This design comes from an exercise in tuning for small area and a short achievable clock period on the open sky130 flow, not from production work.
Where RTL was checked, it was by simulation tests only, not by an equivalence proof against the original.
The series may have gaps, and a smaller design here may also do less where the tests do not look.
No functional check of the RTL was part of runs 2 to 7.

Run 1, pin placement:
Drawn at 1.5 px/micron. Pins as bars across the die edge, other pins in grey.
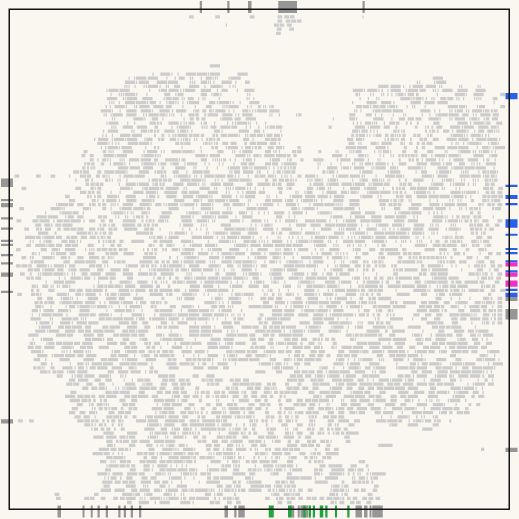
Run 1, clock nets:
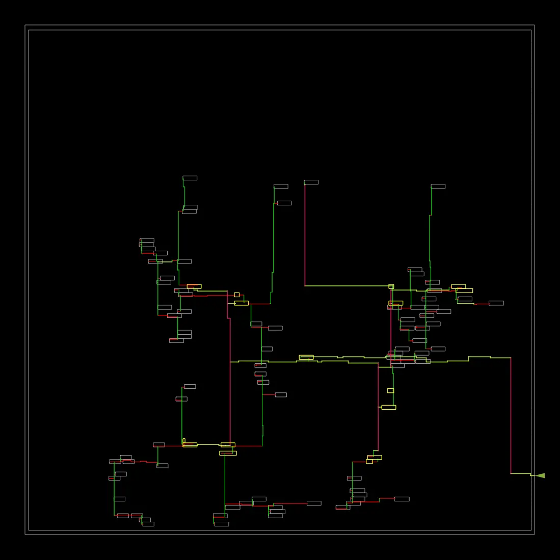
Run 1, selected gate families:
Drawn at 1.5 px/micron.
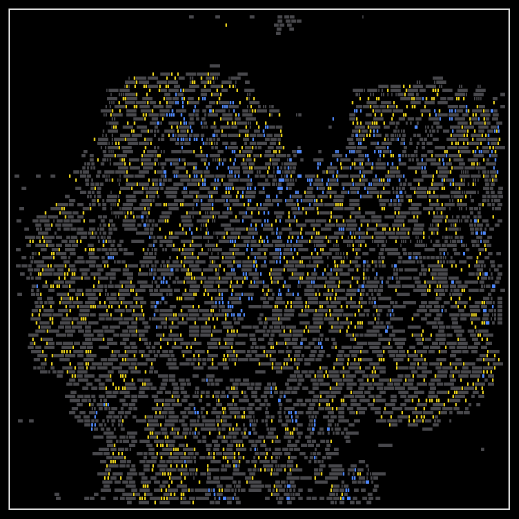
### config.mk
export PLATFORM = sky130hd
export DESIGN_NAME = kalman_range
export DESIGN_NICKNAME = kalman_range
export VERILOG_FILES = /design/flow/design.v
export SDC_FILE = /design/flow/constraint.sdc
export NUM_CORES = 4
export LEC_CHECK = 0
export CAP_MARGIN = 20
export CORE_MARGIN = 2
export CORE_UTILIZATION = 40
export PLACE_DENSITY = 0.6
export SLEW_MARGIN = 20
### constraint.sdc
create_clock -name core_clock -period 140.0 [get_ports {clk}]
set_input_delay 28.0000 -clock core_clock [delete_from_list [all_inputs] [get_ports {clk}]]
set_output_delay 28.0000 -clock core_clock [all_outputs]
set_load 0.01 [all_outputs]
### design.v
module kalman_filter(
input				clk,
input				rst_n,
input		[18:0]	data_in,
input		[13:0]	kg,
output	reg	[18:0]	data_out
);
wire	[19:0]	diff	= {1'b0, data_in} - {1'b0, data_out};
wire			neg		= diff[19];
wire signed	[14:0]	kg_s	= {1'b0, kg};
wire signed	[19:0]	diff_s	= diff;
wire signed	[34:0]	prod	= kg_s * diff_s;
wire	[34:0]	sum		= {data_out, 16'd0} + prod + {19'd0, {16{neg}}};
always @(posedge clk or negedge rst_n) begin
	if(~rst_n)
		data_out	<= 19'd0;
	else
		data_out	<= sum[34:16];
end
endmodule
module seg_driver(
		input	wire		clk		,
		input	wire		rst_n	,
		input	wire		alive	,	 
		input	wire [12:0]	q_in	,
		input	wire [6:0]	r_in	,
		output	wire [6:0]	hex1	,
		output	wire [6:0]	hex2	,
		output	wire [6:0]	hex3	,
		output	wire [6:0]	hex4	,
		output	wire [6:0]	hex5	,
		output	wire [6:0]	hex6	,
		output	wire [6:0]	hex7	,
		output	wire [6:0]	hex8
	);
		reg		[12:0]	q1;
		reg		[6:0]	r1;
		always @(posedge clk) begin
			q1 <= q_in;
			r1 <= r_in;
		end
		wire	[27:0]	q10_w	= q1 * 15'd3277;				 
		wire	[9:0]	q10		= q10_w[24:15];
		wire	[17:0]	q100_w	= q10 * 8'd205;				 
		wire	[6:0]	q100	= q100_w[17:11];
		wire	[14:0]	q1000_w	= q100 * 8'd205;
		wire	[2:0]	q1000	= q1000_w[13:11];
		wire	[3:0]	d_h		= q1 - q10 * 4'd10;
		wire	[3:0]	d_th	= q10 - q100 * 4'd10;
		wire	[3:0]	d_tth	= q100 - q1000 * 4'd10;
		wire	[14:0]	r10_w	= r1 * 8'd205;
		wire	[3:0]	r10		= r10_w[14:11];			 
		wire	[3:0]	d_o		= r1 - r10 * 4'd10;
		reg		[3:0]	point_3, point_2, point_1, cm_unit, cm_ten, cm_hund;
		always @(posedge clk or negedge rst_n) begin
			if(!rst_n)begin
				point_3	<= 4'd8;
				point_2	<= 4'd8;
				point_1	<= 4'd8;
				cm_unit	<= 4'd8;
				cm_ten	<= 4'd8;
				cm_hund	<= 4'd8;
			end
			else begin
				point_3	<= d_o;
				point_2	<= r10;
				point_1	<= d_h;
				cm_unit	<= d_th;
				cm_ten	<= d_tth;
				cm_hund	<= {1'b0, q1000};
			end
		end
		assign hex1 = hex_data(point_3);
		assign hex2 = hex_data(point_2);
		assign hex3 = hex_data(point_1);
		assign hex4 = {1'b0, {6{alive}}};
		assign hex5 = hex_data(cm_unit);
		assign hex6 = hex_data(cm_ten);
		assign hex7 = hex_data(cm_hund);
		assign hex8 = {7{alive}};
		function  [6:0]	hex_data;
			input   [3:0]	data_i;
			begin
				case(data_i)
					4'd0:hex_data = 7'b1000000;
					4'd1:hex_data = 7'b1111001;
					4'd2:hex_data = 7'b0100100;
					4'd3:hex_data = 7'b0110000;
					4'd4:hex_data = 7'b0011001;
					4'd5:hex_data = 7'b0010010;
					4'd6:hex_data = 7'b0000010;
					4'd7:hex_data = 7'b1111000;
					4'd9:hex_data = 7'b0010000;
					default:hex_data = 7'b0000000;
				endcase
			end
		endfunction
	endmodule
module kalman_range (
    input               clk,
    input               rst_n,
    input       [18:0]  f_data_in,
    input       [18:0]  b_data_in,
    output      [6:0]   hex1,
    output      [6:0]   hex2,
    output      [6:0]   hex3,
    output      [6:0]   hex4,
    output      [6:0]   hex5,
    output      [6:0]   hex6,
    output      [6:0]   hex7,
    output      [6:0]   hex8,
    output      [12:0]  distance_data_f,
    output      [12:0]  distance_data_b
);
    reg     [2:0]   step;
    always @(posedge clk or negedge rst_n) begin
        if (!rst_n)
            step <= 3'd0;
        else if (step != 3'd5)
            step <= step + 3'd1;
    end
    reg     [13:0]  kg;
    always @(*) begin
        case (step)
            3'd0:    kg = 14'd5538;
            3'd1:    kg = 14'd9485;
            3'd2:    kg = 14'd12288;
            3'd3:    kg = 14'd14212;
            3'd4:    kg = 14'd15420;
            default: kg = 14'd16002;
        endcase
    end
    wire    [18:0]  filter_data_f;
    wire    [18:0]  filter_data_b;
    kalman_filter   f_kalman_filter(
        .clk        (clk),
        .rst_n      (rst_n),
        .data_in    (f_data_in),
        .kg         (kg),
        .data_out   (filter_data_f)
    );
    kalman_filter   b_kalman_filter(
        .clk        (clk),
        .rst_n      (rst_n),
        .data_in    (b_data_in),
        .kg         (kg),
        .data_out   (filter_data_b)
    );
    wire    [34:0]  qf_w = filter_data_f * 35'd41943 + 35'd20968;
    wire    [34:0]  qb_w = filter_data_b * 35'd41943 + 35'd20968;
    assign distance_data_f = qf_w[34:22];
    assign distance_data_b = qb_w[34:22];
    wire    [6:0]   rf = filter_data_f[6:0] - distance_data_f[6:0] * 7'd100;
    seg_driver u_seg_driver(
        .clk        (clk),
        .rst_n      (rst_n),
        .alive      (step != 3'd0),
        .q_in       (distance_data_f),
        .r_in       (rf),
        .hex1       (hex1),
        .hex2       (hex2),
        .hex3       (hex3),
        .hex4       (hex4),
        .hex5       (hex5),
        .hex6       (hex6),
        .hex7       (hex7),
        .hex8       (hex8)
    );
endmodule
### run.sh
#!/bin/bash
# synth_recipe.tcl (not shown) runs the flow's synth.tcl, then flattens the netlist and writes it again
# the make line also repeats each setting of config.mk as NAME=value (left out here)
make -C /OpenROAD-flow-scripts/flow DESIGN_CONFIG=/design/flow/config.mk WORK_HOME=/design/flow/orfs CLKGATE_MAP_FILE= SYNTH_SCRIPT=/design/flow/synth_recipe.tcl finish
==> results by group, run 1 <==
Logic synthesis
  – Area contributors post-synth: sky130_fd_sc_hd__fa_1 41%, sky130_fd_sc_hd__ha_1 23%, sky130_fd_sc_hd__inv_1 10%
  – Summed instance area of the synthesized netlist: 43100 sq um
  – Portion of synthesized cell area occupied by the leading cell type: approximately two fifths
  – Commonest register cell after synthesis: sky130_fd_sc_hd__dfrtp_1
  – Multiplexer share of the synthesized area: less than 1%
  – Share of the yosys chip area belonging to registers: under 10%
  – Post-synthesis async set-or-reset flop share: ~76%
  – Gate count of the mapped netlist: around 4500
  – Yosys cell types: 79
  – Number of synthesized register bits: between 80 and 90
  – Synthesized area per cell: between 9 and 10 sq um
  – Top cell type by total area after synthesis: sky130_fd_sc_hd__fa_1
  – Adder-cell area share of the yosys netlist: between 60% and 70%
  – Xor-xnor portion of the synthesized cell area: under 10%
  – Largest family of logic cells by synthesized area: adder cells
  – EDFF count, synth: 0
  – Cell with the most instances after synthesis: sky130_fd_sc_hd__inv_1
  – Leading post-synthesis cells by instance count: 1166 x sky130_fd_sc_hd__inv_1, 889 x sky130_fd_sc_hd__fa_1, 810 x sky130_fd_sc_hd__ha_1, 377 x sky130_fd_sc_hd__nor2_1, 282 x sky130_fd_sc_hd__nand2_1
  – Share of the synthesized area in compound gates (AO/OA/AOI/OAI): between 6 and 7%
  – Yosys warnings: 3
  – Post-Synth Simple-Gate Area: 8.31%

Timing
  – Remaining max-slew budget at the tightest pin: about 25%
  – Unrepaired setup endpoints after global routing: no
  – Final critical-path required period: 36900 ps
  – Setup TNS: 0 ps
  – Final setup viols: 0
  – Final-report max-slew violation count: 0
  – Tightest Pin Transition: between 1000 and 1500 ps
  – Final Hold Fails: 0
  – Peak Freq: between 0.02 and 0.03 GHz
  – Final Cycle Share: a little over a quarter

Min path
  – Worst Min Path Start: u_seg_driver.r1[0]
  – Worst hold path type: reg -> reg
  – Hold Path Sink: u_seg_driver.point_3[0]
  – Hold Path Cell Cnt: 0

Floorplan
  – Placement Rows: 120
  – Boundary pin count: 122
  – Overall die area: 110000 sq um
  – Floorplan core area: 107000 sq um
  – Initial standard-cell utilization of the core: between 40% and 50%

Worst setup path
  – Required time worst endpoint: between 100000 and 150000 ps
  – Largest fanout of any net on the critical path: 8
  – Largest stage delay on the critical path: 710 ps
  – Most frequent cell on the critical path: sky130_fd_sc_hd__fa_1
  – Top delay family on crit path: compound AO/OA/AOI/OAI gates
  – Path depth of the worst reg2reg path: 50
  – Startpoint-to-endpoint class of the critical path: in -> reg
  – Reg-to-reg critical path startpoint: u_seg_driver.q1[2]
  – Slowest library cell on the worst path: sky130_fd_sc_hd__a2111oi_0
  – Count of buffer and inverter cells on the critical path: 4
  – Reg2Reg Capture Point: u_seg_driver.cm_ten[3]
  – Worst R2R Setup Slack: 127160 ps
  – Worst Setup End Kind: register
  – Startpoint kind of the worst setup timing path: primary input
  – Arrival @ worst endpoint: around 37000 ps

Clocking
  – Clock buffers created by TritonCTS: 9
  – Clock tree from TritonCTS: done
  – Register clock-pin slew on the reported worst setup and hold paths: 90 ps
  – Number of hold buffers added after cts: 0
  – CTS Root Buffer Type: sky130_fd_sc_hd__clkbuf_16
  – Cts repair resizes: 0
  – Sink count of the clock tree: 85
  – Clock buffer depth: 2
  – Post-CTS setup buffers: 0
  – Depth of the CTS H-tree: 3

Final layout
  – Filler cells: roughly 10000
  – Commonest non-fill, non-tap cells in the layout: 1166 x sky130_fd_sc_hd__inv_1, 889 x sky130_fd_sc_hd__fa_1, 810 x sky130_fd_sc_hd__ha_1
  – Final nets: ~6300
  – Area growth, synth to finish: 7.51%
  – Final instance area: 46400 sq um
  – Number of diodes added for antenna fixing: 0
  – Proportion of layout cells with a drive suffix above 1: roughly 2.2%

Placement
  – Inst Count DP: about 6000
  – Gpl congestion: 0.888
  – Final HPWL DP: 89600 microns
  – Post-place instance area: 46000 sq um

Drt
  – Final routed DRC violation total: 0
  – First-pass iteration count of the detailed router: 5
  – Antenna violation net count after detailed routing: 0
  – DR vias: around 30000
  – DRC violation total after the first TritonRoute iteration: 1425
  – DR vias/cell: between 4 and 5
  – Wire per inst: 17.4 microns
  – Post-Route WL: between 100000 and 150000 microns

Global routing
  – Wire length of the first global-routing pass: 172000 microns
  – Total global routing overflow: 0
  – Via count of the first global-routing pass: 32000
  – Largest net degree at the start of global routing: 66
  – Total Routing Usage GR: between 15 and 20%
  – Antenna violations before repair: 1

Outcome
  – Run status: complete, no violations

Job
  – Max Cap Violations: 0
## Picture notes: 'pin placement'
hex1: drawn in magenta, pins 7, direction output, edge right. distance_data_b: drawn in green, pins 13, direction output, edge bottom. b_data_in: drawn in blue, pins 19, direction input, edge right.
Die W: 332 microns
die boundary height: 332 microns
buffers added on ports: 120

## Picture notes: 'clock nets'
clock network latency to the later pin of the worst-skew pair: 400 ps
maximum clock skew at final layout: 19.8 ps

## Picture notes: 'selected gate families'
NOR gates: drawn in blue, cells 438, most used nor2_1. inverters: drawn in yellow, cells 1169, most used inv_1, where all over the die.
most frequent standard cell in the layout excluding fill and tap cells: sky130_fd_sc_hd__inv_1
multi-input gate share of the layout cell area: 78.6%
Final Instance Count excl. Fillers: 6005

[run 1: registers in the layout, indices dropped and copies added, names as in the netlist, 4 cells and up]
signal / cells
b_kalman_filter.data_out: 19
u_seg_driver.cm_hund: 4
u_seg_driver.point_2: 4
u_seg_driver.r1: 7
u_seg_driver.q1: 13
u_seg_driver.point_1: 4
f_kalman_filter.data_out: 19
u_seg_driver.cm_ten: 4
u_seg_driver.point_3: 4
u_seg_driver.cm_unit: 4
[run 1: worst max-delay path by stage]
stage / cells past startpoint / slack, ps / startpoint / end
2_1_floorplan: 32 / 104120 / b_data_in[0] / b_kalman_filter.data_out[12]
3_3_place_gp: 29 / 102870 / f_data_in[1] / f_kalman_filter.data_out[18]
3_5_place_dp: 29 / 102820 / b_data_in[1] / b_kalman_filter.data_out[8]
4_1_cts: 29 / 103230 / b_data_in[1] / b_kalman_filter.data_out[8]
5_1_grt: 29 / 102610 / b_data_in[1] / b_kalman_filter.data_out[8]
6_report: 27 / 103100 / b_data_in[6] / b_kalman_filter.data_out[12]
[run 1: stage by stage]
stage          hold WS, ps  utilization [%]  setup slack [ps]
4_1_cts                475             43.3            103230
3_3_place_gp           456             43.0            102870
6_report               463             43.3            103100
2_1_floorplan          399                -            104120
3_5_place_dp           463             43.0            102820
5_1_grt                484             43.3            102610
[run 1: cell type report]
cell class / count / area, sq um / area share (%)
Clock buffer: 9 / 225 / 0.486
Clock inverter: 7 / 104 / 0.224
Inverter: 1169 / 4390 / 9.46
Multi-Input combinational cell: 3183 / 36400 / 78.6
Sequential cell: 85 / 2030 / 4.39
Tap cell: 1403 / 1760 / 3.78
Timing Repair Buffer: 149 / 1440 / 3.10
[run 1: per-layer routing]
metal  vias up  share of wire [%]  GRT usage, %  routed length [microns]
li1      14000                  -             -                        -
met2       631                 47          32.4                    48900
met1     15000                 45          27.4                    47200
met4         2                2.0          4.13                     2080
met5         -              0.012             0                       13
met3       113                5.9          3.15                     6130
## Run 2: large edit since run 1, in outline
design.v: 169 -> 1762 lines; modules unchanged: 0
  kalman_filter: edited, 20 -> 1232 lines
  seg_driver: edited, 78 -> 158 lines
  bcd_add3: new, 6 lines
  kalman_range: edited, 71 -> 70 lines
  div100: new, 238 lines
  mod100: new, 50 lines
  add_fa: new, 4 lines
  add_ha: new, 4 lines
==> module add_fa as of run 2 <==
module add_fa(input a, input b, input c, output s, output co);
    assign s  = a ^ b ^ c;
    assign co = (a & b) | (a & c) | (b & c);
endmodule
==> module mod100 as of run 2 <==
module mod100(
    input   [18:0]  x,
    input   [12:0]  q,
    output  [6:0]   r
);
    wire m0 = ~q[0];
    wire m1 = ~q[0];
    wire m2 = ~q[1];
    wire m3 = ~q[0];
    wire m4 = ~q[1];
    wire m5 = ~q[2];
    wire m6 = ~q[3];
    wire m7 = ~q[4];
    wire m8 = ~x[2];
    wire m9, m10;
    add_ha mu0 (.a(x[3]), .b(x[2]), .s(m9), .co(m10));
    wire m11, m12;
    add_ha mu1 (.a(x[4]), .b(m5), .s(m11), .co(m12));
    wire m13 = x[5] ^ m1;
    wire m14 = ~m13;
    wire m15 = x[5] | m1;
    wire m16, m17;
    add_ha mu2 (.a(m6), .b(m12), .s(m16), .co(m17));
    wire m18 = x[6] ^ m0;
    wire m19 = ~m18;
    wire m20 = x[6] | m0;
    wire m21, m22;
    add_fa mu3 (.a(m2), .b(m7), .c(m15), .s(m21), .co(m22));
    wire m23, m24;
    add_ha mu4 (.a(m19), .b(m17), .s(m23), .co(m24));
    wire m25 = m3 & m8;
    wire m26 = m3 ^ m8;
    wire m27 = m4 & m9;
    wire m28 = m4 ^ m9;
    wire m29 = m10 & m11;
    wire m30 = m10 ^ m11;
    wire m31 = m14 & m16;
    wire m32 = m14 ^ m16;
    wire m33 = m21 & m23;
    wire m34 = m21 ^ m23;
    wire m35 = m27 | (m28 & m25);
    wire m36 = m29 | (m30 & m35);
    wire m37 = m31 | (m32 & m36);
    wire m38 = m33 | (m34 & m37);
    wire m39 = m28 ^ m25;
    wire m40 = m30 ^ m35;
    wire m41 = m32 ^ m36;
    wire m42 = m34 ^ m37;
    assign r = {m42, m41, m40, m39, m26, x[1], x[0]};
endmodule
==> module div100 as of run 2 <==
module div100(
    input   [18:0]  x,
    output  [12:0]  q
);
    wire d0 = ~x[0];
    wire d1 = ~x[1];
    wire d2 = ~x[2];
    wire d3 = ~x[3];
    wire d4 = ~x[4];
    wire d5 = ~x[5];
    wire d6 = ~x[6];
    wire d7 = ~x[7];
    wire d8 = ~x[8];
    wire d9 = ~x[9];
    wire d10 = ~x[10];
    wire d11 = ~x[11];
    wire d12 = ~x[12];
    wire d13 = ~x[13];
    wire d14 = ~x[14];
    wire d15 = ~x[15];
    wire d16 = ~x[16];
    wire d17 = ~x[17];
    wire d18 = ~x[18];
    wire d19 = x[2] ^ d7;
    wire d20 = ~d19;
    wire d21 = x[2] | d7;
    wire d22, d23;
    add_ha du0 (.a(d9), .b(d12), .s(d22), .co(d23));
    wire d24, d25;
    add_fa du1 (.a(x[0]), .b(x[3]), .c(d8), .s(d24), .co(d25));
    wire d26, d27;
    add_fa du2 (.a(d10), .b(d13), .c(d21), .s(d26), .co(d27));
    wire d28, d29;
    add_ha du3 (.a(d23), .b(d24), .s(d28), .co(d29));
    wire d30, d31;
    add_fa du4 (.a(x[1]), .b(x[4]), .c(d9), .s(d30), .co(d31));
    wire d32, d33;
    add_fa du5 (.a(d11), .b(d14), .c(d25), .s(d32), .co(d33));
    wire d34, d35;
    add_fa du6 (.a(d30), .b(d27), .c(d29), .s(d34), .co(d35));
    wire d36 = x[0] ^ x[2];
    wire d37 = ~d36;
    wire d38 = x[0] | x[2];
    wire d39, d40;
    add_fa du7 (.a(x[5]), .b(d10), .c(d12), .s(d39), .co(d40));
    wire d41, d42;
    add_fa du8 (.a(d15), .b(d37), .c(d31), .s(d41), .co(d42));
    wire d43, d44;
    add_fa du9 (.a(d39), .b(d33), .c(d41), .s(d43), .co(d44));
    wire d45, d46;
    add_fa du10 (.a(x[1]), .b(x[3]), .c(x[6]), .s(d45), .co(d46));
    wire d47, d48;
    add_fa du11 (.a(d11), .b(d13), .c(d16), .s(d47), .co(d48));
    wire d49, d50;
    add_fa du12 (.a(d38), .b(d40), .c(d45), .s(d49), .co(d50));
    wire d51, d52;
    add_fa du13 (.a(d47), .b(d42), .c(d49), .s(d51), .co(d52));
    wire d53, d54;
    add_fa du14 (.a(x[2]), .b(x[4]), .c(x[7]), .s(d53), .co(d54));
    wire d55, d56;
    add_fa du15 (.a(d12), .b(d14), .c(d17), .s(d55), .co(d56));
    wire d57, d58;
    add_fa du16 (.a(d46), .b(d48), .c(d53), .s(d57), .co(d58));
    wire d59, d60;
    add_fa du17 (.a(d55), .b(d50), .c(d57), .s(d59), .co(d60));
    wire d61, d62;
    add_fa du18 (.a(x[3]), .b(x[5]), .c(x[8]), .s(d61), .co(d62));
    wire d63, d64;
    add_fa du19 (.a(d13), .b(d15), .c(d18), .s(d63), .co(d64));
    wire d65, d66;
    add_fa du20 (.a(d54), .b(d56), .c(d61), .s(d65), .co(d66));
    wire d67, d68;
    add_fa du21 (.a(d63), .b(d58), .c(d65), .s(d67), .co(d68));
    wire d69 = x[4] ^ x[6];
    wire d70 = ~d69;
    wire d71 = x[4] | x[6];
    wire d72, d73;
    add_fa du22 (.a(x[9]), .b(d14), .c(d16), .s(d72), .co(d73));
    wire d74, d75;
    add_fa du23 (.a(d70), .b(d62), .c(d64), .s(d74), .co(d75));
    wire d76, d77;
    add_fa du24 (.a(d72), .b(d66), .c(d74), .s(d76), .co(d77));
    wire d78 = x[5] ^ x[7];
    wire d79 = ~d78;
    wire d80 = x[5] | x[7];
    wire d81, d82;
    add_fa du25 (.a(x[10]), .b(d15), .c(d17), .s(d81), .co(d82));
    wire d83, d84;
    add_fa du26 (.a(d71), .b(d79), .c(d73), .s(d83), .co(d84));
    wire d85, d86;
    add_fa du27 (.a(d81), .b(d75), .c(d83), .s(d85), .co(d86));
    wire d87 = x[6] ^ x[8];
    wire d88 = ~d87;
    wire d89 = x[6] | x[8];
    wire d90, d91;
    add_fa du28 (.a(x[11]), .b(d16), .c(d18), .s(d90), .co(d91));
    wire d92, d93;
    add_fa du29 (.a(d80), .b(d88), .c(d82), .s(d92), .co(d93));
    wire d94, d95;
    add_fa du30 (.a(d90), .b(d84), .c(d92), .s(d94), .co(d95));
    wire d96, d97;
    add_fa du31 (.a(x[7]), .b(x[9]), .c(x[12]), .s(d96), .co(d97));
    wire d98, d99;
    add_fa du32 (.a(d17), .b(d89), .c(d91), .s(d98), .co(d99));
    wire d100, d101;
    add_fa du33 (.a(d96), .b(d93), .c(d98), .s(d100), .co(d101));
    wire d102 = x[8] ^ x[10];
    wire d103 = ~d102;
    wire d104 = x[8] | x[10];
    wire d105, d106;
    add_fa du34 (.a(x[13]), .b(d18), .c(d103), .s(d105), .co(d106));
    wire d107, d108;
    add_fa du35 (.a(d97), .b(d99), .c(d105), .s(d107), .co(d108));
    wire d109, d110;
    add_fa du36 (.a(x[9]), .b(x[11]), .c(x[14]), .s(d109), .co(d110));
    wire d111, d112;
    add_fa du37 (.a(d104), .b(d109), .c(d106), .s(d111), .co(d112));
    wire d113 = x[10] ^ x[12];
    wire d114 = ~d113;
    wire d115 = x[10] | x[12];
    wire d116, d117;
    add_fa du38 (.a(x[15]), .b(d114), .c(d110), .s(d116), .co(d117));
    wire d118 = x[11] ^ x[13];
    wire d119 = ~d118;
    wire d120 = x[11] | x[13];
    wire d121, d122;
    add_fa du39 (.a(x[16]), .b(d115), .c(d119), .s(d121), .co(d122));
    wire d123 = x[12] ^ x[14];
    wire d124 = ~d123;
    wire d125 = x[12] | x[14];
    wire d126, d127;
    add_fa du40 (.a(x[17]), .b(d120), .c(d124), .s(d126), .co(d127));
    wire d128 = x[13] ^ x[15];
    wire d129 = ~d128;
    wire d130 = x[13] | x[15];
    wire d131, d132;
    add_fa du41 (.a(x[18]), .b(d125), .c(d129), .s(d131), .co(d132));
    wire d133 = x[14] ^ x[16];
    wire d134 = ~d133;
    wire d135 = x[14] | x[16];
    wire d136, d137;
    add_ha du42 (.a(d130), .b(d134), .s(d136), .co(d137));
    wire d138 = x[15] ^ x[17];
    wire d139 = ~d138;
    wire d140 = x[15] | x[17];
    wire d141, d142;
    add_ha du43 (.a(d135), .b(d139), .s(d141), .co(d142));
    wire d143 = x[16] ^ x[18];
    wire d144 = ~d143;
    wire d145 = x[16] | x[18];
    wire d146, d147;
    add_ha du44 (.a(d140), .b(d144), .s(d146), .co(d147));
    wire d148 = x[17] ^ d145;
    wire d149 = ~d148;
    wire d150 = x[17] | d145;
    wire d151 = ~x[18];
    wire d152 = d20 & d22;
    wire d153 = d20 ^ d22;
    wire d154 = d26 & d28;
    wire d155 = d26 ^ d28;
    wire d156 = d32 & d34;
    wire d157 = d32 ^ d34;
    wire d158 = d35 & d43;
    wire d159 = d35 ^ d43;
    wire d160 = d44 & d51;
    wire d161 = d44 ^ d51;
    wire d162 = d52 & d59;
    wire d163 = d52 ^ d59;
    wire d164 = d60 & d67;
    wire d165 = d60 ^ d67;
    wire d166 = d68 & d76;
    wire d167 = d68 ^ d76;
    wire d168 = d77 & d85;
    wire d169 = d77 ^ d85;
    wire d170 = d86 & d94;
    wire d171 = d86 ^ d94;
    wire d172 = d95 & d100;
    wire d173 = d95 ^ d100;
    wire d174 = d101 & d107;
    wire d175 = d101 ^ d107;
    wire d176 = d108 & d111;
    wire d177 = d108 ^ d111;
    wire d178 = d112 & d116;
    wire d179 = d112 ^ d116;
    wire d180 = d117 & d121;
    wire d181 = d117 ^ d121;
    wire d182 = d122 & d126;
    wire d183 = d122 ^ d126;
    wire d184 = d127 & d131;
    wire d185 = d127 ^ d131;
    wire d186 = d132 & d136;
    wire d187 = d132 ^ d136;
    wire d188 = d137 & d141;
    wire d189 = d137 ^ d141;
    wire d190 = d142 & d146;
    wire d191 = d142 ^ d146;
    wire d192 = d147 & d149;
    wire d193 = d147 ^ d149;
    wire d194 = d150 & d151;
    wire d195 = d150 ^ d151;
    wire d196 = ~x[18];
    wire d197 = d154 | (d155 & d152);
    wire d198 = d156 | (d157 & d197);
    wire d199 = d158 | (d159 & d198);
    wire d200 = d160 | (d161 & d199);
    wire d201 = d162 | (d163 & d200);
    wire d202 = d164 | (d165 & d201);
    wire d203 = d166 | (d167 & d202);
    wire d204 = d168 | (d169 & d203);
    wire d205 = d170 | (d171 & d204);
    wire d206 = d172 | (d173 & d205);
    wire d207 = d174 | (d175 & d206);
    wire d208 = d176 | (d177 & d207);
    wire d209 = d178 | (d179 & d208);
    wire d210 = d180 | (d181 & d209);
    wire d211 = d182 | (d183 & d210);
    wire d212 = d184 | (d185 & d211);
    wire d213 = d186 | (d187 & d212);
    wire d214 = d188 | (d189 & d213);
    wire d215 = d190 | (d191 & d214);
    wire d216 = d192 | (d193 & d215);
    wire d217 = d194 | (d195 & d216);
    wire d218 = x[18] | (d196 & d217);
    wire d219 = d173 ^ d205;
    wire d220 = d175 ^ d206;
    wire d221 = d177 ^ d207;
    wire d222 = d179 ^ d208;
    wire d223 = d181 ^ d209;
    wire d224 = d183 ^ d210;
    wire d225 = d185 ^ d211;
    wire d226 = d187 ^ d212;
    wire d227 = d189 ^ d213;
    wire d228 = d191 ^ d214;
    wire d229 = d193 ^ d215;
    wire d230 = d195 ^ d216;
    wire d231 = d196 ^ d217;
    assign q = {d231, d230, d229, d228, d227, d226, d225, d224, d223, d222, d221, d220, d219};
endmodule
==> module kalman_range as of run 2 <==
module kalman_range (
    input               clk,
    input               rst_n,
    input       [18:0]  f_data_in,
    input       [18:0]  b_data_in,
    output      [6:0]   hex1,
    output      [6:0]   hex2,
    output      [6:0]   hex3,
    output      [6:0]   hex4,
    output      [6:0]   hex5,
    output      [6:0]   hex6,
    output      [6:0]   hex7,
    output      [6:0]   hex8,
    output      [12:0]  distance_data_f,
    output      [12:0]  distance_data_b
);
    reg     [2:0]   step;
    always @(posedge clk or negedge rst_n) begin
        if (!rst_n)
            step <= 3'd0;
        else if (step != 3'd5)
            step <= step + 3'd1;
    end
    reg     [15:0]   bsel;
    always @(*) begin
        case (step)
            3'd0: bsel = 16'b0100101001100010;    
            3'd1: bsel = 16'b0110010000010101;    
            3'd2: bsel = 16'b1000000000000000;    
            3'd3: bsel = 16'b0000100001001000;    
            3'd4: bsel = 16'b0001000010000100;    
            default: bsel = 16'b0000001100000010;    
        endcase
    end
    wire    [18:0]  filter_data_f;
    wire    [18:0]  filter_data_b;
    kalman_filter   f_kalman_filter(
        .clk        (clk),
        .rst_n      (rst_n),
        .data_in    (f_data_in),
        .bsel       (bsel),
        .data_out   (filter_data_f)
    );
    kalman_filter   b_kalman_filter(
        .clk        (clk),
        .rst_n      (rst_n),
        .data_in    (b_data_in),
        .bsel       (bsel),
        .data_out   (filter_data_b)
    );
    div100  f_div (.x(filter_data_f), .q(distance_data_f));
    div100  b_div (.x(filter_data_b), .q(distance_data_b));
    wire    [6:0]   rf;
    mod100  f_mod (.x(filter_data_f), .q(distance_data_f), .r(rf));
    seg_driver u_seg_driver(
        .clk        (clk),
        .rst_n      (rst_n),
        .alive      (step != 3'd0),
        .q_in       (distance_data_f),
        .r_in       (rf),
        .hex1       (hex1),
        .hex2       (hex2),
        .hex3       (hex3),
        .hex4       (hex4),
        .hex5       (hex5),
        .hex6       (hex6),
        .hex7       (hex7),
        .hex8       (hex8)
    );
endmodule
==> module bcd_add3 as of run 2 <==
module bcd_add3(input [3:0] d, output [3:0] o);
	assign o = {d[3] | d[2] & (d[1] | d[0]),
	            d[3] & d[0] | d[2] & ~d[1] & ~d[0],
	            d[3] & ~d[0] | ~d[2] & d[1] | d[1] & d[0],
	            d[3] & ~d[0] | ~d[3] & ~d[2] & d[0] | d[2] & d[1] & ~d[0]};
endmodule
==> module add_ha as of run 2 <==
module add_ha(input a, input b, output s, output co);
    assign s  = a ^ b;
    assign co = a & b;
endmodule
--- a/config.mk
+++ b/config.mk
@@ -6,4 +6,5 @@
 export NUM_CORES = 4
 export LEC_CHECK = 0
+export ABC_AREA = 1
 export CAP_MARGIN = 20
 export CORE_MARGIN = 2
@@ -11,2 +12,4 @@
 export PLACE_DENSITY = 0.6
 export SLEW_MARGIN = 20
+export SYNTH_HIERARCHICAL = 1
+export SYNTH_MINIMUM_KEEP_SIZE = 0
Run 2, selected gate families:
Drawn at 2 px/micron.
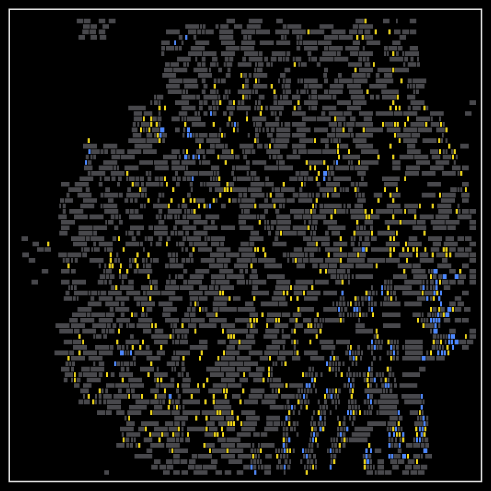
NOR gates: drawn in blue, cells 128, most used nor2_1. inverters: drawn in yellow, cells 424, most used inv_1.
multi-input gate share of the layout cell area: 73.8%
Final Instance Count excl. Fillers: 3198
most frequent standard cell in the layout excluding fill and tap cells: sky130_fd_sc_hd__nand2_1

Run 2, pin placement:
Drawn at 2 px/micron. Pins as bars across the die edge, other pins in grey.
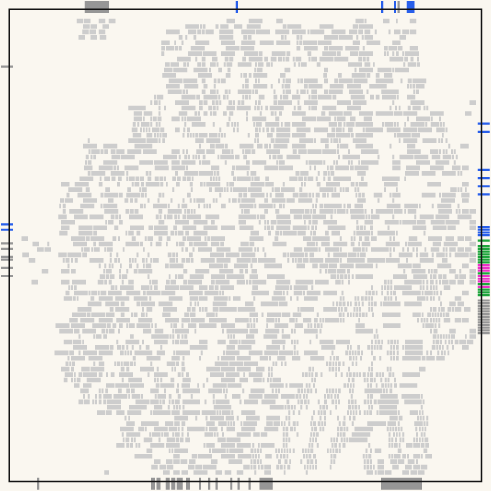
hex1: drawn in magenta, pins 7, direction output, edge right. distance_data_b: drawn in green, pins 13, direction output, edge right. b_data_in: drawn in blue, pins 19, direction input, edge 10 right, 7 top, 2 left.
All pins by edge: 49 bottom, 43 right, 21 top, 9 left.
Die W: 235 microns
die boundary height: 235 microns

Run 2, nets reached from selected ports:
Drawn at 2 px/micron.
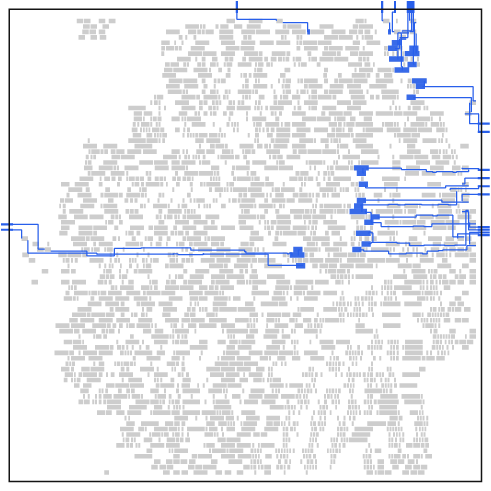
b_data_in: drawn in blue, direction input, edge 10 right, 7 top, 2 left, end cells 27, buffers 19, wire 1220 microns.
boundary pin count: 122

Run 2, clock nets:
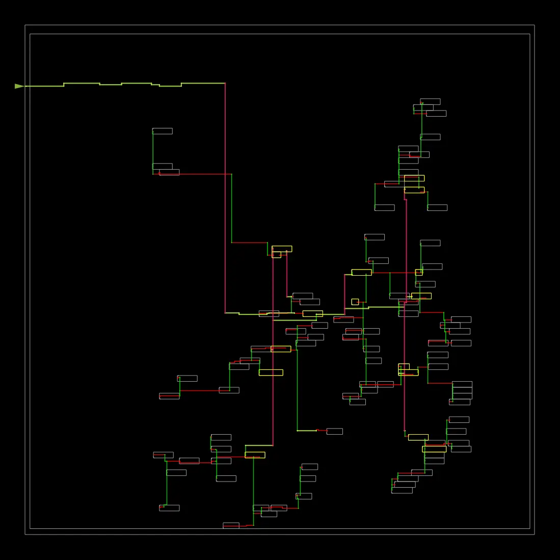
maximum clock skew at final layout: 16.6 ps
sink count of the clock tree: 84
clock buffers created by TritonCTS: 9
Layout clock buffers: 11

==> results by group, run 2 <==
Global routing
  – Total Routing Usage GR: 22.1% (+2.4 points)
  – Antenna violations before repair: 0 (-1)
  – Wire length of the first global-routing pass: 97600 microns (-43%)
  – Via count of the first global-routing pass: 18200 (-43%)
  – Largest net degree at the start of global routing: 56 (-15%)
  – Total global routing overflow: 0 (unchanged)

Timing
  – Final Cycle Share: 26.3% (-0.061 points)
  – Final-report max-slew violation count: 0 (unchanged)
  – Setup TNS: 0 ps (unchanged)
  – Final Hold Fails: 0 (unchanged)
  – Remaining max-slew budget at the tightest pin: 44.0% (+19 points)
  – Final setup viols: 0 (unchanged)
  – Setup WS post-layout: 103180 ps (+86.0 ps)
  – Unrepaired setup endpoints after global routing: no
  – Peak Freq: 0.0272 GHz (+0.23%)
  – Tightest Pin Transition: 838 ps (-277 ps)
  – Final critical-path required period: 36820 ps (-86.0 ps)

Job
  – Max Cap Violations: 0 (unchanged)

Floorplan
  – Placement Rows: 84 (-30%)
  – Initial standard-cell utilization of the core: 40.6% (+0.28 points)
  – Overall die area: 55400 sq um (-50%)

Clocking
  – Clock network latency to the later pin of the worst-skew pair: 370 ps (-30 ps)
  – Cts repair resizes: 0 (unchanged)
  – CTS Root Buffer Type: sky130_fd_sc_hd__clkbuf_16
  – Clock buffer depth: 2 (unchanged)
  – Register clock-pin slew on the reported worst setup and hold paths: 70 ps (-20 ps)
  – Post-CTS setup buffers: 0 (unchanged)
  – Depth of the CTS H-tree: 3 (unchanged)
  – Clock tree from TritonCTS: done

Final layout
  – Combined area of the multi-input logic cells: 17200 sq um (-53%)
  – Top Registers: b_kalman_filter.data_out (19), f_kalman_filter.data_out (19), u_seg_driver.q1 (13)
  – Commonest non-fill, non-tap cells in the layout: 493 x sky130_fd_sc_hd__nand2_1, 420 x sky130_fd_sc_hd__fa_1, 378 x sky130_fd_sc_hd__inv_1
  – Final instance area: 23300 sq um (-50%)
  – Proportion of layout cells with a drive suffix above 1: 5.50% (+3.3 points)
  – Final nets: 3178 (-50%)
  – Filler cells: 5126 (-51%)
  – Area growth, synth to finish: 8.66%
  – Number of diodes added for antenna fixing: 0 (unchanged)

Worst setup path
  – Most frequent cell on the critical path: sky130_fd_sc_hd__fa_1
  – Reg-to-reg critical path startpoint: f_kalman_filter.data_out[0]
  – CP Launch Point: b_kalman_filter.data_out[9]
  – Largest fanout of any net on the critical path: 5 (-3)
  – Critical Path End: distance_data_b[12]
  – Worst R2R Setup Slack: 131960 ps (+4800 ps)
  – Reg2Reg Capture Point: f_kalman_filter.data_out[15]
  – Largest stage delay on the critical path: 560 ps (-150 ps)
  – Path depth of the worst reg2reg path: 31 (-38%)
  – Worst Setup End Kind: primary output
  – Required time worst endpoint: 112000 ps (-28270 ps)
  – Arrival @ worst endpoint: 8820 ps (-28350 ps)

Outcome
  – Run status: complete, no violations

Drt
  – DR vias/cell: 5.43 (+9.6%)
  – Final routed DRC violation total: 0 (unchanged)
  – Post-Route WL: 60000 microns (-43%)
  – First-pass iteration count of the detailed router: 6 (+1)
  – DRC violation total after the first TritonRoute iteration: 1490 (+4.6%)

Min path
  – Hold Path Cell Cnt: 0 (unchanged)
  – Worst Min Path Start: u_seg_driver.r1[0]
  – Worst hold path type: reg -> reg

Placement
  – Placement Setup Slack: 103520 ps (+703 ps)
  – Gpl congestion: 0.929 (+4.6%)
  – Post-place instance area: 22900 sq um (-50%)
  – Final HPWL DP: 49300 microns (-45%)
  – Buffers added on ports: 120 (unchanged)

Logic synthesis
  – Yosys warnings: 9 (+6)
[run 2: cell count changes in the layout (fill, tap and decap cells not counted), moves of 34 or more]
| cell | previous run | this run |
|---|---|---|
| sky130_fd_sc_hd__xor2_1 | 68 | 16 |
| sky130_fd_sc_hd__o221ai_1 | 3 | 68 |
| sky130_fd_sc_hd__a21o_1 | 70 | 12 |
| sky130_fd_sc_hd__nor2_1 | 375 | 109 |
| sky130_fd_sc_hd__inv_1 | 1166 | 378 |
| sky130_fd_sc_hd__o22ai_1 | 3 | 150 |
| sky130_fd_sc_hd__nand2_1 | 282 | 493 |
| sky130_fd_sc_hd__xnor2_1 | 139 | 8 |
| sky130_fd_sc_hd__inv_2 | 0 | 34 |
| sky130_fd_sc_hd__fa_1 | 889 | 420 |
| sky130_fd_sc_hd__a21oi_1 | 133 | 40 |
| sky130_fd_sc_hd__o21ai_0 | 48 | 102 |
| sky130_fd_sc_hd__nand3_1 | 18 | 82 |
| sky130_fd_sc_hd__ha_1 | 810 | 213 |
[run 2: metrics by stage]
step / hold slack (ps) / util (%) / instances
2_1_floorplan: 316 / - / 2498
3_3_place_gp: 324 / 43.4 / 3182
3_5_place_dp: 326 / 43.4 / 3182
4_1_cts: 344 / 44.1 / 3198
5_1_grt: 351 / 44.1 / 3198
6_report: 338 / 44.1 / 3198
[run 2: routing by layer]
metal	vias to the layer above	global-route usage (%)	part of all wire [%]	routed length, microns
met5	-	0	0	0
met4	0	7.14	2.7	1620
met3	103	3.71	7.3	4390
met2	718	35.8	46	27700
met1	8506	30.3	44	26300
li1	8034	-	-	-
[run 2: cell type report]
class	count	share of cell area, %
clock inverters	5	0.382
multi-input cells	1854	73.8
well taps	688	3.70
repair buffers	132	5.54
inverters	424	6.84
flip-flops and latches	84	8.65
clock buffers	11	1.13
[run 2: critical path, delay by kind of cell (launching register included)]
| kind | cells | cell delay [ps] |
|---|---|---|
| fa+ha+maj | 16 | 6390 |
| buf+inv | 2 | 710 |
| simple gates | 14 | 690 |
| flops | 1 | 500 |
| xor+xnor | 1 | 170 |
==> inputs of run 3 (changes only) <==
--- a/design.v
+++ b/design.v
@@ -1666,41 +1666,114 @@
     wire d195 = d150 ^ d151;
     wire d196 = ~x[18];
     wire d197 = d154 | (d155 & d152);
-    wire d198 = d156 | (d157 & d197);
-    wire d199 = d158 | (d159 & d198);
-    wire d200 = d160 | (d161 & d199);
-    wire d201 = d162 | (d163 & d200);
-    wire d202 = d164 | (d165 & d201);
-    wire d203 = d166 | (d167 & d202);
-    wire d204 = d168 | (d169 & d203);
-    wire d205 = d170 | (d171 & d204);
-    wire d206 = d172 | (d173 & d205);
-    wire d207 = d174 | (d175 & d206);
-    wire d208 = d176 | (d177 & d207);
-    wire d209 = d178 | (d179 & d208);
-    wire d210 = d180 | (d181 & d209);
-    wire d211 = d182 | (d183 & d210);
-    wire d212 = d184 | (d185 & d211);
-    wire d213 = d186 | (d187 & d212);
-    wire d214 = d188 | (d189 & d213);
-    wire d215 = d190 | (d191 & d214);
-    wire d216 = d192 | (d193 & d215);
-    wire d217 = d194 | (d195 & d216);
-    wire d218 = x[18] | (d196 & d217);
-    wire d219 = d173 ^ d205;
-    wire d220 = d175 ^ d206;
-    wire d221 = d177 ^ d207;
-    wire d222 = d179 ^ d208;
-    wire d223 = d181 ^ d209;
-    wire d224 = d183 ^ d210;
-    wire d225 = d185 ^ d211;
-    wire d226 = d187 ^ d212;
-    wire d227 = d189 ^ d213;
-    wire d228 = d191 ^ d214;
-    wire d229 = d193 ^ d215;
-    wire d230 = d195 ^ d216;
-    wire d231 = d196 ^ d217;
-    assign q = {d231, d230, d229, d228, d227, d226, d225, d224, d223, d222, d221, d220, d219};
+    wire d198 = d155 & d153;
+    wire d199 = d158 | (d159 & d156);
+    wire d200 = d159 & d157;
+    wire d201 = d162 | (d163 & d160);
+    wire d202 = d163 & d161;
+    wire d203 = d166 | (d167 & d164);
+    wire d204 = d167 & d165;
+    wire d205 = d170 | (d171 & d168);
+    wire d206 = d171 & d169;
+    wire d207 = d174 | (d175 & d172);
+    wire d208 = d175 & d173;
+    wire d209 = d178 | (d179 & d176);
+    wire d210 = d179 & d177;
+    wire d211 = d182 | (d183 & d180);
+    wire d212 = d183 & d181;
+    wire d213 = d186 | (d187 & d184);
+    wire d214 = d187 & d185;
+    wire d215 = d190 | (d191 & d188);
+    wire d216 = d191 & d189;
+    wire d217 = d194 | (d195 & d192);
+    wire d218 = d195 & d193;
+    wire d219 = d156 | (d157 & d197);
+    wire d220 = d157 & d198;
+    wire d221 = d199 | (d200 & d197);
+    wire d222 = d200 & d198;
+    wire d223 = d164 | (d165 & d201);
+    wire d224 = d165 & d202;
+    wire d225 = d203 | (d204 & d201);
+    wire d226 = d204 & d202;
+    wire d227 = d172 | (d173 & d205);
+    wire d228 = d173 & d206;
+    wire d229 = d207 | (d208 & d205);
+    wire d230 = d208 & d206;
+    wire d231 = d180 | (d181 & d209);
+    wire d232 = d181 & d210;
+    wire d233 = d211 | (d212 & d209);
+    wire d234 = d212 & d210;
+    wire d235 = d188 | (d189 & d213);
+    wire d236 = d189 & d214;
+    wire d237 = d215 | (d216 & d213);
+    wire d238 = d216 & d214;
+    wire d239 = x[18] | (d196 & d217);
+    wire d240 = d196 & d218;
+    wire d241 = d168 | (d169 & d225);
+    wire d242 = d169 & d226;
+    wire d243 = d205 | (d206 & d225);
+    wire d244 = d206 & d226;
+    wire d245 = d227 | (d228 & d225);
+    wire d246 = d228 & d226;
+    wire d247 = d229 | (d230 & d225);
+    wire d248 = d230 & d226;
+    wire d249 = d184 | (d185 & d233);
+    wire d250 = d185 & d234;
+    wire d251 = d213 | (d214 & d233);
+    wire d252 = d214 & d234;
+    wire d253 = d235 | (d236 & d233);
+    wire d254 = d236 & d234;
+    wire d255 = d237 | (d238 & d233);
+    wire d256 = d238 & d234;
+    wire d257 = d176 | (d177 & d247);
+    wire d258 = d177 & d248;
+    wire d259 = d209 | (d210 & d247);
+    wire d260 = d210 & d248;
+    wire d261 = d231 | (d232 & d247);
+    wire d262 = d232 & d248;
+    wire d263 = d233 | (d234 & d247);
+    wire d264 = d234 & d248;
+    wire d265 = d249 | (d250 & d247);
+    wire d266 = d250 & d248;
+    wire d267 = d251 | (d252 & d247);
+    wire d268 = d252 & d248;
+    wire d269 = d253 | (d254 & d247);
+    wire d270 = d254 & d248;
+    wire d271 = d255 | (d256 & d247);
+    wire d272 = d256 & d248;
+    wire d273 = d160 | (d161 & d221);
+    wire d274 = d201 | (d202 & d221);
+    wire d275 = d223 | (d224 & d221);
+    wire d276 = d225 | (d226 & d221);
+    wire d277 = d241 | (d242 & d221);
+    wire d278 = d243 | (d244 & d221);
+    wire d279 = d245 | (d246 & d221);
+    wire d280 = d247 | (d248 & d221);
+    wire d281 = d257 | (d258 & d221);
+    wire d282 = d259 | (d260 & d221);
+    wire d283 = d261 | (d262 & d221);
+    wire d284 = d263 | (d264 & d221);
+    wire d285 = d265 | (d266 & d221);
+    wire d286 = d267 | (d268 & d221);
+    wire d287 = d269 | (d270 & d221);
+    wire d288 = d271 | (d272 & d221);
+    wire d289 = d192 | (d193 & d288);
+    wire d290 = d217 | (d218 & d288);
+    wire d291 = d239 | (d240 & d288);
+    wire d292 = d173 ^ d278;
+    wire d293 = d175 ^ d279;
+    wire d294 = d177 ^ d280;
+    wire d295 = d179 ^ d281;
+    wire d296 = d181 ^ d282;
+    wire d297 = d183 ^ d283;
+    wire d298 = d185 ^ d284;
+    wire d299 = d187 ^ d285;
+    wire d300 = d189 ^ d286;
+    wire d301 = d191 ^ d287;
+    wire d302 = d193 ^ d288;
+    wire d303 = d195 ^ d289;
+    wire d304 = d196 ^ d290;
+    assign q = {d304, d303, d302, d301, d300, d299, d298, d297, d296, d295, d294, d293, d292};
 endmodule
 module mod100(
     input   [18:0]  x,
Run 3, nets reached from selected ports:
Drawn at 2 px/micron.
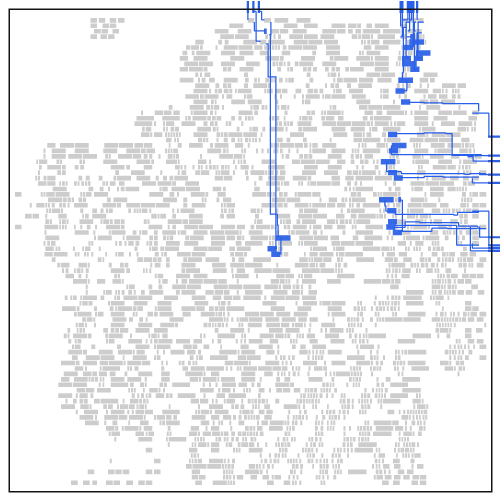
b_data_in: drawn in blue, direction input, edge 10 top, 9 right, end cells 27, buffers 19, wire 1050 microns.

Run 3, clock nets:
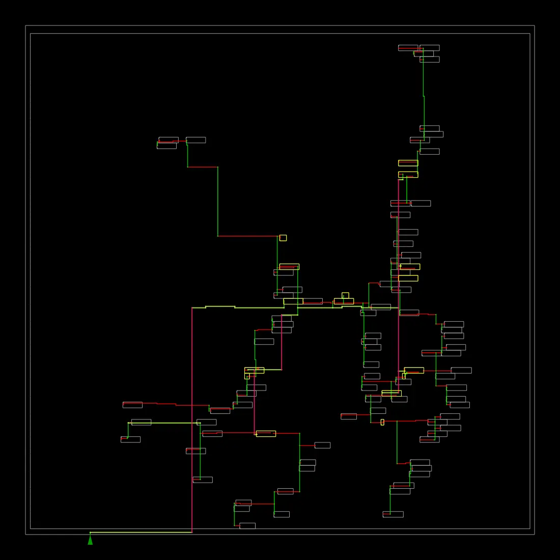
total number of sequential cells: 84
clock network latency to the later pin of the worst-skew pair: 360 ps
Layout clock buffers: 13
maximum clock skew at final layout: 15.4 ps

Run 3, pin placement:
Drawn at 2 px/micron. Pins as bars across the die edge, other pins in grey.
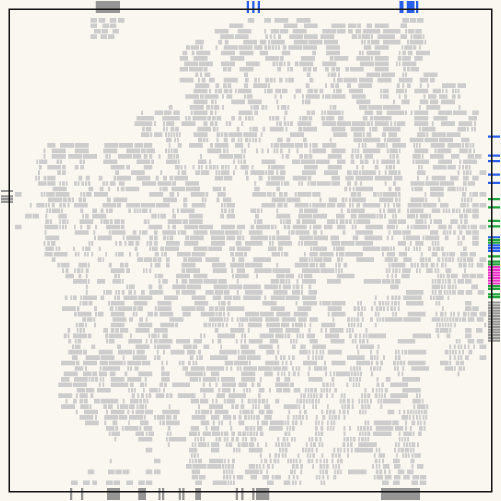
b_data_in: drawn in blue, pins 19, direction input, edge 10 top, 9 right. hex1: drawn in magenta, pins 7, direction output, edge right. distance_data_b: drawn in green, pins 13, direction output, edge right.
Die W: 240 microns
die boundary height: 240 microns

Run 3, sequential cells grouped by signal name:
Drawn at 2 px/micron. Other sequential cells in the stronger grey, the rest of the logic in the fainter grey.
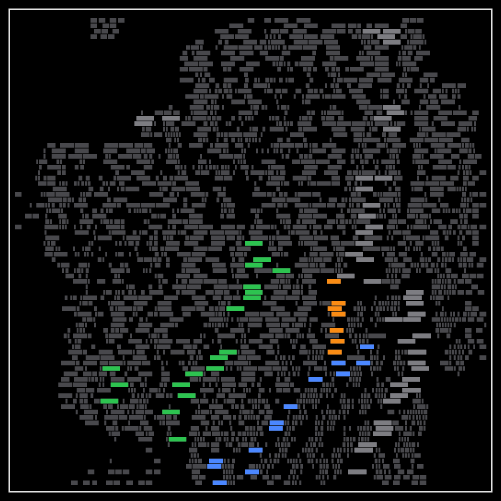
u_seg_driver.q1: drawn in blue, flops 13, where bottom middle. u_seg_driver.r1: drawn in orange, flops 7. f_kalman_filter.data_out: drawn in green, flops 19.
Another 45 sequential cells are not coloured.
share of cell area taken by flip-flops and latches: 8.31%
post-layout utilization of the core: 43.9%
area of all sequential standard cells: 2010 sq um

==> results by group, run 3 <==
Clocking
  – Clock buffer depth: 2 (unchanged)
  – Sink count of the clock tree: 84 (unchanged)
  – Cts repair resizes: 0 (unchanged)
  – CTS Root Buffer Type: sky130_fd_sc_hd__clkbuf_16
  – Depth of the CTS H-tree: 3 (unchanged)
  – Clock buffers created by TritonCTS: 9 (unchanged)

Timing
  – Peak Freq: 0.0285 GHz (+5.0%)
  – Final-report max-slew violation count: 0 (unchanged)
  – Smallest hold slack: 331 ps (-6.98 ps)
  – Final Hold Fails: 0 (unchanged)
  – Setup TNS: 0 ps (unchanged)
  – Remaining max-slew budget at the tightest pin: 40.5% (-3.5 points)
  – Final Cycle Share: 25.0% (-1.3 points)
  – Final setup viols: 0 (unchanged)

Final layout
  – Final nets: 3381 (+6.4%)
  – Top Registers: b_kalman_filter.data_out (19), f_kalman_filter.data_out (19), u_seg_driver.q1 (13)
  – Proportion of layout cells with a drive suffix above 1: 6.23% (+0.74 points)
  – Commonest non-fill, non-tap cells in the layout: 553 x sky130_fd_sc_hd__nand2_1, 398 x sky130_fd_sc_hd__fa_1, 396 x sky130_fd_sc_hd__inv_1

Worst setup path
  – Required time worst endpoint: 140250 ps (+28250 ps)
  – Largest stage delay on the critical path: 490 ps (-70 ps)
  – Top delay family on crit path: adder cells
  – Arrival @ worst endpoint: 35320 ps (+26500 ps)

Floorplan
  – Initial standard-cell utilization of the core: 40.5% (-0.066 points)
  – Placement Rows: 86 (+2.4%)
  – Boundary pin count: 122 (unchanged)
  – Overall die area: 57800 sq um (+4.4%)

Drt
  – DRC violation total after the first TritonRoute iteration: 1420 (-4.7%)
  – First-pass iteration count of the detailed router: 6 (unchanged)

Global routing
  – Largest net degree at the start of global routing: 53 (-5.4%)
  – Wire length of the first global-routing pass: 103000 microns (+5.0%)
  – Global-route met1 utilization: 30.9% (+0.63 points)
  – Via count of the first global-routing pass: 19100 (+5.0%)
  – Total global routing overflow: 0 (unchanged)
  – Met3 routing resource usage after global routing: 2.92% (-0.79 points)
  – Total Routing Usage GR: 22.6% (+0.44 points)

Min path
  – Worst hold path type: reg -> reg

Outcome
  – Run status: complete, no violations

Placement
  – Buffers added on ports: 120 (unchanged)
  – Final HPWL DP: 52200 microns (+6.0%)
## run 3: final cells by class
| type | instances | area [sq um] |
|---|---|---|
| antenna | 1 | 2.50 |
| clock buffer | 13 | 283 |
| clock inverter | 3 | 23.8 |
| fill | 5403 | 31000 |
| inverter | 448 | 1680 |
| multi-input combinational | 2034 | 18000 |
| sequential | 84 | 2010 |
| tap | 748 | 936 |
| timing repair buffer | 129 | 1270 |
## run 3: per-stage QoR
step	cell area, sq um	instances	setup WS (ps)
after floorplan	22400	2702	105480
final	24200	3460	104930
after global routing	24200	3459	104380
after CTS	24200	3459	104940
after global placement	23900	3443	104670
after detailed placement	23900	3443	104600
## run 3: worst paths after layout
path	start	end	slack (ps)	cells past startpoint
max in group asynchronous	rst_n	b_kalman_filter.data_out[0]	111500	2
setup / recovery	f_data_in[0]	f_kalman_filter.data_out[17]	104930	32
setup reg to reg	f_kalman_filter.data_out[0]	f_kalman_filter.data_out[17]	132320	30
hold / removal	u_seg_driver.r1[0]	u_seg_driver.point_3[0]	330	0
hold reg to reg	u_seg_driver.r1[0]	u_seg_driver.point_3[0]	330	0
min in group asynchronous	rst_n	f_kalman_filter.data_out[15]	27490	1
## run 3: per-layer routing
| layer | up-vias | share of wire (%) |
|---|---|---|
| li1 | 8726 | - |
| met1 | 9084 | 44 |
| met2 | 679 | 47 |
| met3 | 85 | 7.0 |
| met4 | 0 | 2.4 |
| met5 | - | 0 |
## run 3: worst register-to-register path, delay by kind of cell (launching register included)
family,cells,cell delay [ps]
compound gates,5,800
xor+xnor,1,170
fa+ha+maj,10,4040
buf+inv,1,50
flops,1,630
simple gates,13,1900
==> inputs of run 4 (changes only) <==
--- a/config.mk
+++ b/config.mk
@@ -8,8 +8,8 @@
 export ABC_AREA = 1
 export CAP_MARGIN = 20
 export CORE_MARGIN = 2
-export CORE_UTILIZATION = 40
-export PLACE_DENSITY = 0.6
+export CORE_UTILIZATION = 65
+export PLACE_DENSITY = 0.75
 export SLEW_MARGIN = 20
 export SYNTH_HIERARCHICAL = 1
 export SYNTH_MINIMUM_KEEP_SIZE = 0
Run 4, nets reached from selected ports:
Drawn at 2 px/micron.
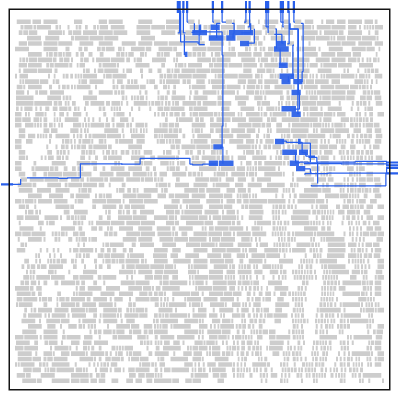
b_data_in: drawn in blue, direction input, edge 14 top, 4 right, 1 left, end cells 27, buffers 19, wire 842 microns.

Run 4, clock nets:
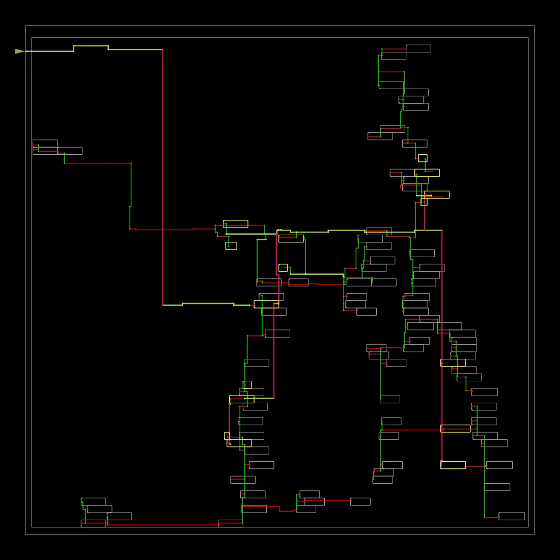
Layout clock buffers: 9
clock network latency to the later pin of the worst-skew pair: 380 ps

Run 4, selected gate families:
Drawn at 2 px/micron.
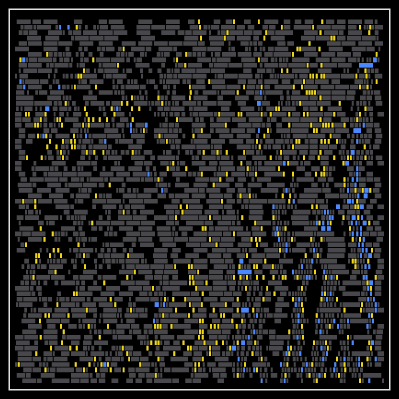
NOR gates: drawn in blue, cells 144, most used nor2_1. inverters: drawn in yellow, cells 448, most used inv_1, where all over the die.
Final Instance Count excl. Fillers: 3158
multi-input gate share of the layout cell area: 75.6%

Run 4, pin placement:
Drawn at 2 px/micron. Pins as bars across the die edge, other pins in grey.
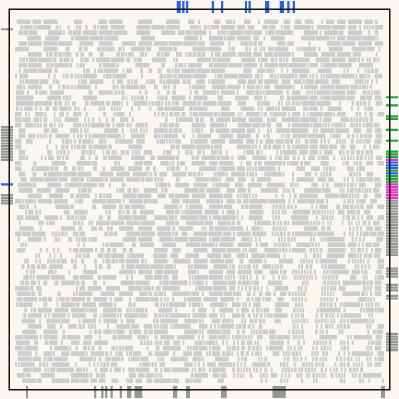
b_data_in: drawn in blue, pins 19, direction input, edge 14 top, 4 right, 1 left. hex1: drawn in magenta, pins 7, direction output, edge right. distance_data_b: drawn in green, pins 13, direction output, edge right.
Die W: 189 microns
die boundary height: 189 microns

==> results by group, run 4 <==
Worst setup path
  – Largest stage delay on the critical path: 510 ps (+20 ps)
  – Most frequent cell on the critical path: sky130_fd_sc_hd__fa_1
  – Startpoint-to-endpoint class of the critical path: in -> reg
  – Startpoint kind of the worst setup timing path: primary input
  – Required time worst endpoint: 140260 ps (about the same)
  – Largest fanout of any net on the critical path: 14
  – Arrival @ worst endpoint: 35390 ps (+70 ps)
  – Worst Setup End Kind: register
  – Slowest library cell on the worst path: sky130_fd_sc_hd__fa_1

Final layout
  – Top Registers: b_kalman_filter.data_out (19), f_kalman_filter.data_out (19), u_seg_driver.q1 (13)
  – Filler cells: 2682 (-50%)
  – Most frequent standard cell in the layout excluding fill and tap cells: sky130_fd_sc_hd__nand2_1
  – Final nets: 3380 (-0.030%)
  – Area growth, synth to finish: 6.56%
  – Number of diodes added for antenna fixing: 0 (-1)
  – Commonest non-fill, non-tap cells in the layout: 553 x sky130_fd_sc_hd__nand2_1, 398 x sky130_fd_sc_hd__fa_1, 396 x sky130_fd_sc_hd__inv_1
  – Proportion of layout cells with a drive suffix above 1: 6.27% (+0.039 points)

Clocking
  – Cts repair resizes: 0 (unchanged)
  – Post-CTS setup buffers: 0
  – Depth of the CTS H-tree: 3 (unchanged)
  – Register clock-pin slew on the reported worst setup and hold paths: around 70 ps
  – Clock tree from TritonCTS: done
  – Clock buffers created by TritonCTS: 9 (unchanged)
  – CTS Root Buffer Type: sky130_fd_sc_hd__clkbuf_16
  – Sink count of the clock tree: 84 (unchanged)
  – Clock buffer depth: 2 (unchanged)

Outcome
  – Run status: complete, no violations

Drt
  – Wire per inst: 18.9 microns
  – DR vias/cell: slightly above 6
  – DRC violation total after the first TritonRoute iteration: 1950 (+37%)
  – Final routed DRC violation total: 0
  – Antenna violation net count after detailed routing: 0
  – Post-Route WL: slightly below 60000 microns
  – First-pass iteration count of the detailed router: 6 (unchanged)
  – DR vias: 19100

Logic synthesis
  – Synthesized area per cell: between 8 and 9 sq um
  – Gate count of the mapped netlist: around 2700
  – Summed instance area of the synthesized netlist: 22400 sq um
  – Yosys warnings: 9

Min path
  – Worst hold path type: reg -> reg

Floorplan
  – Initial standard-cell utilization of the core: 66.4% (+26 points)
  – Overall die area: 35900 sq um (-38%)
  – Floorplan core area: 33700 sq um
  – Placement Rows: 67 (-22%)
  – Boundary pin count: 122 (unchanged)

Global routing
  – Largest net degree at the start of global routing: 65 (+23%)
  – Total Routing Usage GR: 34.7% (+12 points)
  – Via count of the first global-routing pass: 19400 (+1.4%)
  – Wire length of the first global-routing pass: 98600 microns (-3.8%)
  – Antenna violations before repair: 1
  – Total global routing overflow: 0 (unchanged)

Timing
  – Peak Freq: 0.0285 GHz (-0.17%)
  – Setup WS post-layout: 104870 ps (-61.0 ps)
  – Final Hold Fails: 0 (unchanged)
  – Final critical-path required period: 35130 ps
  – Tightest Pin Transition: roughly 890 ps
  – Smallest hold slack: 330 ps (-1.53 ps)
  – Final setup viols: 0 (unchanged)
  – Setup TNS: 0 ps (unchanged)
  – Remaining max-slew budget at the tightest pin: 40.7% (+0.23 points)
  – Maximum clock skew at final layout: 23.1 ps (+7.71 ps)
  – Unrepaired setup endpoints after global routing: no
  – Final Cycle Share: 25.1% (+0.044 points)
  – Final-report max-slew violation count: 0 (unchanged)

Placement
  – Inst Count DP: 3142 (-8.7%)
  – Final HPWL DP: 48400 microns (-7.4%)
  – Gpl congestion: 0.984
  – Buffers added on ports: 120 (unchanged)
  – Placement Setup Slack: 104570 ps (-27.0 ps)

Job
  – Max Cap Violations: 0
## run 4: changes by cell type in the layout (fill, tap and decap cells not counted), sizes merged
cell / previous run / this run
clkbuf: 13 / 9
bufinv: 0 / 1
buf: 10 / 9
inv: 436 / 439
diode: 1 / 0
## run 4: layout make-up
cell class,count,area (sq um),area share (%)
Tap cell,448,561,2.35
Sequential cell,84,2010,8.44
Multi-Input combinational cell,2034,18000,75.6
Timing Repair Buffer,128,1260,5.28
Clock inverter,7,78.8,0.331
Clock buffer,9,225,0.945
Inverter,448,1680,7.06
## run 4: worst paths after layout
kind,to,cells past startpoint,slack (ps),start
worst max-delay path,f_kalman_filter.data_out[15],33,104870,f_data_in[0]
worst min-delay path,u_seg_driver.point_1[0],0,330,u_seg_driver.q1[0]
worst max register to register,f_kalman_filter.data_out[15],31,132310,f_kalman_filter.data_out[0]
worst min register to register,u_seg_driver.point_1[0],0,330,u_seg_driver.q1[0]
max in group asynchronous,u_seg_driver.cm_unit[2],1,111660,rst_n
min in group asynchronous,f_kalman_filter.data_out[15],1,27690,rst_n
## run 4: metal layers
metal / global-route usage [%] / up-vias / share of wire (%)
li1: - / 8710 / -
met1: 48.5 / 9179 / 42
met2: 54.5 / 1034 / 45
met3: 6.86 / 181 / 9.8
met4: 11.7 / 0 / 3.2
met5: 0 / - / 0
## run 4: per-stage QoR
stage          utilization, %  instance area [sq um]
6_report                 70.7                  23800
3_5_place_dp             69.8                  23500
2_1_floorplan               -                  22400
4_1_cts                  70.7                  23800
3_3_place_gp             69.8                  23500
5_1_grt                  70.7                  23800
## run 4: worst max-delay path: cells and delay by family
kind                     cells  cell delay [ps]
AND/OR/NAND/NOR             12             1520
buffers and inverters        5              750
XOR/XNOR                     1              170
adder cells (fa/ha/maj)     10             4010
AO/OA/AOI/OAI                5              910
==> inputs of run 5 (changes only) <==
==> flow/run.sh (new file) <==
#!/bin/bash
# The standard layout (standard.sh: ORFS with the standard synthesis),
# with the port buffers that global placement inserts made buf_1 cells instead
# of the delay buffers buffer_ports picks on its own. Every port still gets
# its own buffer. ORFS writes each step's full log under orfs/logs; make's own
# output goes to flow_make.log here.
set -euo pipefail
export BUFFER_PORTS_ARGS="-buffer_cell sky130_fd_sc_hd__buf_1"
bash standard.sh finish > flow_make.log 2>&1
==> standard.sh (new file) <==
#!/bin/bash
# synth_recipe.tcl (not shown) runs the flow's synth.tcl, then flattens the netlist and writes it again
# the make line also repeats each setting of config.mk as NAME=value (left out here)
make -C /OpenROAD-flow-scripts/flow DESIGN_CONFIG=/design/flow/config.mk WORK_HOME=/design/flow/orfs CLKGATE_MAP_FILE= SYNTH_SCRIPT=/design/flow/synth_recipe.tcl "${@:-finish}"
--- a/config.mk
+++ b/config.mk
@@ -8,8 +8,8 @@
 export ABC_AREA = 1
 export CAP_MARGIN = 20
 export CORE_MARGIN = 2
-export CORE_UTILIZATION = 65
-export PLACE_DENSITY = 0.75
+export CORE_UTILIZATION = 40
+export PLACE_DENSITY = 0.6
 export SLEW_MARGIN = 20
 export SYNTH_HIERARCHICAL = 1
 export SYNTH_MINIMUM_KEEP_SIZE = 0
removed: run.sh
Run 5, pin placement:
Drawn at 2 px/micron. Pins as bars across the die edge, other pins in grey.
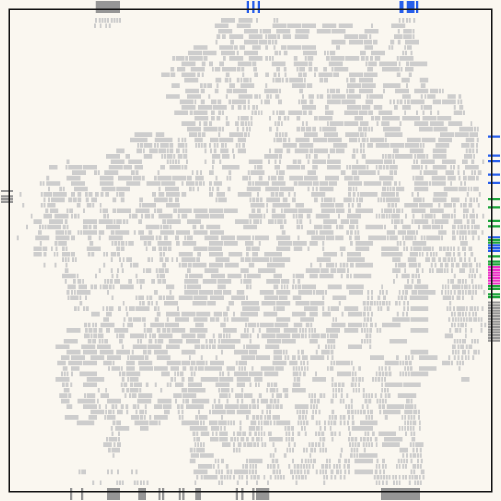
hex1: drawn in magenta, pins 7, direction output, edge right. b_data_in: drawn in blue, pins 19, direction input, edge 10 top, 9 right. distance_data_b: drawn in green, pins 13, direction output, edge right.
All pins by edge: 51 bottom, 44 right, 23 top, 4 left.
Die W: 240 microns
die boundary height: 240 microns

Run 5, clock nets:
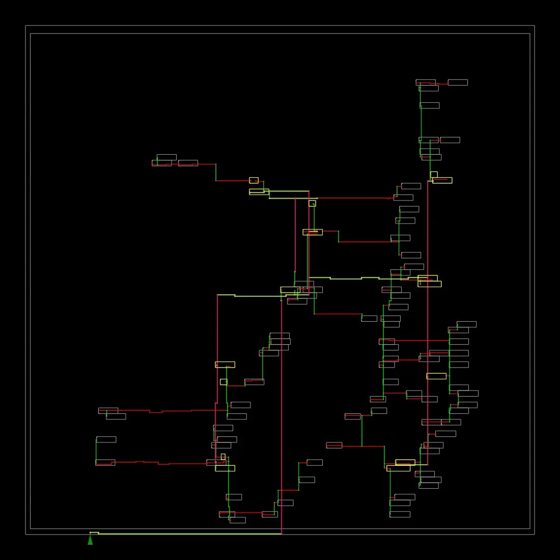
clock network latency to the later pin of the worst-skew pair: 390 ps
maximum clock skew at final layout: 14.0 ps

Run 5, selected gate families:
Drawn at 2 px/micron.
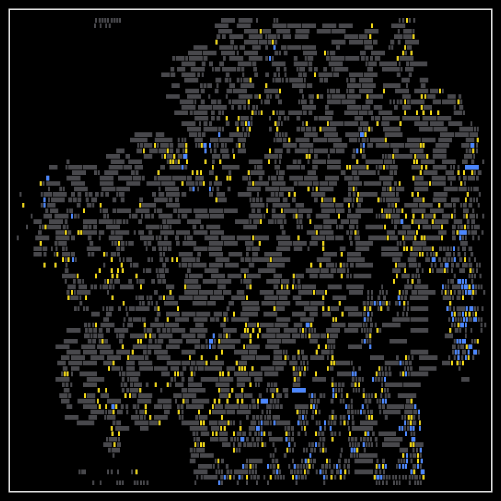
inverters: drawn in yellow, cells 448, most used inv_1, where all over the die. NOR gates: drawn in blue, cells 144, most used nor2_1.
multi-input gate share of the layout cell area: 76.6%
Final Instance Count excl. Fillers: 3458

Run 5, sequential cells grouped by signal name:
Drawn at 2 px/micron. Other sequential cells in the stronger grey, the rest of the logic in the fainter grey.
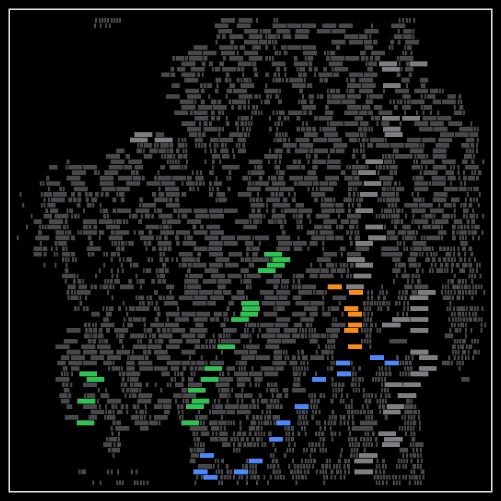
u_seg_driver.q1: drawn in blue, flops 13. u_seg_driver.r1: drawn in orange, flops 7. f_kalman_filter.data_out: drawn in green, flops 19.
Another 45 sequential cells are not coloured.
post-layout utilization of the core: 42.6%
share of cell area taken by flip-flops and latches: 8.56%

==> results by group, run 5 <==
Worst setup path
  – Slowest library cell on the worst path: sky130_fd_sc_hd__fa_1
  – Worst Setup End Kind: register
  – Startpoint-to-endpoint class of the critical path: in -> reg
  – Top delay family on crit path: adder cells
  – Count of buffer and inverter cells on the critical path: 5 (unchanged)
  – Largest fanout of any net on the critical path: 14 (unchanged)
  – Startpoint kind of the worst setup timing path: primary input
  – Arrival @ worst endpoint: 35020 ps (-370 ps)
  – Largest stage delay on the critical path: 510 ps (about the same)
  – Required time worst endpoint: 140280 ps (+20 ps)
  – Most frequent cell on the critical path: sky130_fd_sc_hd__fa_1

Timing
  – Final Cycle Share: 24.8% (-0.28 points)
  – Remaining max-slew budget at the tightest pin: 39.2% (-1.5 points)
  – Unrepaired setup endpoints after global routing: no
  – Peak Freq: 0.0288 GHz (+1.1%)
  – Tightest Pin Transition: 911 ps (+21.7 ps)
  – Final Hold Fails: 0 (unchanged)
  – Final critical-path required period: 34740 ps (-386 ps)
  – Setup TNS: 0 ps (unchanged)
  – Final setup viols: 0 (unchanged)
  – Final-report max-slew violation count: 0 (unchanged)

Clocking
  – Clock tree from TritonCTS: done
  – Clock buffers created by TritonCTS: 9 (unchanged)
  – Post-CTS setup buffers: 0 (unchanged)
  – Clock buffer depth: 2 (unchanged)
  – Register clock-pin slew on the reported worst setup and hold paths: 80 ps (about the same)
  – Cts repair resizes: 0 (unchanged)
  – Depth of the CTS H-tree: 3 (unchanged)
  – Number of hold buffers added after cts: 0
  – Sink count of the clock tree: 84 (unchanged)
  – CTS Root Buffer Type: sky130_fd_sc_hd__clkbuf_16

Drt
  – First-pass iteration count of the detailed router: 6 (unchanged)
  – DR vias: 18600 (-2.4%)
  – Metal1 wirelength: 27000 microns (+7.5%)
  – Routed wl met3: 4770 microns (-18%)
  – Antenna violation net count after detailed routing: 0 (unchanged)
  – Final routed DRC violation total: 0 (unchanged)
  – Metal2 WL: 29100 microns (+8.9%)
  – Post-Route WL: 62300 microns (+4.5%)
  – Wire per inst: 18.0 microns (-4.6%)
  – DRC violation total after the first TritonRoute iteration: 1445 (-26%)
  – Top routing layer in use: met4
  – DR vias/cell: 5.39 (-11%)

Floorplan
  – Boundary pin count: 122 (unchanged)
  – Placement Rows: 86 (+28%)
  – Floorplan core area: 55200 sq um (+64%)
  – Initial standard-cell utilization of the core: 40.5% (-26 points)
  – Overall die area: 57800 sq um (+61%)

Logic synthesis
  – Yosys warnings: 9 (unchanged)
  – Synthesized area per cell: 8.31 sq um (unchanged)
  – Gate count of the mapped netlist: 2690 (unchanged)
  – Summed instance area of the synthesized netlist: 22400 sq um (unchanged)

Global routing
  – Antenna violations before repair: 0 (-1)
  – Largest net degree at the start of global routing: 65 (unchanged)
  – Total Routing Usage GR: 22.1% (-13 points)
  – Via count of the first global-routing pass: 18900 (-2.8%)
  – Wire length of the first global-routing pass: 100000 microns (+1.7%)
  – Total global routing overflow: 0 (unchanged)

Final layout
  – Proportion of layout cells with a drive suffix above 1: 6.27% (unchanged)
  – Commonest non-fill, non-tap cells in the layout: 553 x sky130_fd_sc_hd__nand2_1, 398 x sky130_fd_sc_hd__fa_1, 396 x sky130_fd_sc_hd__inv_1
  – Most frequent standard cell in the layout excluding fill and tap cells: sky130_fd_sc_hd__nand2_1
  – Final nets: 3380 (unchanged)
  – Filler cells: 5461 (+100%)
  – Top Registers: b_kalman_filter.data_out (19), f_kalman_filter.data_out (19), u_seg_driver.q1 (13)
  – Area growth, synth to finish: 5.14%
  – Number of diodes added for antenna fixing: 0 (unchanged)

Placement
  – Buffers added on ports: 120 (unchanged)
  – Inst Count DP: 3441 (+9.5%)
  – Gpl congestion: 0.962 (-2.2%)
  – Final HPWL DP: 50800 microns (+4.9%)

Min path
  – Worst hold path type: reg -> reg

Outcome
  – Run status: complete, no violations

Job
  – Max Cap Violations: 0 (unchanged)
## run 5: area by class of cell
type	count	area, sq um	share of cell area (%)
Clock buffer	9	225	0.958
Clock inverter	7	103	0.436
Inverter	448	1680	7.15
Multi-Input combinational cell	2034	18000	76.6
Sequential cell	84	2010	8.56
Tap cell	748	936	3.98
Timing Repair Buffer	128	534	2.27
## run 5: per-layer routing
metal | vias up | GRT usage, %
met5 | - | 0
li1 | 8707 | -
met3 | 89 | 3.50
met2 | 778 | 36.2
met1 | 9062 | 30.2
met4 | 0 | 6.66
## run 5: worst reg2reg max path, delay by kind of cell, from the launching register on
| family | cells | cell delay, ps |
|---|---|---|
| XOR/XNOR | 1 | 170 |
| adder cells (fa/ha/maj) | 10 | 4100 |
| flip-flops | 1 | 640 |
| AO/OA/AOI/OAI | 5 | 810 |
| AND/OR/NAND/NOR | 12 | 1580 |
| buffers and inverters | 3 | 320 |
## run 5: path summary, 6_finish.rpt
| kind | startpoint | end | slack [ps] | cells after the start |
|---|---|---|---|---|
| max | f_data_in[0] | f_kalman_filter.data_out[15] | 105260 | 33 |
| min | u_seg_driver.r1[0] | u_seg_driver.point_3[0] | 340 | 0 |
| max reg2reg | f_kalman_filter.data_out[0] | f_kalman_filter.data_out[15] | 132250 | 31 |
| min reg2reg | u_seg_driver.r1[0] | u_seg_driver.point_3[0] | 340 | 0 |
| max in group asynchronous | rst_n | u_seg_driver.cm_ten[3] | 111850 | 2 |
| min in group asynchronous | rst_n | f_kalman_filter.data_out[15] | 27520 | 1 |
## run 5: stage by stage
stage | worst slack (ps) | hold WS [ps] | instance area [sq um] | utilization [%]
after floorplan | 105480 | 316 | 22400 | -
after global placement | 105050 | 318 | 23200 | 41.9
after detailed placement | 104880 | 322 | 23200 | 41.9
after CTS | 105300 | 339 | 23500 | 42.5
after global routing | 104910 | 340 | 23500 | 42.6
final | 105260 | 338 | 23500 | 42.6
--- run 6: outline of the changes from run 5 ---
design.v: 1835 -> 1880 lines; modules unchanged: 0
  kalman_filter: edited, 1232 -> 1248 lines
  seg_driver: edited, 158 -> 95 lines
  kalman_range: edited, 70 -> 70 lines
  div100: edited, 311 -> 417 lines
  mod100: edited, 50 -> 50 lines
  removed: bcd_add3, add_fa, add_ha
==> module mod100 as of run 6 <==
module mod100(
    input   [18:0]  x,
    input   [12:0]  q,
    output  [6:0]   r
);
    wire m0 = ~q[0];
    wire m1 = ~q[0];
    wire m2 = ~q[1];
    wire m3 = ~q[0];
    wire m4 = ~q[1];
    wire m5 = ~q[2];
    wire m6 = ~q[3];
    wire m7 = ~q[4];
    wire m8 = ~x[2];
    wire m9 = x[3] ^ x[2];
    wire m10 = x[3] & x[2];
    wire m11 = x[4] ^ m5;
    wire m12 = x[4] & m5;
    wire m13 = x[5] ^ m1;
    wire m14 = ~m13;
    wire m15 = x[5] | m1;
    wire m16 = m6 ^ m12;
    wire m17 = m6 & m12;
    wire m18 = x[6] ^ m0;
    wire m19 = ~m18;
    wire m20 = x[6] | m0;
    wire m21 = m2 ^ m7 ^ m15;
    wire m22 = (m2 & m7) | (m2 & m15) | (m7 & m15);
    wire m23 = m19 ^ m17;
    wire m24 = m19 & m17;
    wire m25 = m3 & m8;
    wire m26 = m3 ^ m8;
    wire m27 = m4 & m9;
    wire m28 = m4 ^ m9;
    wire m29 = m10 & m11;
    wire m30 = m10 ^ m11;
    wire m31 = m14 & m16;
    wire m32 = m14 ^ m16;
    wire m33 = m21 & m23;
    wire m34 = m21 ^ m23;
    wire m35 = m27 | (m28 & m25);
    wire m36 = m29 | (m30 & m35);
    wire m37 = m31 | (m32 & m36);
    wire m38 = m33 | (m34 & m37);
    wire m39 = m28 ^ m25;
    wire m40 = m30 ^ m35;
    wire m41 = m32 ^ m36;
    wire m42 = m34 ^ m37;
    assign r = {m42, m41, m40, m39, m26, x[1], x[0]};
endmodule
==> module kalman_range as of run 6 <==
module kalman_range (
    input               clk,
    input               rst_n,
    input       [18:0]  f_data_in,
    input       [18:0]  b_data_in,
    output      [6:0]   hex1,
    output      [6:0]   hex2,
    output      [6:0]   hex3,
    output      [6:0]   hex4,
    output      [6:0]   hex5,
    output      [6:0]   hex6,
    output      [6:0]   hex7,
    output      [6:0]   hex8,
    output      [12:0]  distance_data_f,
    output      [12:0]  distance_data_b
);
    reg     [2:0]   step;
    always @(posedge clk or negedge rst_n) begin
        if (!rst_n)
            step <= 3'd0;
        else if (step != 3'd5)
            step <= step + 3'd1;
    end
    reg     [17:0]   bsel;
    always @(*) begin
        case (step)
            3'd0: bsel = 18'b110110110110100010;    
            3'd1: bsel = 18'b110001001000011101;    
            3'd2: bsel = 18'b101000000000000000;    
            3'd3: bsel = 18'b101010101010000100;    
            3'd4: bsel = 18'b000101000001001100;    
            default: bsel = 18'b000101010010000010;    
        endcase
    end
    wire    [18:0]  filter_data_f;
    wire    [18:0]  filter_data_b;
    kalman_filter   f_kalman_filter(
        .clk        (clk),
        .rst_n      (rst_n),
        .data_in    (f_data_in),
        .bsel       (bsel),
        .data_out   (filter_data_f)
    );
    kalman_filter   b_kalman_filter(
        .clk        (clk),
        .rst_n      (rst_n),
        .data_in    (b_data_in),
        .bsel       (bsel),
        .data_out   (filter_data_b)
    );
    div100  f_div (.x(filter_data_f), .q(distance_data_f));
    div100  b_div (.x(filter_data_b), .q(distance_data_b));
    wire    [6:0]   rf;
    mod100  f_mod (.x(filter_data_f), .q(distance_data_f), .r(rf));
    seg_driver u_seg_driver(
        .clk        (clk),
        .rst_n      (rst_n),
        .alive      (step != 3'd0),
        .q_in       (distance_data_f),
        .r_in       (rf),
        .hex1       (hex1),
        .hex2       (hex2),
        .hex3       (hex3),
        .hex4       (hex4),
        .hex5       (hex5),
        .hex6       (hex6),
        .hex7       (hex7),
        .hex8       (hex8)
    );
endmodule
==> module seg_driver as of run 6 <==
module seg_driver(
		input	wire		clk		,
		input	wire		rst_n	,
		input	wire		alive	,	 
		input	wire [12:0]	q_in	,
		input	wire [6:0]	r_in	,
		output	wire [6:0]	hex1	,
		output	wire [6:0]	hex2	,
		output	wire [6:0]	hex3	,
		output	wire [6:0]	hex4	,
		output	wire [6:0]	hex5	,
		output	wire [6:0]	hex6	,
		output	wire [6:0]	hex7	,
		output	wire [6:0]	hex8
	);
		reg		[12:0]	q1;
		reg		[6:0]	r1;
		always @(posedge clk) begin
			q1 <= q_in;
			r1 <= r_in;
		end
		function [3:0] add3;
			input [3:0] d;
			case (d)
				4'd5:    add3 = 4'd8;
				4'd6:    add3 = 4'd9;
				4'd7:    add3 = 4'd10;
				4'd8:    add3 = 4'd11;
				4'd9:    add3 = 4'd12;
				default: add3 = d;
			endcase
		endfunction
		reg		[28:0]	sq;
		reg		[14:0]	sr;
		integer			i;
		always @(*) begin
			sq = {16'd0, q1};
			for (i = 0; i < 13; i = i + 1) begin
				sq[16:13] = add3(sq[16:13]);
				sq[20:17] = add3(sq[20:17]);
				sq[24:21] = add3(sq[24:21]);
				sq = sq << 1;
			end
			sr = {8'd0, r1};
			for (i = 0; i < 7; i = i + 1) begin
				sr[10:7]  = add3(sr[10:7]);
				sr = sr << 1;
			end
		end
		reg		[3:0]	point_3, point_2, point_1, cm_unit, cm_ten;
		reg		[2:0]	cm_hund;
		always @(posedge clk or negedge rst_n) begin
			if(!rst_n)begin
				point_3	<= 4'd8;
				point_2	<= 4'd8;
				point_1	<= 4'd8;
				cm_unit	<= 4'd8;
				cm_ten	<= 4'd8;
				cm_hund	<= 3'd7;
			end
			else begin
				point_3	<= sr[10:7];
				point_2	<= sr[14:11];
				point_1	<= sq[16:13];
				cm_unit	<= sq[20:17];
				cm_ten	<= sq[24:21];
				cm_hund	<= sq[27:25];
			end
		end
		assign hex1 = hex_data(point_3);
		assign hex2 = hex_data(point_2);
		assign hex3 = hex_data(point_1);
		assign hex4 = {1'b0, {6{alive}}};
		assign hex5 = hex_data(cm_unit);
		assign hex6 = hex_data(cm_ten);
		assign hex7 = hex_data({cm_hund[2] & cm_hund[1] ? 4'd8 : {1'b0, cm_hund}});
		assign hex8 = {7{alive}};
		function  [6:0]	hex_data;
			input   [3:0]	data_i;
			begin
				case(data_i)
					4'd0:hex_data = 7'b1000000;
					4'd1:hex_data = 7'b1111001;
					4'd2:hex_data = 7'b0100100;
					4'd3:hex_data = 7'b0110000;
					4'd4:hex_data = 7'b0011001;
					4'd5:hex_data = 7'b0010010;
					4'd6:hex_data = 7'b0000010;
					4'd7:hex_data = 7'b1111000;
					4'd9:hex_data = 7'b0010000;
					default:hex_data = 7'b0000000;
				endcase
			end
		endfunction
	endmodule
==> run.sh (new file) <==
#!/bin/bash
# synth_recipe.tcl (not shown) runs the flow's synth.tcl, then flattens the netlist and writes it again
# the make line also repeats each setting of config.mk as NAME=value (left out here)
make -C /OpenROAD-flow-scripts/flow DESIGN_CONFIG=/design/flow/config.mk WORK_HOME=/design/flow/orfs CLKGATE_MAP_FILE= SYNTH_SCRIPT=/design/flow/synth_recipe.tcl finish
--- a/config.mk
+++ b/config.mk
@@ -6,5 +6,4 @@
 export NUM_CORES = 4
 export LEC_CHECK = 0
-export ABC_AREA = 1
 export CAP_MARGIN = 20
 export CORE_MARGIN = 2
@@ -12,4 +11,2 @@
 export PLACE_DENSITY = 0.6
 export SLEW_MARGIN = 20
-export SYNTH_HIERARCHICAL = 1
-export SYNTH_MINIMUM_KEEP_SIZE = 0
removed: flow/run.sh
removed: standard.sh
Run 6, clock nets:
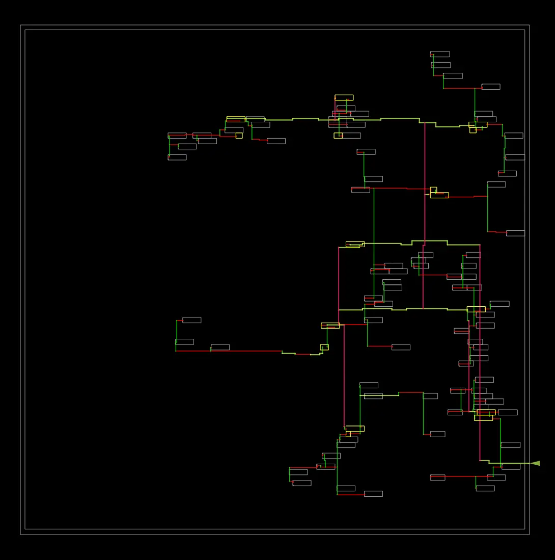
maximum clock skew at final layout: 22.5 ps
Layout clock buffers: 10
clock network latency to the later pin of the worst-skew pair: 400 ps

Run 6, selected gate families:
Drawn at 2 px/micron.
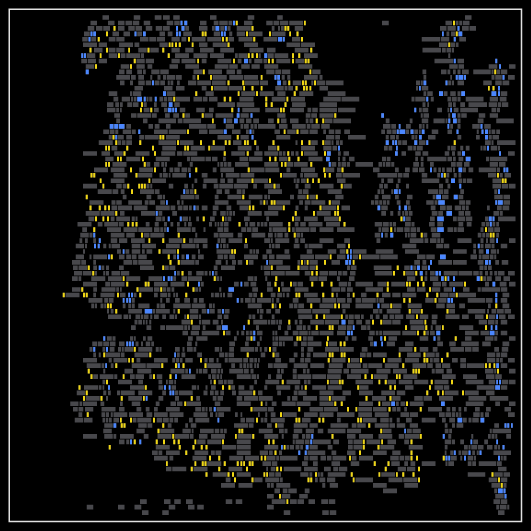
inverters: drawn in yellow, cells 543, most used inv_1. NOR gates: drawn in blue, cells 264, most used nor2_1, where all over the die.
Final Instance Count excl. Fillers: 3855
most frequent standard cell in the layout excluding fill and tap cells: sky130_fd_sc_hd__inv_1
multi-input gate share of the layout cell area: 74.4%

Run 6, pin placement:
Drawn at 2 px/micron. Pins as bars across the die edge, other pins in grey.
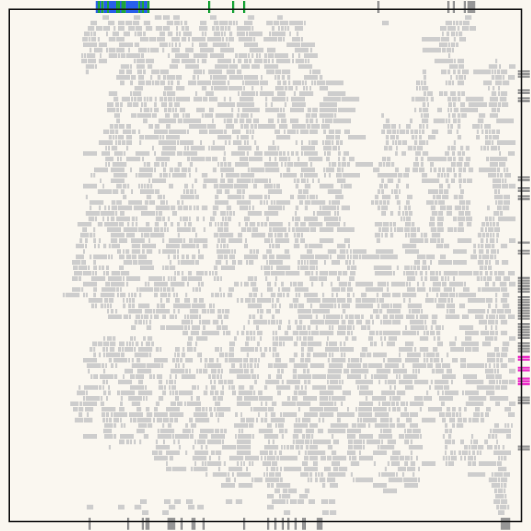
distance_data_b: drawn in green, pins 13, direction output, edge top. b_data_in: drawn in blue, pins 19, direction input, edge top. hex1: drawn in magenta, pins 7, direction output, edge right.
All pins by edge: 53 right, 40 top, 29 bottom.
Die W: 255 microns
die boundary height: 255 microns

Run 6, sequential cells grouped by signal name:
Drawn at 2 px/micron. Other sequential cells in the stronger grey, the rest of the logic in the fainter grey.
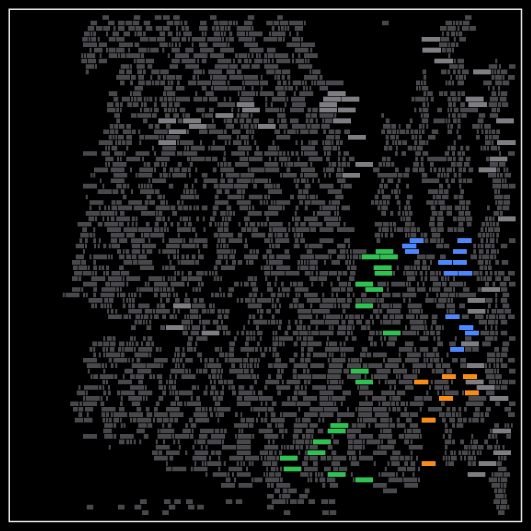
u_seg_driver.r1: drawn in orange, flops 7, where bottom right. f_kalman_filter.data_out: drawn in green, flops 19. u_seg_driver.q1: drawn in blue, flops 13, where right middle.
Another 45 sequential cells are not coloured.
post-layout utilization of the core: 43.6%
share of cell area taken by flip-flops and latches: 7.36%

==> results by group, run 6 <==
Drt
  – DR vias/cell: 5.62 (+4.3%)
  – Wire per inst: 20.3 microns (+13%)
  – Final routed DRC violation total: 0 (unchanged)
  – Antenna violation net count after detailed routing: 0 (unchanged)
  – DRC violation total after the first TritonRoute iteration: 1984 (+37%)
  – DR vias: 21700 (+16%)
  – Post-Route WL: 78200 microns (+26%)
  – First-pass iteration count of the detailed router: 6 (unchanged)

Timing
  – Tightest Pin Transition: 1120 ps (+207 ps)
  – Final Cycle Share: 26.6% (+1.8 points)
  – Unrepaired setup endpoints after global routing: no
  – Final setup viols: 0 (unchanged)
  – Final critical-path required period: 37220 ps (+2480 ps)
  – Setup TNS: 0 ps (unchanged)
  – Remaining max-slew budget at the tightest pin: 25.5% (-14 points)
  – Final-report max-slew violation count: 0 (unchanged)
  – Final Hold Fails: 0 (unchanged)
  – Peak Freq: 0.0269 GHz (-6.7%)

Placement
  – Buffers added on ports: 120 (unchanged)
  – Gpl congestion: 0.918 (-4.6%)
  – Inst Count DP: 3838 (+12%)
  – Final HPWL DP: 60200 microns (+19%)

Logic synthesis
  – Synthesized area per cell: 8.39 sq um (+0.88%)
  – Gate count of the mapped netlist: 3014 (+12%)
  – Yosys warnings: 3 (-6)
  – Area contributors post-synth: sky130_fd_sc_hd__fa_1 30%, sky130_fd_sc_hd__ha_1 14%, sky130_fd_sc_hd__inv_1 7.9%
  – Commonest register cell after synthesis: sky130_fd_sc_hd__dfrtp_1
  – Yosys cell types: just under 100
  – Number of synthesized register bits: between 80 and 90
  – Portion of synthesized cell area occupied by the leading cell type: a little under 30%
  – Cell with the most instances after synthesis: sky130_fd_sc_hd__inv_1
  – Leading post-synthesis cells by instance count: 530 x sky130_fd_sc_hd__inv_1, 373 x sky130_fd_sc_hd__fa_1, 276 x sky130_fd_sc_hd__ha_1, 185 x sky130_fd_sc_hd__o21ai_0, 183 x sky130_fd_sc_hd__nand2_1
  – EDFF count, synth: 0
  – Top cell type by total area after synthesis: sky130_fd_sc_hd__fa_1
  – Share of the yosys chip area belonging to registers: ~8%
  – Post-synthesis async set-or-reset flop share: between 70 and 80%
  – Summed instance area of the synthesized netlist: 25300 sq um (+13%)

Clocking
  – CTS Root Buffer Type: sky130_fd_sc_hd__clkbuf_16
  – Clock buffer depth: 2 (unchanged)
  – Number of hold buffers added after cts: 0 (unchanged)
  – Depth of the CTS H-tree: 3 (unchanged)
  – Post-CTS setup buffers: 0 (unchanged)
  – Sink count of the clock tree: 84 (unchanged)
  – Clock tree from TritonCTS: done
  – Register clock-pin slew on the reported worst setup and hold paths: 80 ps (about the same)
  – Clock buffers created by TritonCTS: 9 (unchanged)
  – Cts repair resizes: 0 (unchanged)

Floorplan
  – Boundary pin count: 122 (unchanged)
  – Overall die area: 65200 sq um (+13%)
  – Initial standard-cell utilization of the core: 40.3% (-0.22 points)
  – Placement Rows: 92 (+7.0%)
  – Floorplan core area: 62700 sq um (+14%)

Global routing
  – Wire length of the first global-routing pass: 125000 microns (+24%)
  – Total Routing Usage GR: 24.0% (+1.8 points)
  – Largest net degree at the start of global routing: 50 (-23%)
  – Via count of the first global-routing pass: 22500 (+19%)
  – Total global routing overflow: 0 (unchanged)
  – Antenna violations before repair: 0 (unchanged)

Worst setup path
  – Required time worst endpoint: 140290 ps (about the same)
  – Startpoint-to-endpoint class of the critical path: in -> reg
  – Largest fanout of any net on the critical path: 12 (-2)
  – Arrival @ worst endpoint: 37510 ps (+2490 ps)
  – Most frequent cell on the critical path: sky130_fd_sc_hd__fa_1
  – Worst Setup End Kind: register
  – Reg-to-reg critical path startpoint: f_kalman_filter.data_out[0]
  – Startpoint kind of the worst setup timing path: primary input
  – Worst R2R Setup Slack: 130250 ps (-2000 ps)
  – Slowest library cell on the worst path: sky130_fd_sc_hd__xnor2_1
  – CP Launch Point: f_data_in[0]
  – Largest stage delay on the critical path: 800 ps (+290 ps)

Final layout
  – Filler cells: 6111 (+12%)
  – Final nets: 3692 (+9.2%)
  – Proportion of layout cells with a drive suffix above 1: 3.82% (-2.4 points)
  – Commonest non-fill, non-tap cells in the layout: 530 x sky130_fd_sc_hd__inv_1, 373 x sky130_fd_sc_hd__fa_1, 276 x sky130_fd_sc_hd__ha_1
  – Top Registers: b_kalman_filter.data_out (19), f_kalman_filter.data_out (19), u_seg_driver.q1 (13)
  – Area growth, synth to finish: 8.19%

Min path
  – Worst Min Path Start: u_seg_driver.q1[0]
  – Worst hold path type: reg -> reg

Job
  – Max Cap Violations: 0 (unchanged)

Outcome
  – Run status: complete, no violations
run 6: cell families after synthesis:
kind of cell / after synthesis / share of synthesized area (%)
AND/OR/NAND/NOR: 576 / 10.6
AO/OA/AOI/OAI: 755 / 18.9
adder cells (fa/ha/maj): 649 / 43.2
flip-flops: 84 / 7.96
buffers and inverters: 735 / 11.7
XOR/XNOR: 182 / 6.31
other: 1 / 0.0148
multiplexers: 32 / 1.31
run 6: through the flow:
step	instance area, sq um	hold WS, ps	setup slack (ps)
floorplan	25300	316	104350
global placement	27000	322	102810
detailed placement	27000	320	102510
CTS	27300	331	102910
global route	27300	338	102160
finish	27300	329	102780
run 6: critical path, delay by kind of cell:
family	cells	cell delay, ps
AO/OA/AOI/OAI	17	4050
XOR/XNOR	2	940
adder cells (fa/ha/maj)	8	3150
buffers and inverters	5	880
AND/OR/NAND/NOR	4	450
run 6: area by class of cell:
type / instances / area, sq um / share of cell area [%]
multi-input cells: 2195 / 20400 / 74.4
inverters: 543 / 2040 / 7.45
flip-flops and latches: 84 / 2010 / 7.36
repair buffers: 170 / 1570 / 5.76
well taps: 846 / 1060 / 3.87
clock buffers: 10 / 250 / 0.915
clock inverters: 6 / 55.1 / 0.201
diodes: 1 / 2.50 / 0.00915
run 6: final timing paths:
kind / cells past startpoint / endpoint
setup / recovery: 36 / f_kalman_filter.data_out[17]
hold / removal: 0 / u_seg_driver.point_1[0]
setup reg to reg: 34 / f_kalman_filter.data_out[17]
hold reg to reg: 0 / u_seg_driver.point_1[0]
max in group asynchronous: 2 / b_kalman_filter.data_out[17]
min in group asynchronous: 1 / u_seg_driver.point_3[2]
run 6: layer usage:
layer  global-route usage, %  vias to the layer above  routed length (microns)
li1                        -                     9934                        -
met1                    31.8                    10600                    33100
met2                    39.9                      964                    36900
met3                    3.77                      156                     5920
met4                    8.04                        0                     2280
met5                       0                        -                        0
==> run 7: too many edits to list; what changed since run 6 <==
design.v: 1880 -> 1888 lines; modules unchanged: 2
  kalman_filter: edited, 1248 -> 1248 lines
  div100: edited, 417 -> 417 lines
  mod100: edited, 50 -> 50 lines
  add_fa: new, 4 lines
  add_ha: new, 4 lines
==> module add_ha as of run 7 <==
module add_ha(input a, input b, output s, output co);
    assign s  = a ^ b;
    assign co = a & b;
endmodule
==> module mod100 as of run 7 <==
module mod100(
    input   [18:0]  x,
    input   [12:0]  q,
    output  [6:0]   r
);
    wire m0 = ~q[0];
    wire m1 = ~q[0];
    wire m2 = ~q[1];
    wire m3 = ~q[0];
    wire m4 = ~q[1];
    wire m5 = ~q[2];
    wire m6 = ~q[3];
    wire m7 = ~q[4];
    wire m8 = ~x[2];
    wire m9, m10;
    add_ha mu0 (.a(x[3]), .b(x[2]), .s(m9), .co(m10));
    wire m11, m12;
    add_ha mu1 (.a(x[4]), .b(m5), .s(m11), .co(m12));
    wire m13 = x[5] ^ m1;
    wire m14 = ~m13;
    wire m15 = x[5] | m1;
    wire m16, m17;
    add_ha mu2 (.a(m6), .b(m12), .s(m16), .co(m17));
    wire m18 = x[6] ^ m0;
    wire m19 = ~m18;
    wire m20 = x[6] | m0;
    wire m21, m22;
    add_fa mu3 (.a(m2), .b(m7), .c(m15), .s(m21), .co(m22));
    wire m23, m24;
    add_ha mu4 (.a(m19), .b(m17), .s(m23), .co(m24));
    wire m25 = m3 & m8;
    wire m26 = m3 ^ m8;
    wire m27 = m4 & m9;
    wire m28 = m4 ^ m9;
    wire m29 = m10 & m11;
    wire m30 = m10 ^ m11;
    wire m31 = m14 & m16;
    wire m32 = m14 ^ m16;
    wire m33 = m21 & m23;
    wire m34 = m21 ^ m23;
    wire m35 = m27 | (m28 & m25);
    wire m36 = m29 | (m30 & m35);
    wire m37 = m31 | (m32 & m36);
    wire m38 = m33 | (m34 & m37);
    wire m39 = m28 ^ m25;
    wire m40 = m30 ^ m35;
    wire m41 = m32 ^ m36;
    wire m42 = m34 ^ m37;
    assign r = {m42, m41, m40, m39, m26, x[1], x[0]};
endmodule
==> module add_fa as of run 7 <==
module add_fa(input a, input b, input c, output s, output co);
    assign s  = a ^ b ^ c;
    assign co = (a & b) | (a & c) | (b & c);
endmodule
--- a/config.mk
+++ b/config.mk
@@ -11,2 +11,4 @@
 export PLACE_DENSITY = 0.6
 export SLEW_MARGIN = 20
+export SYNTH_HIERARCHICAL = 1
+export SYNTH_MINIMUM_KEEP_SIZE = 0
Run 7, sequential cells grouped by signal name:
Drawn at 2 px/micron. Other sequential cells in the stronger grey, the rest of the logic in the fainter grey.
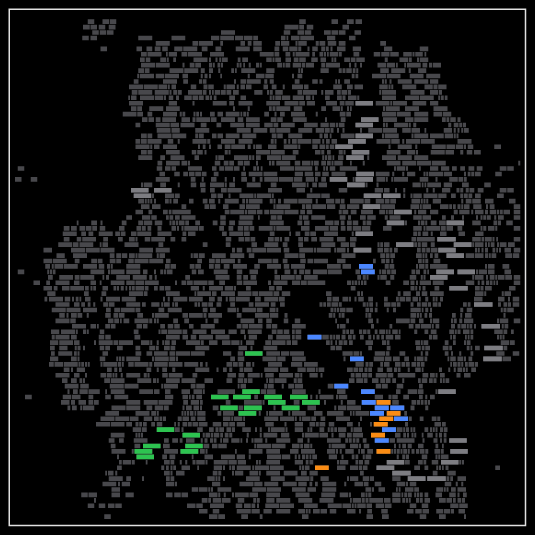
f_kalman_filter.data_out: drawn in green, flops 19, where bottom middle. u_seg_driver.r1: drawn in orange, flops 7, where bottom right. u_seg_driver.q1: drawn in blue, flops 13.
Another 45 sequential cells are not coloured.
post-layout utilization of the core: 43.7%
share of cell area taken by flip-flops and latches: 7.28%

Run 7, clock nets:
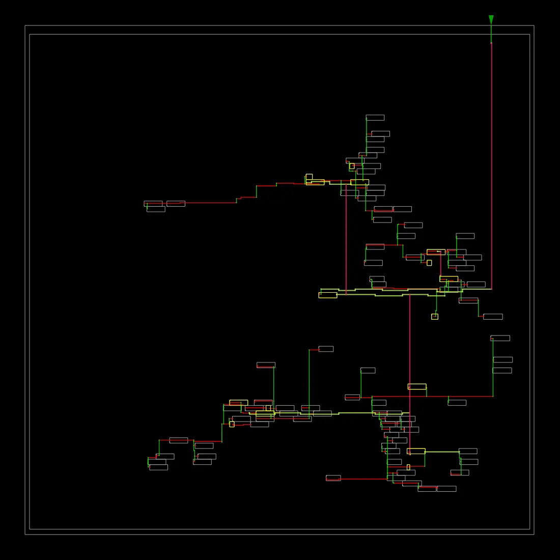
maximum clock skew at final layout: 14.5 ps
clock network latency to the later pin of the worst-skew pair: 370 ps

Run 7, nets reached from selected ports:
Drawn at 2 px/micron.
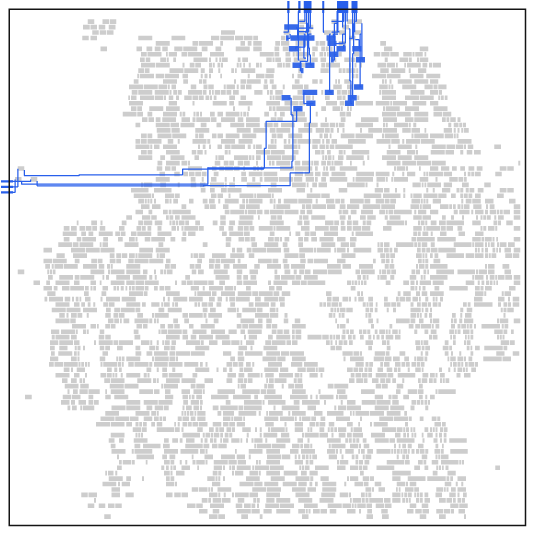
b_data_in: drawn in blue, direction input, edge 16 top, 3 left, end cells 23, buffers 19, wire 1070 microns.

Run 7, selected gate families:
Drawn at 2 px/micron.
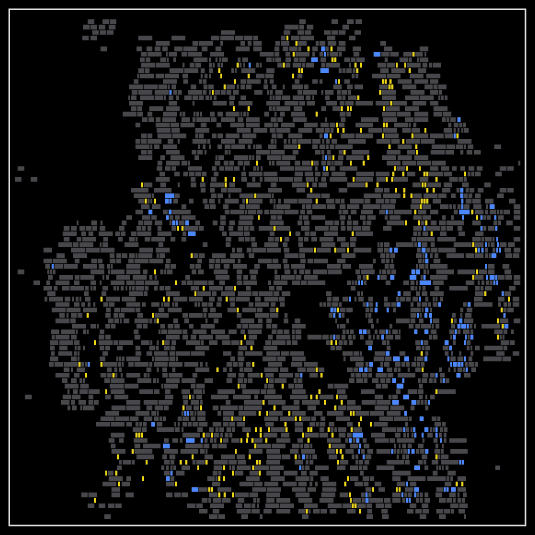
NOR gates: drawn in blue, cells 180, most used nor2_1. inverters: drawn in yellow, cells 269, most used inv_1.
multi-input gate share of the layout cell area: 78.7%
Final Instance Count excl. Fillers: 3583
most frequent standard cell in the layout excluding fill and tap cells: sky130_fd_sc_hd__fa_1

==> results by group, run 7 <==
Global routing
  – Total global routing overflow: 0 (unchanged)
  – Via count of the first global-routing pass: 21200 (-5.9%)
  – Antenna violations before repair: 0 (unchanged)
  – Wire length of the first global-routing pass: 118000 microns (-5.5%)

Final layout
  – Top Registers: b_kalman_filter.data_out (19), f_kalman_filter.data_out (19), u_seg_driver.q1 (13)
  – Proportion of layout cells with a drive suffix above 1: 6.32% (+2.5 points)

Drt
  – Top routing layer in use: met4
  – Metal1 wirelength: 31400 microns (-5.2%)
  – DR vias: 20500 (-5.4%)
  – Post-Route WL: 73700 microns (-5.8%)
  – Antenna violation net count after detailed routing: 0 (unchanged)

Clocking
  – Clock tree from TritonCTS: done
  – CTS Root Buffer Type: sky130_fd_sc_hd__clkbuf_16
  – Register clock-pin slew on the reported worst setup and hold paths: 70 ps (about the same)
  – Depth of the CTS H-tree: 3 (unchanged)
  – Clock buffers created by TritonCTS: 9 (unchanged)
  – Number of hold buffers added after cts: 0 (unchanged)

Logic synthesis
  – Top cell type by total area after synthesis: sky130_fd_sc_hd__fa_1
  – Multiplexer share of the synthesized area: 0.555% (-0.75 points)
  – Share of the synthesized area in compound gates (AO/OA/AOI/OAI): 18.7% (-0.22 points)
  – Gate count of the mapped netlist: 2752 (-8.7%)
  – Cell with the most instances after synthesis: sky130_fd_sc_hd__fa_1
  – Leading post-synthesis cells by instance count: 392 x sky130_fd_sc_hd__fa_1, 277 x sky130_fd_sc_hd__ha_1, 259 x sky130_fd_sc_hd__inv_1, 253 x sky130_fd_sc_hd__xnor2_1, 218 x sky130_fd_sc_hd__nand2_1
  – Number of synthesized register bits: 84 (unchanged)
  – Yosys warnings: 9 (+6)
  – Xor-xnor portion of the synthesized cell area: 10.6% (+4.3 points)
  – Summed instance area of the synthesized netlist: 25700 sq um (+1.6%)

Timing
  – Final Hold Fails: 0 (unchanged)
  – Tightest Pin Transition: 1050 ps (-68.2 ps)
  – Final critical-path required period: 35520 ps (-1700 ps)
  – Final Cycle Share: 25.4% (-1.2 points)
  – Final-report max-slew violation count: 0 (unchanged)
  – Unrepaired setup endpoints after global routing: no

Placement
  – Buffers added on ports: 120 (unchanged)
  – Gpl congestion: 0.929 (+1.3%)

Worst setup path
  – Startpoint kind of the worst setup timing path: primary input
  – Arrival @ worst endpoint: 35780 ps (-1730 ps)
  – Largest stage delay on the critical path: 570 ps (-230 ps)
  – Slowest library cell on the worst path: sky130_fd_sc_hd__fa_1

Floorplan
  – Overall die area: 66300 sq um (+1.6%)
  – Initial standard-cell utilization of the core: 40.6% (+0.29 points)
  – Boundary pin count: 122 (unchanged)
  – Die boundary height: 257 microns (+0.80%)

Job
  – Max Cap Violations: 0 (unchanged)

Outcome
  – Run status: complete, no violations
==> run 7: changes by cell type in the layout (fill, tap and decap cells not counted), moves of 34 or more <==
cell	change
sky130_fd_sc_hd__nand2_1	+34
sky130_fd_sc_hd__inv_1	-271
sky130_fd_sc_hd__o22ai_1	-83
sky130_fd_sc_hd__a21oi_1	-71
sky130_fd_sc_hd__xnor2_1	+123
sky130_fd_sc_hd__o21ai_0	-64
sky130_fd_sc_hd__nor2_1	-85
sky130_fd_sc_hd__a22oi_1	+104
==> run 7: worst max-delay path: cells and delay by family <==
kind                       cells  cell delay [ps]
xor gates and xnor gates       2              370
and+or+nand+nor                3              290
AOI/OAI and AO/OA             10             2330
adders and majority gates     10             4020
buffers and inverters          4              740
==> run 7: cell type report <==
cell class | count | area (sq um) | share of cell area [%]
multi-input cells | 2204 | 21800 | 78.7
flip-flops and latches | 84 | 2010 | 7.28
clock inverters | 6 | 42.5 | 0.154
inverters | 269 | 1010 | 3.65
repair buffers | 164 | 1530 | 5.53
clock buffers | 10 | 229 | 0.829
well taps | 846 | 1060 | 3.83
==> run 7: through the flow <==
step | hold slack, ps | worst slack [ps] | instances | util [%]
final | 358 | 104480 | 3583 | 43.7
after global routing | 360 | 104120 | 3583 | 43.7
after CTS | 355 | 104480 | 3583 | 43.6
after detailed placement | 345 | 104120 | 3567 | 43.2
after global placement | 338 | 104270 | 3567 | 43.2
after floorplan | 316 | 105240 | 2752 | -
==> run 7: path summary, 6_finish.rpt <==
| kind | endpoint | slack [ps] | start |
|---|---|---|---|
| max in group asynchronous | b_kalman_filter.data_out[0] | 111640 | rst_n |
| worst min register to register | u_seg_driver.point_3[0] | 360 | u_seg_driver.r1[0] |
| worst min-delay path | u_seg_driver.point_3[0] | 360 | u_seg_driver.r1[0] |
| worst max-delay path | f_kalman_filter.data_out[17] | 104480 | f_data_in[0] |
| worst max register to register | f_kalman_filter.data_out[17] | 131770 | f_kalman_filter.data_out[0] |
| min in group asynchronous | u_seg_driver.point_2[1] | 27750 | rst_n |
==> run 7: Yosys stat by module, one instance, submodules excluded <==
module | times used | cell area [sq um]
seg_driver | 1 | 4900
kalman_filter | 2 | 4770
div100 | 2 | 1380
kalman_range | 1 | 359
mod100 | 1 | 219
add_fa | 373 | 20.0
add_ha | 36 | 12.5
==> inputs of run 8 (changes only) <==
--- a/design.v
+++ b/design.v
@@ -1269,14 +1269,10 @@
 		end
 		function [3:0] add3;
 			input [3:0] d;
-			case (d)
-				4'd5:    add3 = 4'd8;
-				4'd6:    add3 = 4'd9;
-				4'd7:    add3 = 4'd10;
-				4'd8:    add3 = 4'd11;
-				4'd9:    add3 = 4'd12;
-				default: add3 = d;
-			endcase
+			add3 = {d[3] | d[2] & (d[1] | d[0]),
+			        d[3] & d[0] | d[2] & ~d[1] & ~d[0],
+			        d[3] & ~d[0] | ~d[2] & d[1] | d[1] & d[0],
+			        d[3] & ~d[0] | ~d[3] & ~d[2] & d[0] | d[2] & d[1] & ~d[0]};
 		endfunction
 		reg		[28:0]	sq;
 		reg		[14:0]	sr;
@@ -1321,24 +1317,29 @@
 		assign hex4 = {1'b0, {6{alive}}};
 		assign hex5 = hex_data(cm_unit);
 		assign hex6 = hex_data(cm_ten);
-		assign hex7 = hex_data({cm_hund[2] & cm_hund[1] ? 4'd8 : {1'b0, cm_hund}});
+		assign hex7 = hex_hund(cm_hund);
 		assign hex8 = {7{alive}};
 		function  [6:0]	hex_data;
-			input   [3:0]	data_i;
-			begin
-				case(data_i)
-					4'd0:hex_data = 7'b1000000;
-					4'd1:hex_data = 7'b1111001;
-					4'd2:hex_data = 7'b0100100;
-					4'd3:hex_data = 7'b0110000;
-					4'd4:hex_data = 7'b0011001;
-					4'd5:hex_data = 7'b0010010;
-					4'd6:hex_data = 7'b0000010;
-					4'd7:hex_data = 7'b1111000;
-					4'd9:hex_data = 7'b0010000;
-					default:hex_data = 7'b0000000;
-				endcase
-			end
+			input   [3:0]	d;
+			hex_data = ~{d[3] | d[2] ^ d[1] | d[1] & ~d[0],						 
+			             d[3] | ~d[1] & ~d[0] | d[2] & ~d[1] | d[2] & ~d[0],	 
+			             ~d[2] & ~d[0] | d[1] & ~d[0],							 
+			             d[3] | ~d[2] & ~d[0] | ~d[2] & d[1] | d[1] & ~d[0] | d[2] & ~d[1] & d[0],	 
+			             d[2] | ~d[1] | d[0],									 
+			             ~d[2] | ~d[1] & ~d[0] | d[1] & d[0],					 
+			             d[3] | d[1] | d[2] & d[0] | ~d[2] & ~d[0]};			 
+		endfunction
+		function  [6:0]	hex_hund;
+			input   [2:0]	d;
+			case (d)
+				3'd0:    hex_hund = 7'b1000000;
+				3'd1:    hex_hund = 7'b1111001;
+				3'd2:    hex_hund = 7'b0100100;
+				3'd3:    hex_hund = 7'b0110000;
+				3'd4:    hex_hund = 7'b0011001;
+				3'd5:    hex_hund = 7'b0010010;
+				default: hex_hund = 7'b0000000;
+			endcase
 		endfunction
 	endmodule
 module kalman_range (
--- a/config.mk
+++ b/config.mk
@@ -5,6 +5,7 @@
 export SDC_FILE = /design/flow/constraint.sdc
 export NUM_CORES = 4
 export LEC_CHECK = 0
+export ABC_AREA = 1
 export CAP_MARGIN = 20
 export CORE_MARGIN = 2
 export CORE_UTILIZATION = 40
Run 8, nets reached from selected ports:
Drawn at 2 px/micron.
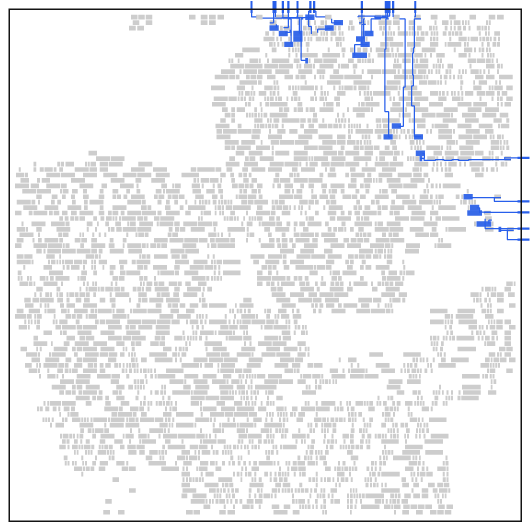
b_data_in: drawn in blue, direction input, edge 14 top, 5 right, end cells 23, buffers 19, wire 606 microns.

Run 8, selected gate families:
Drawn at 2 px/micron.
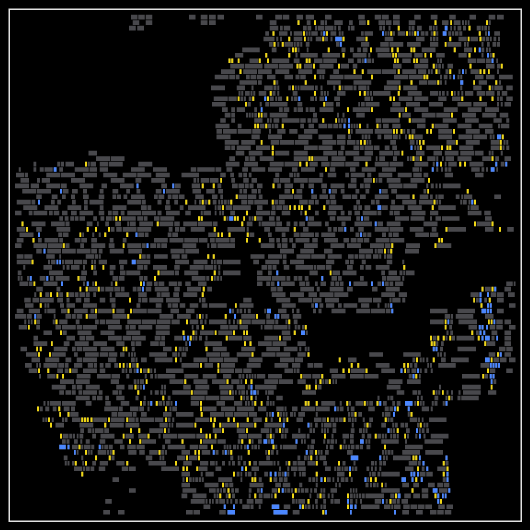
NOR gates: drawn in blue, cells 186, most used nor2_1, where all over the die. inverters: drawn in yellow, cells 514, most used inv_1, where all over the die.
most frequent standard cell in the layout excluding fill and tap cells: sky130_fd_sc_hd__nand2_1
multi-input gate share of the layout cell area: 75.5%

Run 8, sequential cells grouped by signal name:
Drawn at 2 px/micron. Other sequential cells in the stronger grey, the rest of the logic in the fainter grey.
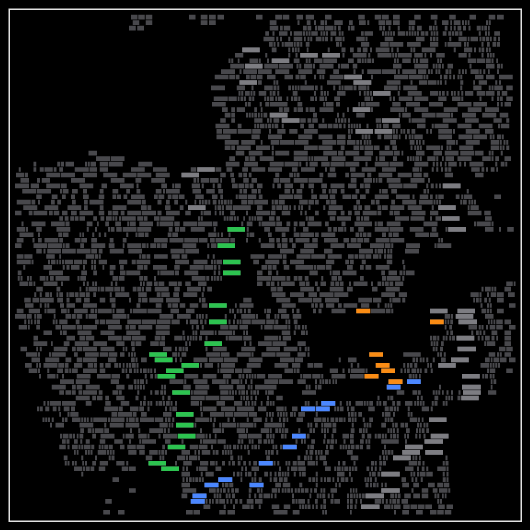
u_seg_driver.q1: drawn in blue, flops 13, where bottom middle. f_kalman_filter.data_out: drawn in green, flops 19. u_seg_driver.r1: drawn in orange, flops 7.
Another 45 sequential cells are not coloured.
share of cell area taken by flip-flops and latches: 7.42%

Run 8, clock nets:
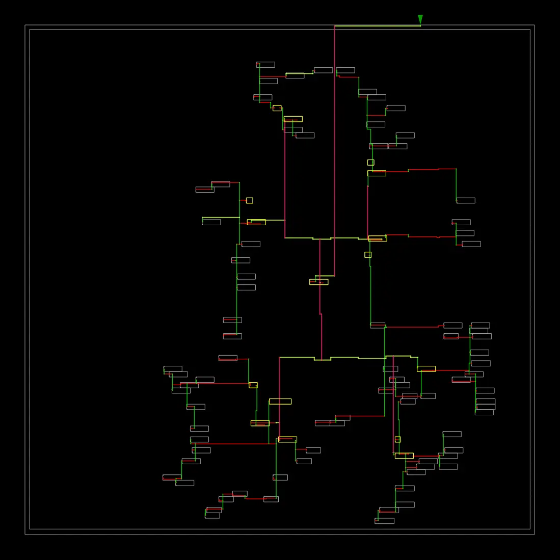
maximum clock skew at final layout: 15.4 ps
Layout clock buffers: 9
clock network latency to the later pin of the worst-skew pair: 390 ps

==> results by group, run 8 <==
Global routing
  – Wire length of the first global-routing pass: 105000 microns (-11%)
  – Antenna violations before repair: 0 (unchanged)
  – Via count of the first global-routing pass: 19900 (-6.1%)
  – Total global routing overflow: 0 (unchanged)

Final layout
  – Proportion of layout cells with a drive suffix above 1: 8.43% (+2.1 points)
  – Top Registers: b_kalman_filter.data_out (19), f_kalman_filter.data_out (19), u_seg_driver.q1 (13)
  – Final Instance Count excl. Fillers: 3907 (+9.0%)
  – Post-layout utilization of the core: 43.2% (-0.42 points)
  – Area growth, synth to finish: 7.45%
  – Final nets: ~3700
  – Commonest non-fill, non-tap cells in the layout: 561 x sky130_fd_sc_hd__nand2_1, 483 x sky130_fd_sc_hd__inv_1, 392 x sky130_fd_sc_hd__fa_1

Logic synthesis
  – Area contributors post-synth: sky130_fd_sc_hd__fa_1 31%, sky130_fd_sc_hd__ha_1 13%, sky130_fd_sc_hd__nand2_1 8.4%
  – Number of synthesized register bits: 84 (unchanged)
  – Synthesized area per cell: about 8.2 sq um
  – Cell with the most instances after synthesis: sky130_fd_sc_hd__nand2_1
  – Top cell type by total area after synthesis: sky130_fd_sc_hd__fa_1
  – Yosys cell types: 52
  – Leading post-synthesis cells by instance count: 563 x sky130_fd_sc_hd__nand2_1, 484 x sky130_fd_sc_hd__inv_1, 392 x sky130_fd_sc_hd__fa_1, 258 x sky130_fd_sc_hd__ha_1, 228 x sky130_fd_sc_hd__xor2_1
  – Yosys warnings: 9 (unchanged)
  – Commonest register cell after synthesis: sky130_fd_sc_hd__dfrtp_1
  – Summed instance area of the synthesized netlist: 25200 sq um (-1.7%)
  – Gate count of the mapped netlist: 3064 (+11%)
  – EDFF count, synth: 0
  – Portion of synthesized cell area occupied by the leading cell type: approximately 31%

Floorplan
  – Boundary pin count: 122 (unchanged)
  – Initial standard-cell utilization of the core: 40.2% (-0.34 points)
  – Die boundary height: 255 microns (-0.86%)
  – Placement Rows: between 90 and 100
  – Floorplan core area: 62700 sq um
  – Die W: between 200 and 300 microns
  – Overall die area: 65100 sq um (-1.7%)

Worst setup path
  – Arrival @ worst endpoint: 35560 ps (-220 ps)
  – CP Launch Point: f_data_in[0]
  – Path depth of the worst reg2reg path: 33
  – Critical Path End: f_kalman_filter.data_out[17]
  – Required time worst endpoint: 140280 ps
  – Worst R2R Setup Slack: 131920 ps (+150 ps)
  – Largest stage delay on the critical path: 850 ps (+280 ps)
  – Slowest library cell on the worst path: sky130_fd_sc_hd__inv_1
  – Startpoint kind of the worst setup timing path: primary input
  – Reg-to-reg critical path startpoint: f_kalman_filter.data_out[0]
  – Reg2Reg Capture Point: f_kalman_filter.data_out[17]

Placement
  – Placement Setup Slack: 104080 ps (-37.0 ps)
  – Final HPWL DP: a little over 50000 microns
  – Inst Count DP: 3889 (+9.0%)
  – Gpl congestion: 0.860 (-7.4%)
  – Buffers added on ports: 120 (unchanged)

Outcome
  – Run status: complete, no violations

Clocking
  – Clock buffers created by TritonCTS: 9 (unchanged)
  – Post-CTS setup buffers: 0
  – Depth of the CTS H-tree: 3 (unchanged)
  – Clock buffer depth: 2
  – Register clock-pin slew on the reported worst setup and hold paths: 80 ps (about the same)
  – Number of hold buffers added after cts: 0 (unchanged)
  – Sink count of the clock tree: 84
  – Clock tree from TritonCTS: done
  – CTS Root Buffer Type: sky130_fd_sc_hd__clkbuf_16

Timing
  – Final-report max-slew violation count: 0 (unchanged)
  – Tightest Pin Transition: 1040 ps (-11.8 ps)
  – Final Hold Fails: 0 (unchanged)
  – Final setup viols: 0
  – Final critical-path required period: 35280 ps (-245 ps)
  – Final Cycle Share: 25.2% (-0.18 points)
  – Unrepaired setup endpoints after global routing: no
  – Remaining max-slew budget at the tightest pin: 30.7%
  – Setup WS post-layout: 104720 ps (+245 ps)
  – Smallest hold slack: 352 ps (-6.36 ps)
  – Setup TNS: 0 ps

Drt
  – DR vias/cell: between 5 and 6
  – Post-Route WL: 64800 microns (-12%)
  – DRC violation total after the first TritonRoute iteration: approximately 1400
  – DR vias: 19900 (-2.8%)
  – Antenna violation net count after detailed routing: 0 (unchanged)

Job
  – Max Cap Violations: 0 (unchanged)
==> run 8: cell families (layout without fill, tap and decap cells) <==
group / count (synthesis) / after routing / share of synthesized area, %
and+or+nand+nor: 1014 / 1014 / 18.3
adders and majority gates: 650 / 650 / 43.9
xor gates and xnor gates: 240 / 240 / 8.39
other: 1 / 2 / 0.0149
AOI/OAI and AO/OA: 405 / 405 / 10.5
DFF: 84 / 84 / 7.97
buffers and inverters: 670 / 666 / 11.0
==> run 8: cell type report <==
| class | instances | area (sq um) |
|---|---|---|
| well taps | 846 | 1060 |
| clock inverters | 7 | 86.3 |
| repair buffers | 136 | 1330 |
| diodes | 1 | 2.50 |
| multi-input cells | 2310 | 20500 |
| clock buffers | 9 | 225 |
| inverters | 514 | 1930 |
| fillers | 6225 | 35600 |
| flip-flops and latches | 84 | 2010 |
==> run 8: worst max-delay path, delay by kind of cell <==
family	cells	cell delay [ps]
AOI/OAI and AO/OA	7	940
xor gates and xnor gates	2	450
adders and majority gates	9	3340
buffers and inverters	7	1610
and+or+nand+nor	10	1180
==> run 8: Yosys stat by module, one instance, submodules excluded <==
module         flops+latches  cell area, sq um  times used
kalman_filter             19              4990           2
seg_driver                43              3710           1
div100                     0              1550           2
kalman_range               3               308           1
mod100                     0               233           1
add_fa                     0              20.0         373
add_ha                     0              12.5          36
==> run 8: worst min path at each step <==
stage                             from                       to  cells past startpoint  slack (ps)
finish              u_seg_driver.q1[0]  u_seg_driver.point_1[0]                      0         350
global route        u_seg_driver.q1[0]  u_seg_driver.point_1[0]                      0         360
CTS                 u_seg_driver.q1[0]  u_seg_driver.point_1[0]                      0         350
global placement    u_seg_driver.q1[0]  u_seg_driver.point_1[0]                      0         340
floorplan           u_seg_driver.q1[0]  u_seg_driver.point_1[0]                      0         320
detailed placement  u_seg_driver.q1[0]  u_seg_driver.point_1[0]                      0         340
==> run 8: layer usage <==
layer,vias to the layer above,share of wire [%],track usage [%]
li1,9647,-,-
met1,9548,46,28.9
met2,649,46,33.1
met3,75,6.0,2.54
met4,0,2.0,5.35
met5,-,0,0

==> layout pictures side by side <==
Nets reached from selected ports.
(a)
Drawn at 2 px/micron.
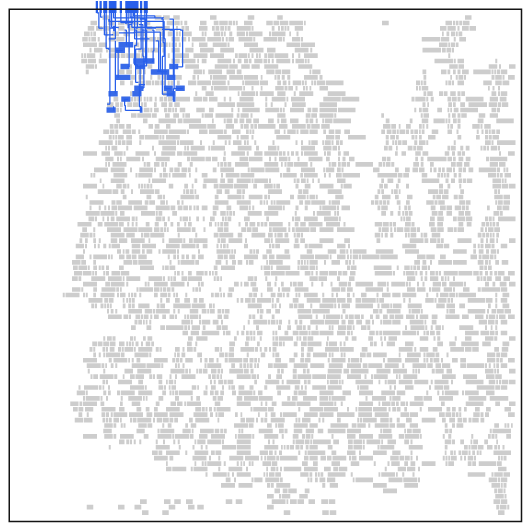
(b)
Drawn at 2 px/micron.
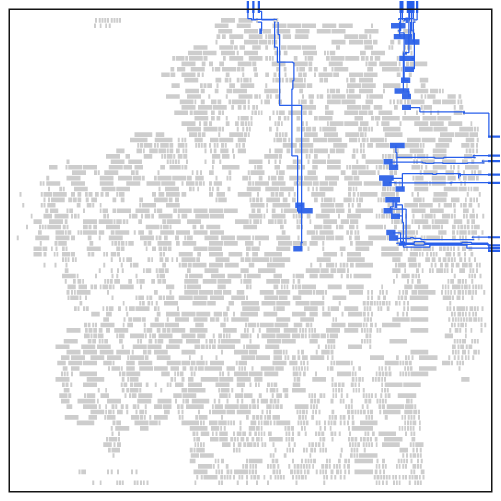
(c)
Drawn at 1.5 px/micron.
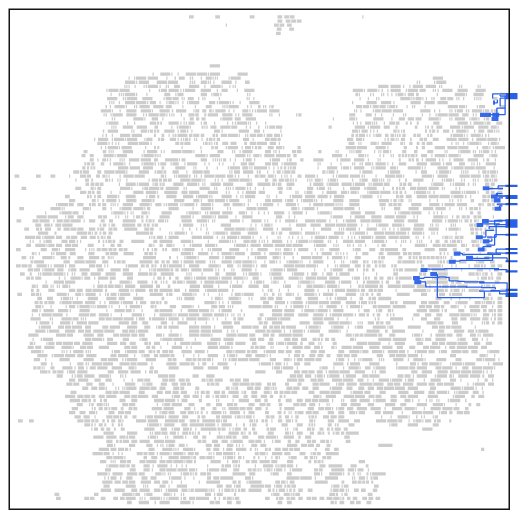
run 6 -> (a)
run 5 -> (b)
run 1 -> (c)
The one with the most cells is (c).
The one with the largest die is (c).

Key to (a):
b_data_in: drawn in blue, direction input, edge top, end cells 23, buffers 19, wire 857 microns.


==> gallery <==
Sequential cells grouped by signal name.
shot_01.png
Drawn at 2 px/micron. Other sequential cells in the stronger grey, the rest of the logic in the fainter grey.
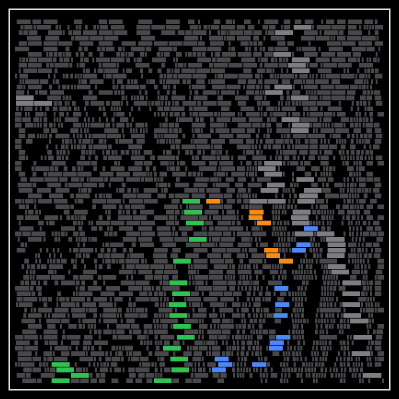
shot_02.png
Drawn at 2 px/micron. Other sequential cells in the stronger grey, the rest of the logic in the fainter grey.
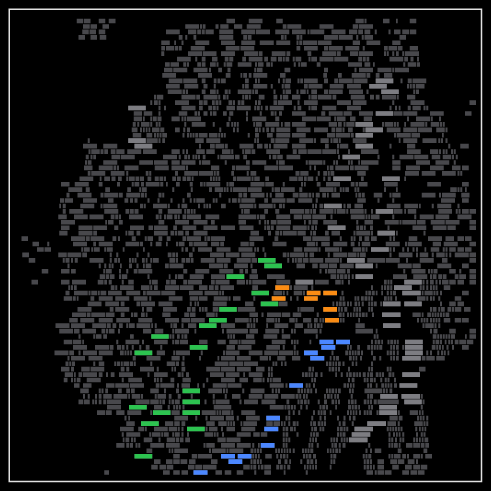
shot_03.png
Drawn at 1.5 px/micron. Other sequential cells in the stronger grey, the rest of the logic in the fainter grey.
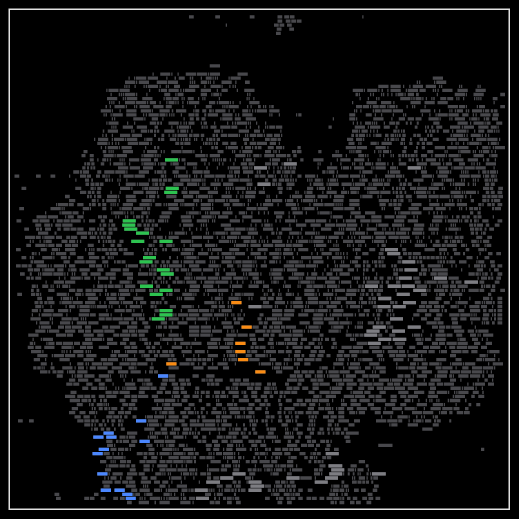
| picture | from |
|---|---|
| shot_02.png | run 2 |
| shot_01.png | run 4 |
| shot_03.png | run 1 |

Key to shot_03.png:
u_seg_driver.r1: drawn in orange, flops 7. u_seg_driver.q1: drawn in blue, flops 13, where bottom left. f_kalman_filter.data_out: drawn in green, flops 19.

## port drivers added, routing unchanged
The results above use ideal ports. As a check the final layouts listed here were re-extracted and re-timed, cells and wires unchanged. Step 1 (the two cells are an assumption about what drives the block):
set clk [get_ports {clk}]
set_driving_cell -lib_cell sky130_fd_sc_hd__clkbuf_16 $clk
set_driving_cell -lib_cell sky130_fd_sc_hd__buf_2 [delete_from_list [all_inputs] $clk]
Step 2, shift: input delay + t, output delay - t, t = (earliest + latest rising clock arrival at the registers) / 2. This alone moves slack from input paths to output paths. a / b / c = no drivers / after step 1 / after step 2; a / b = the first two.
run | shift t [ns] | setup slack, ns | pins driven straight from the clock port
run 1 | 0.450 | 103.096 / 103.136 / 102.687 | 1
run 2 | 0.422 | 103.182 / 103.121 / 103.543 | 1
run 3 | 0.407 | 104.932 / 104.963 / 104.556 | 1
run 4 | 0.426 | 104.871 / 104.906 / 104.480 | 1
run 5 | 0.432 | 105.257 / 105.289 / 104.856 | 1
run 6 | 0.447 | 102.776 / 102.808 / 102.361 | 1
run 7 | 0.425 | 104.479 / 104.513 / 104.088 | 1
run 8 | 0.437 | 104.724 / 104.756 / 104.319 | 1
After both steps setup and hold are still met in every run listed. The setup slack of run 6, which loses most, moves by +0.032 ns with the drivers and by -0.415 ns with both steps.
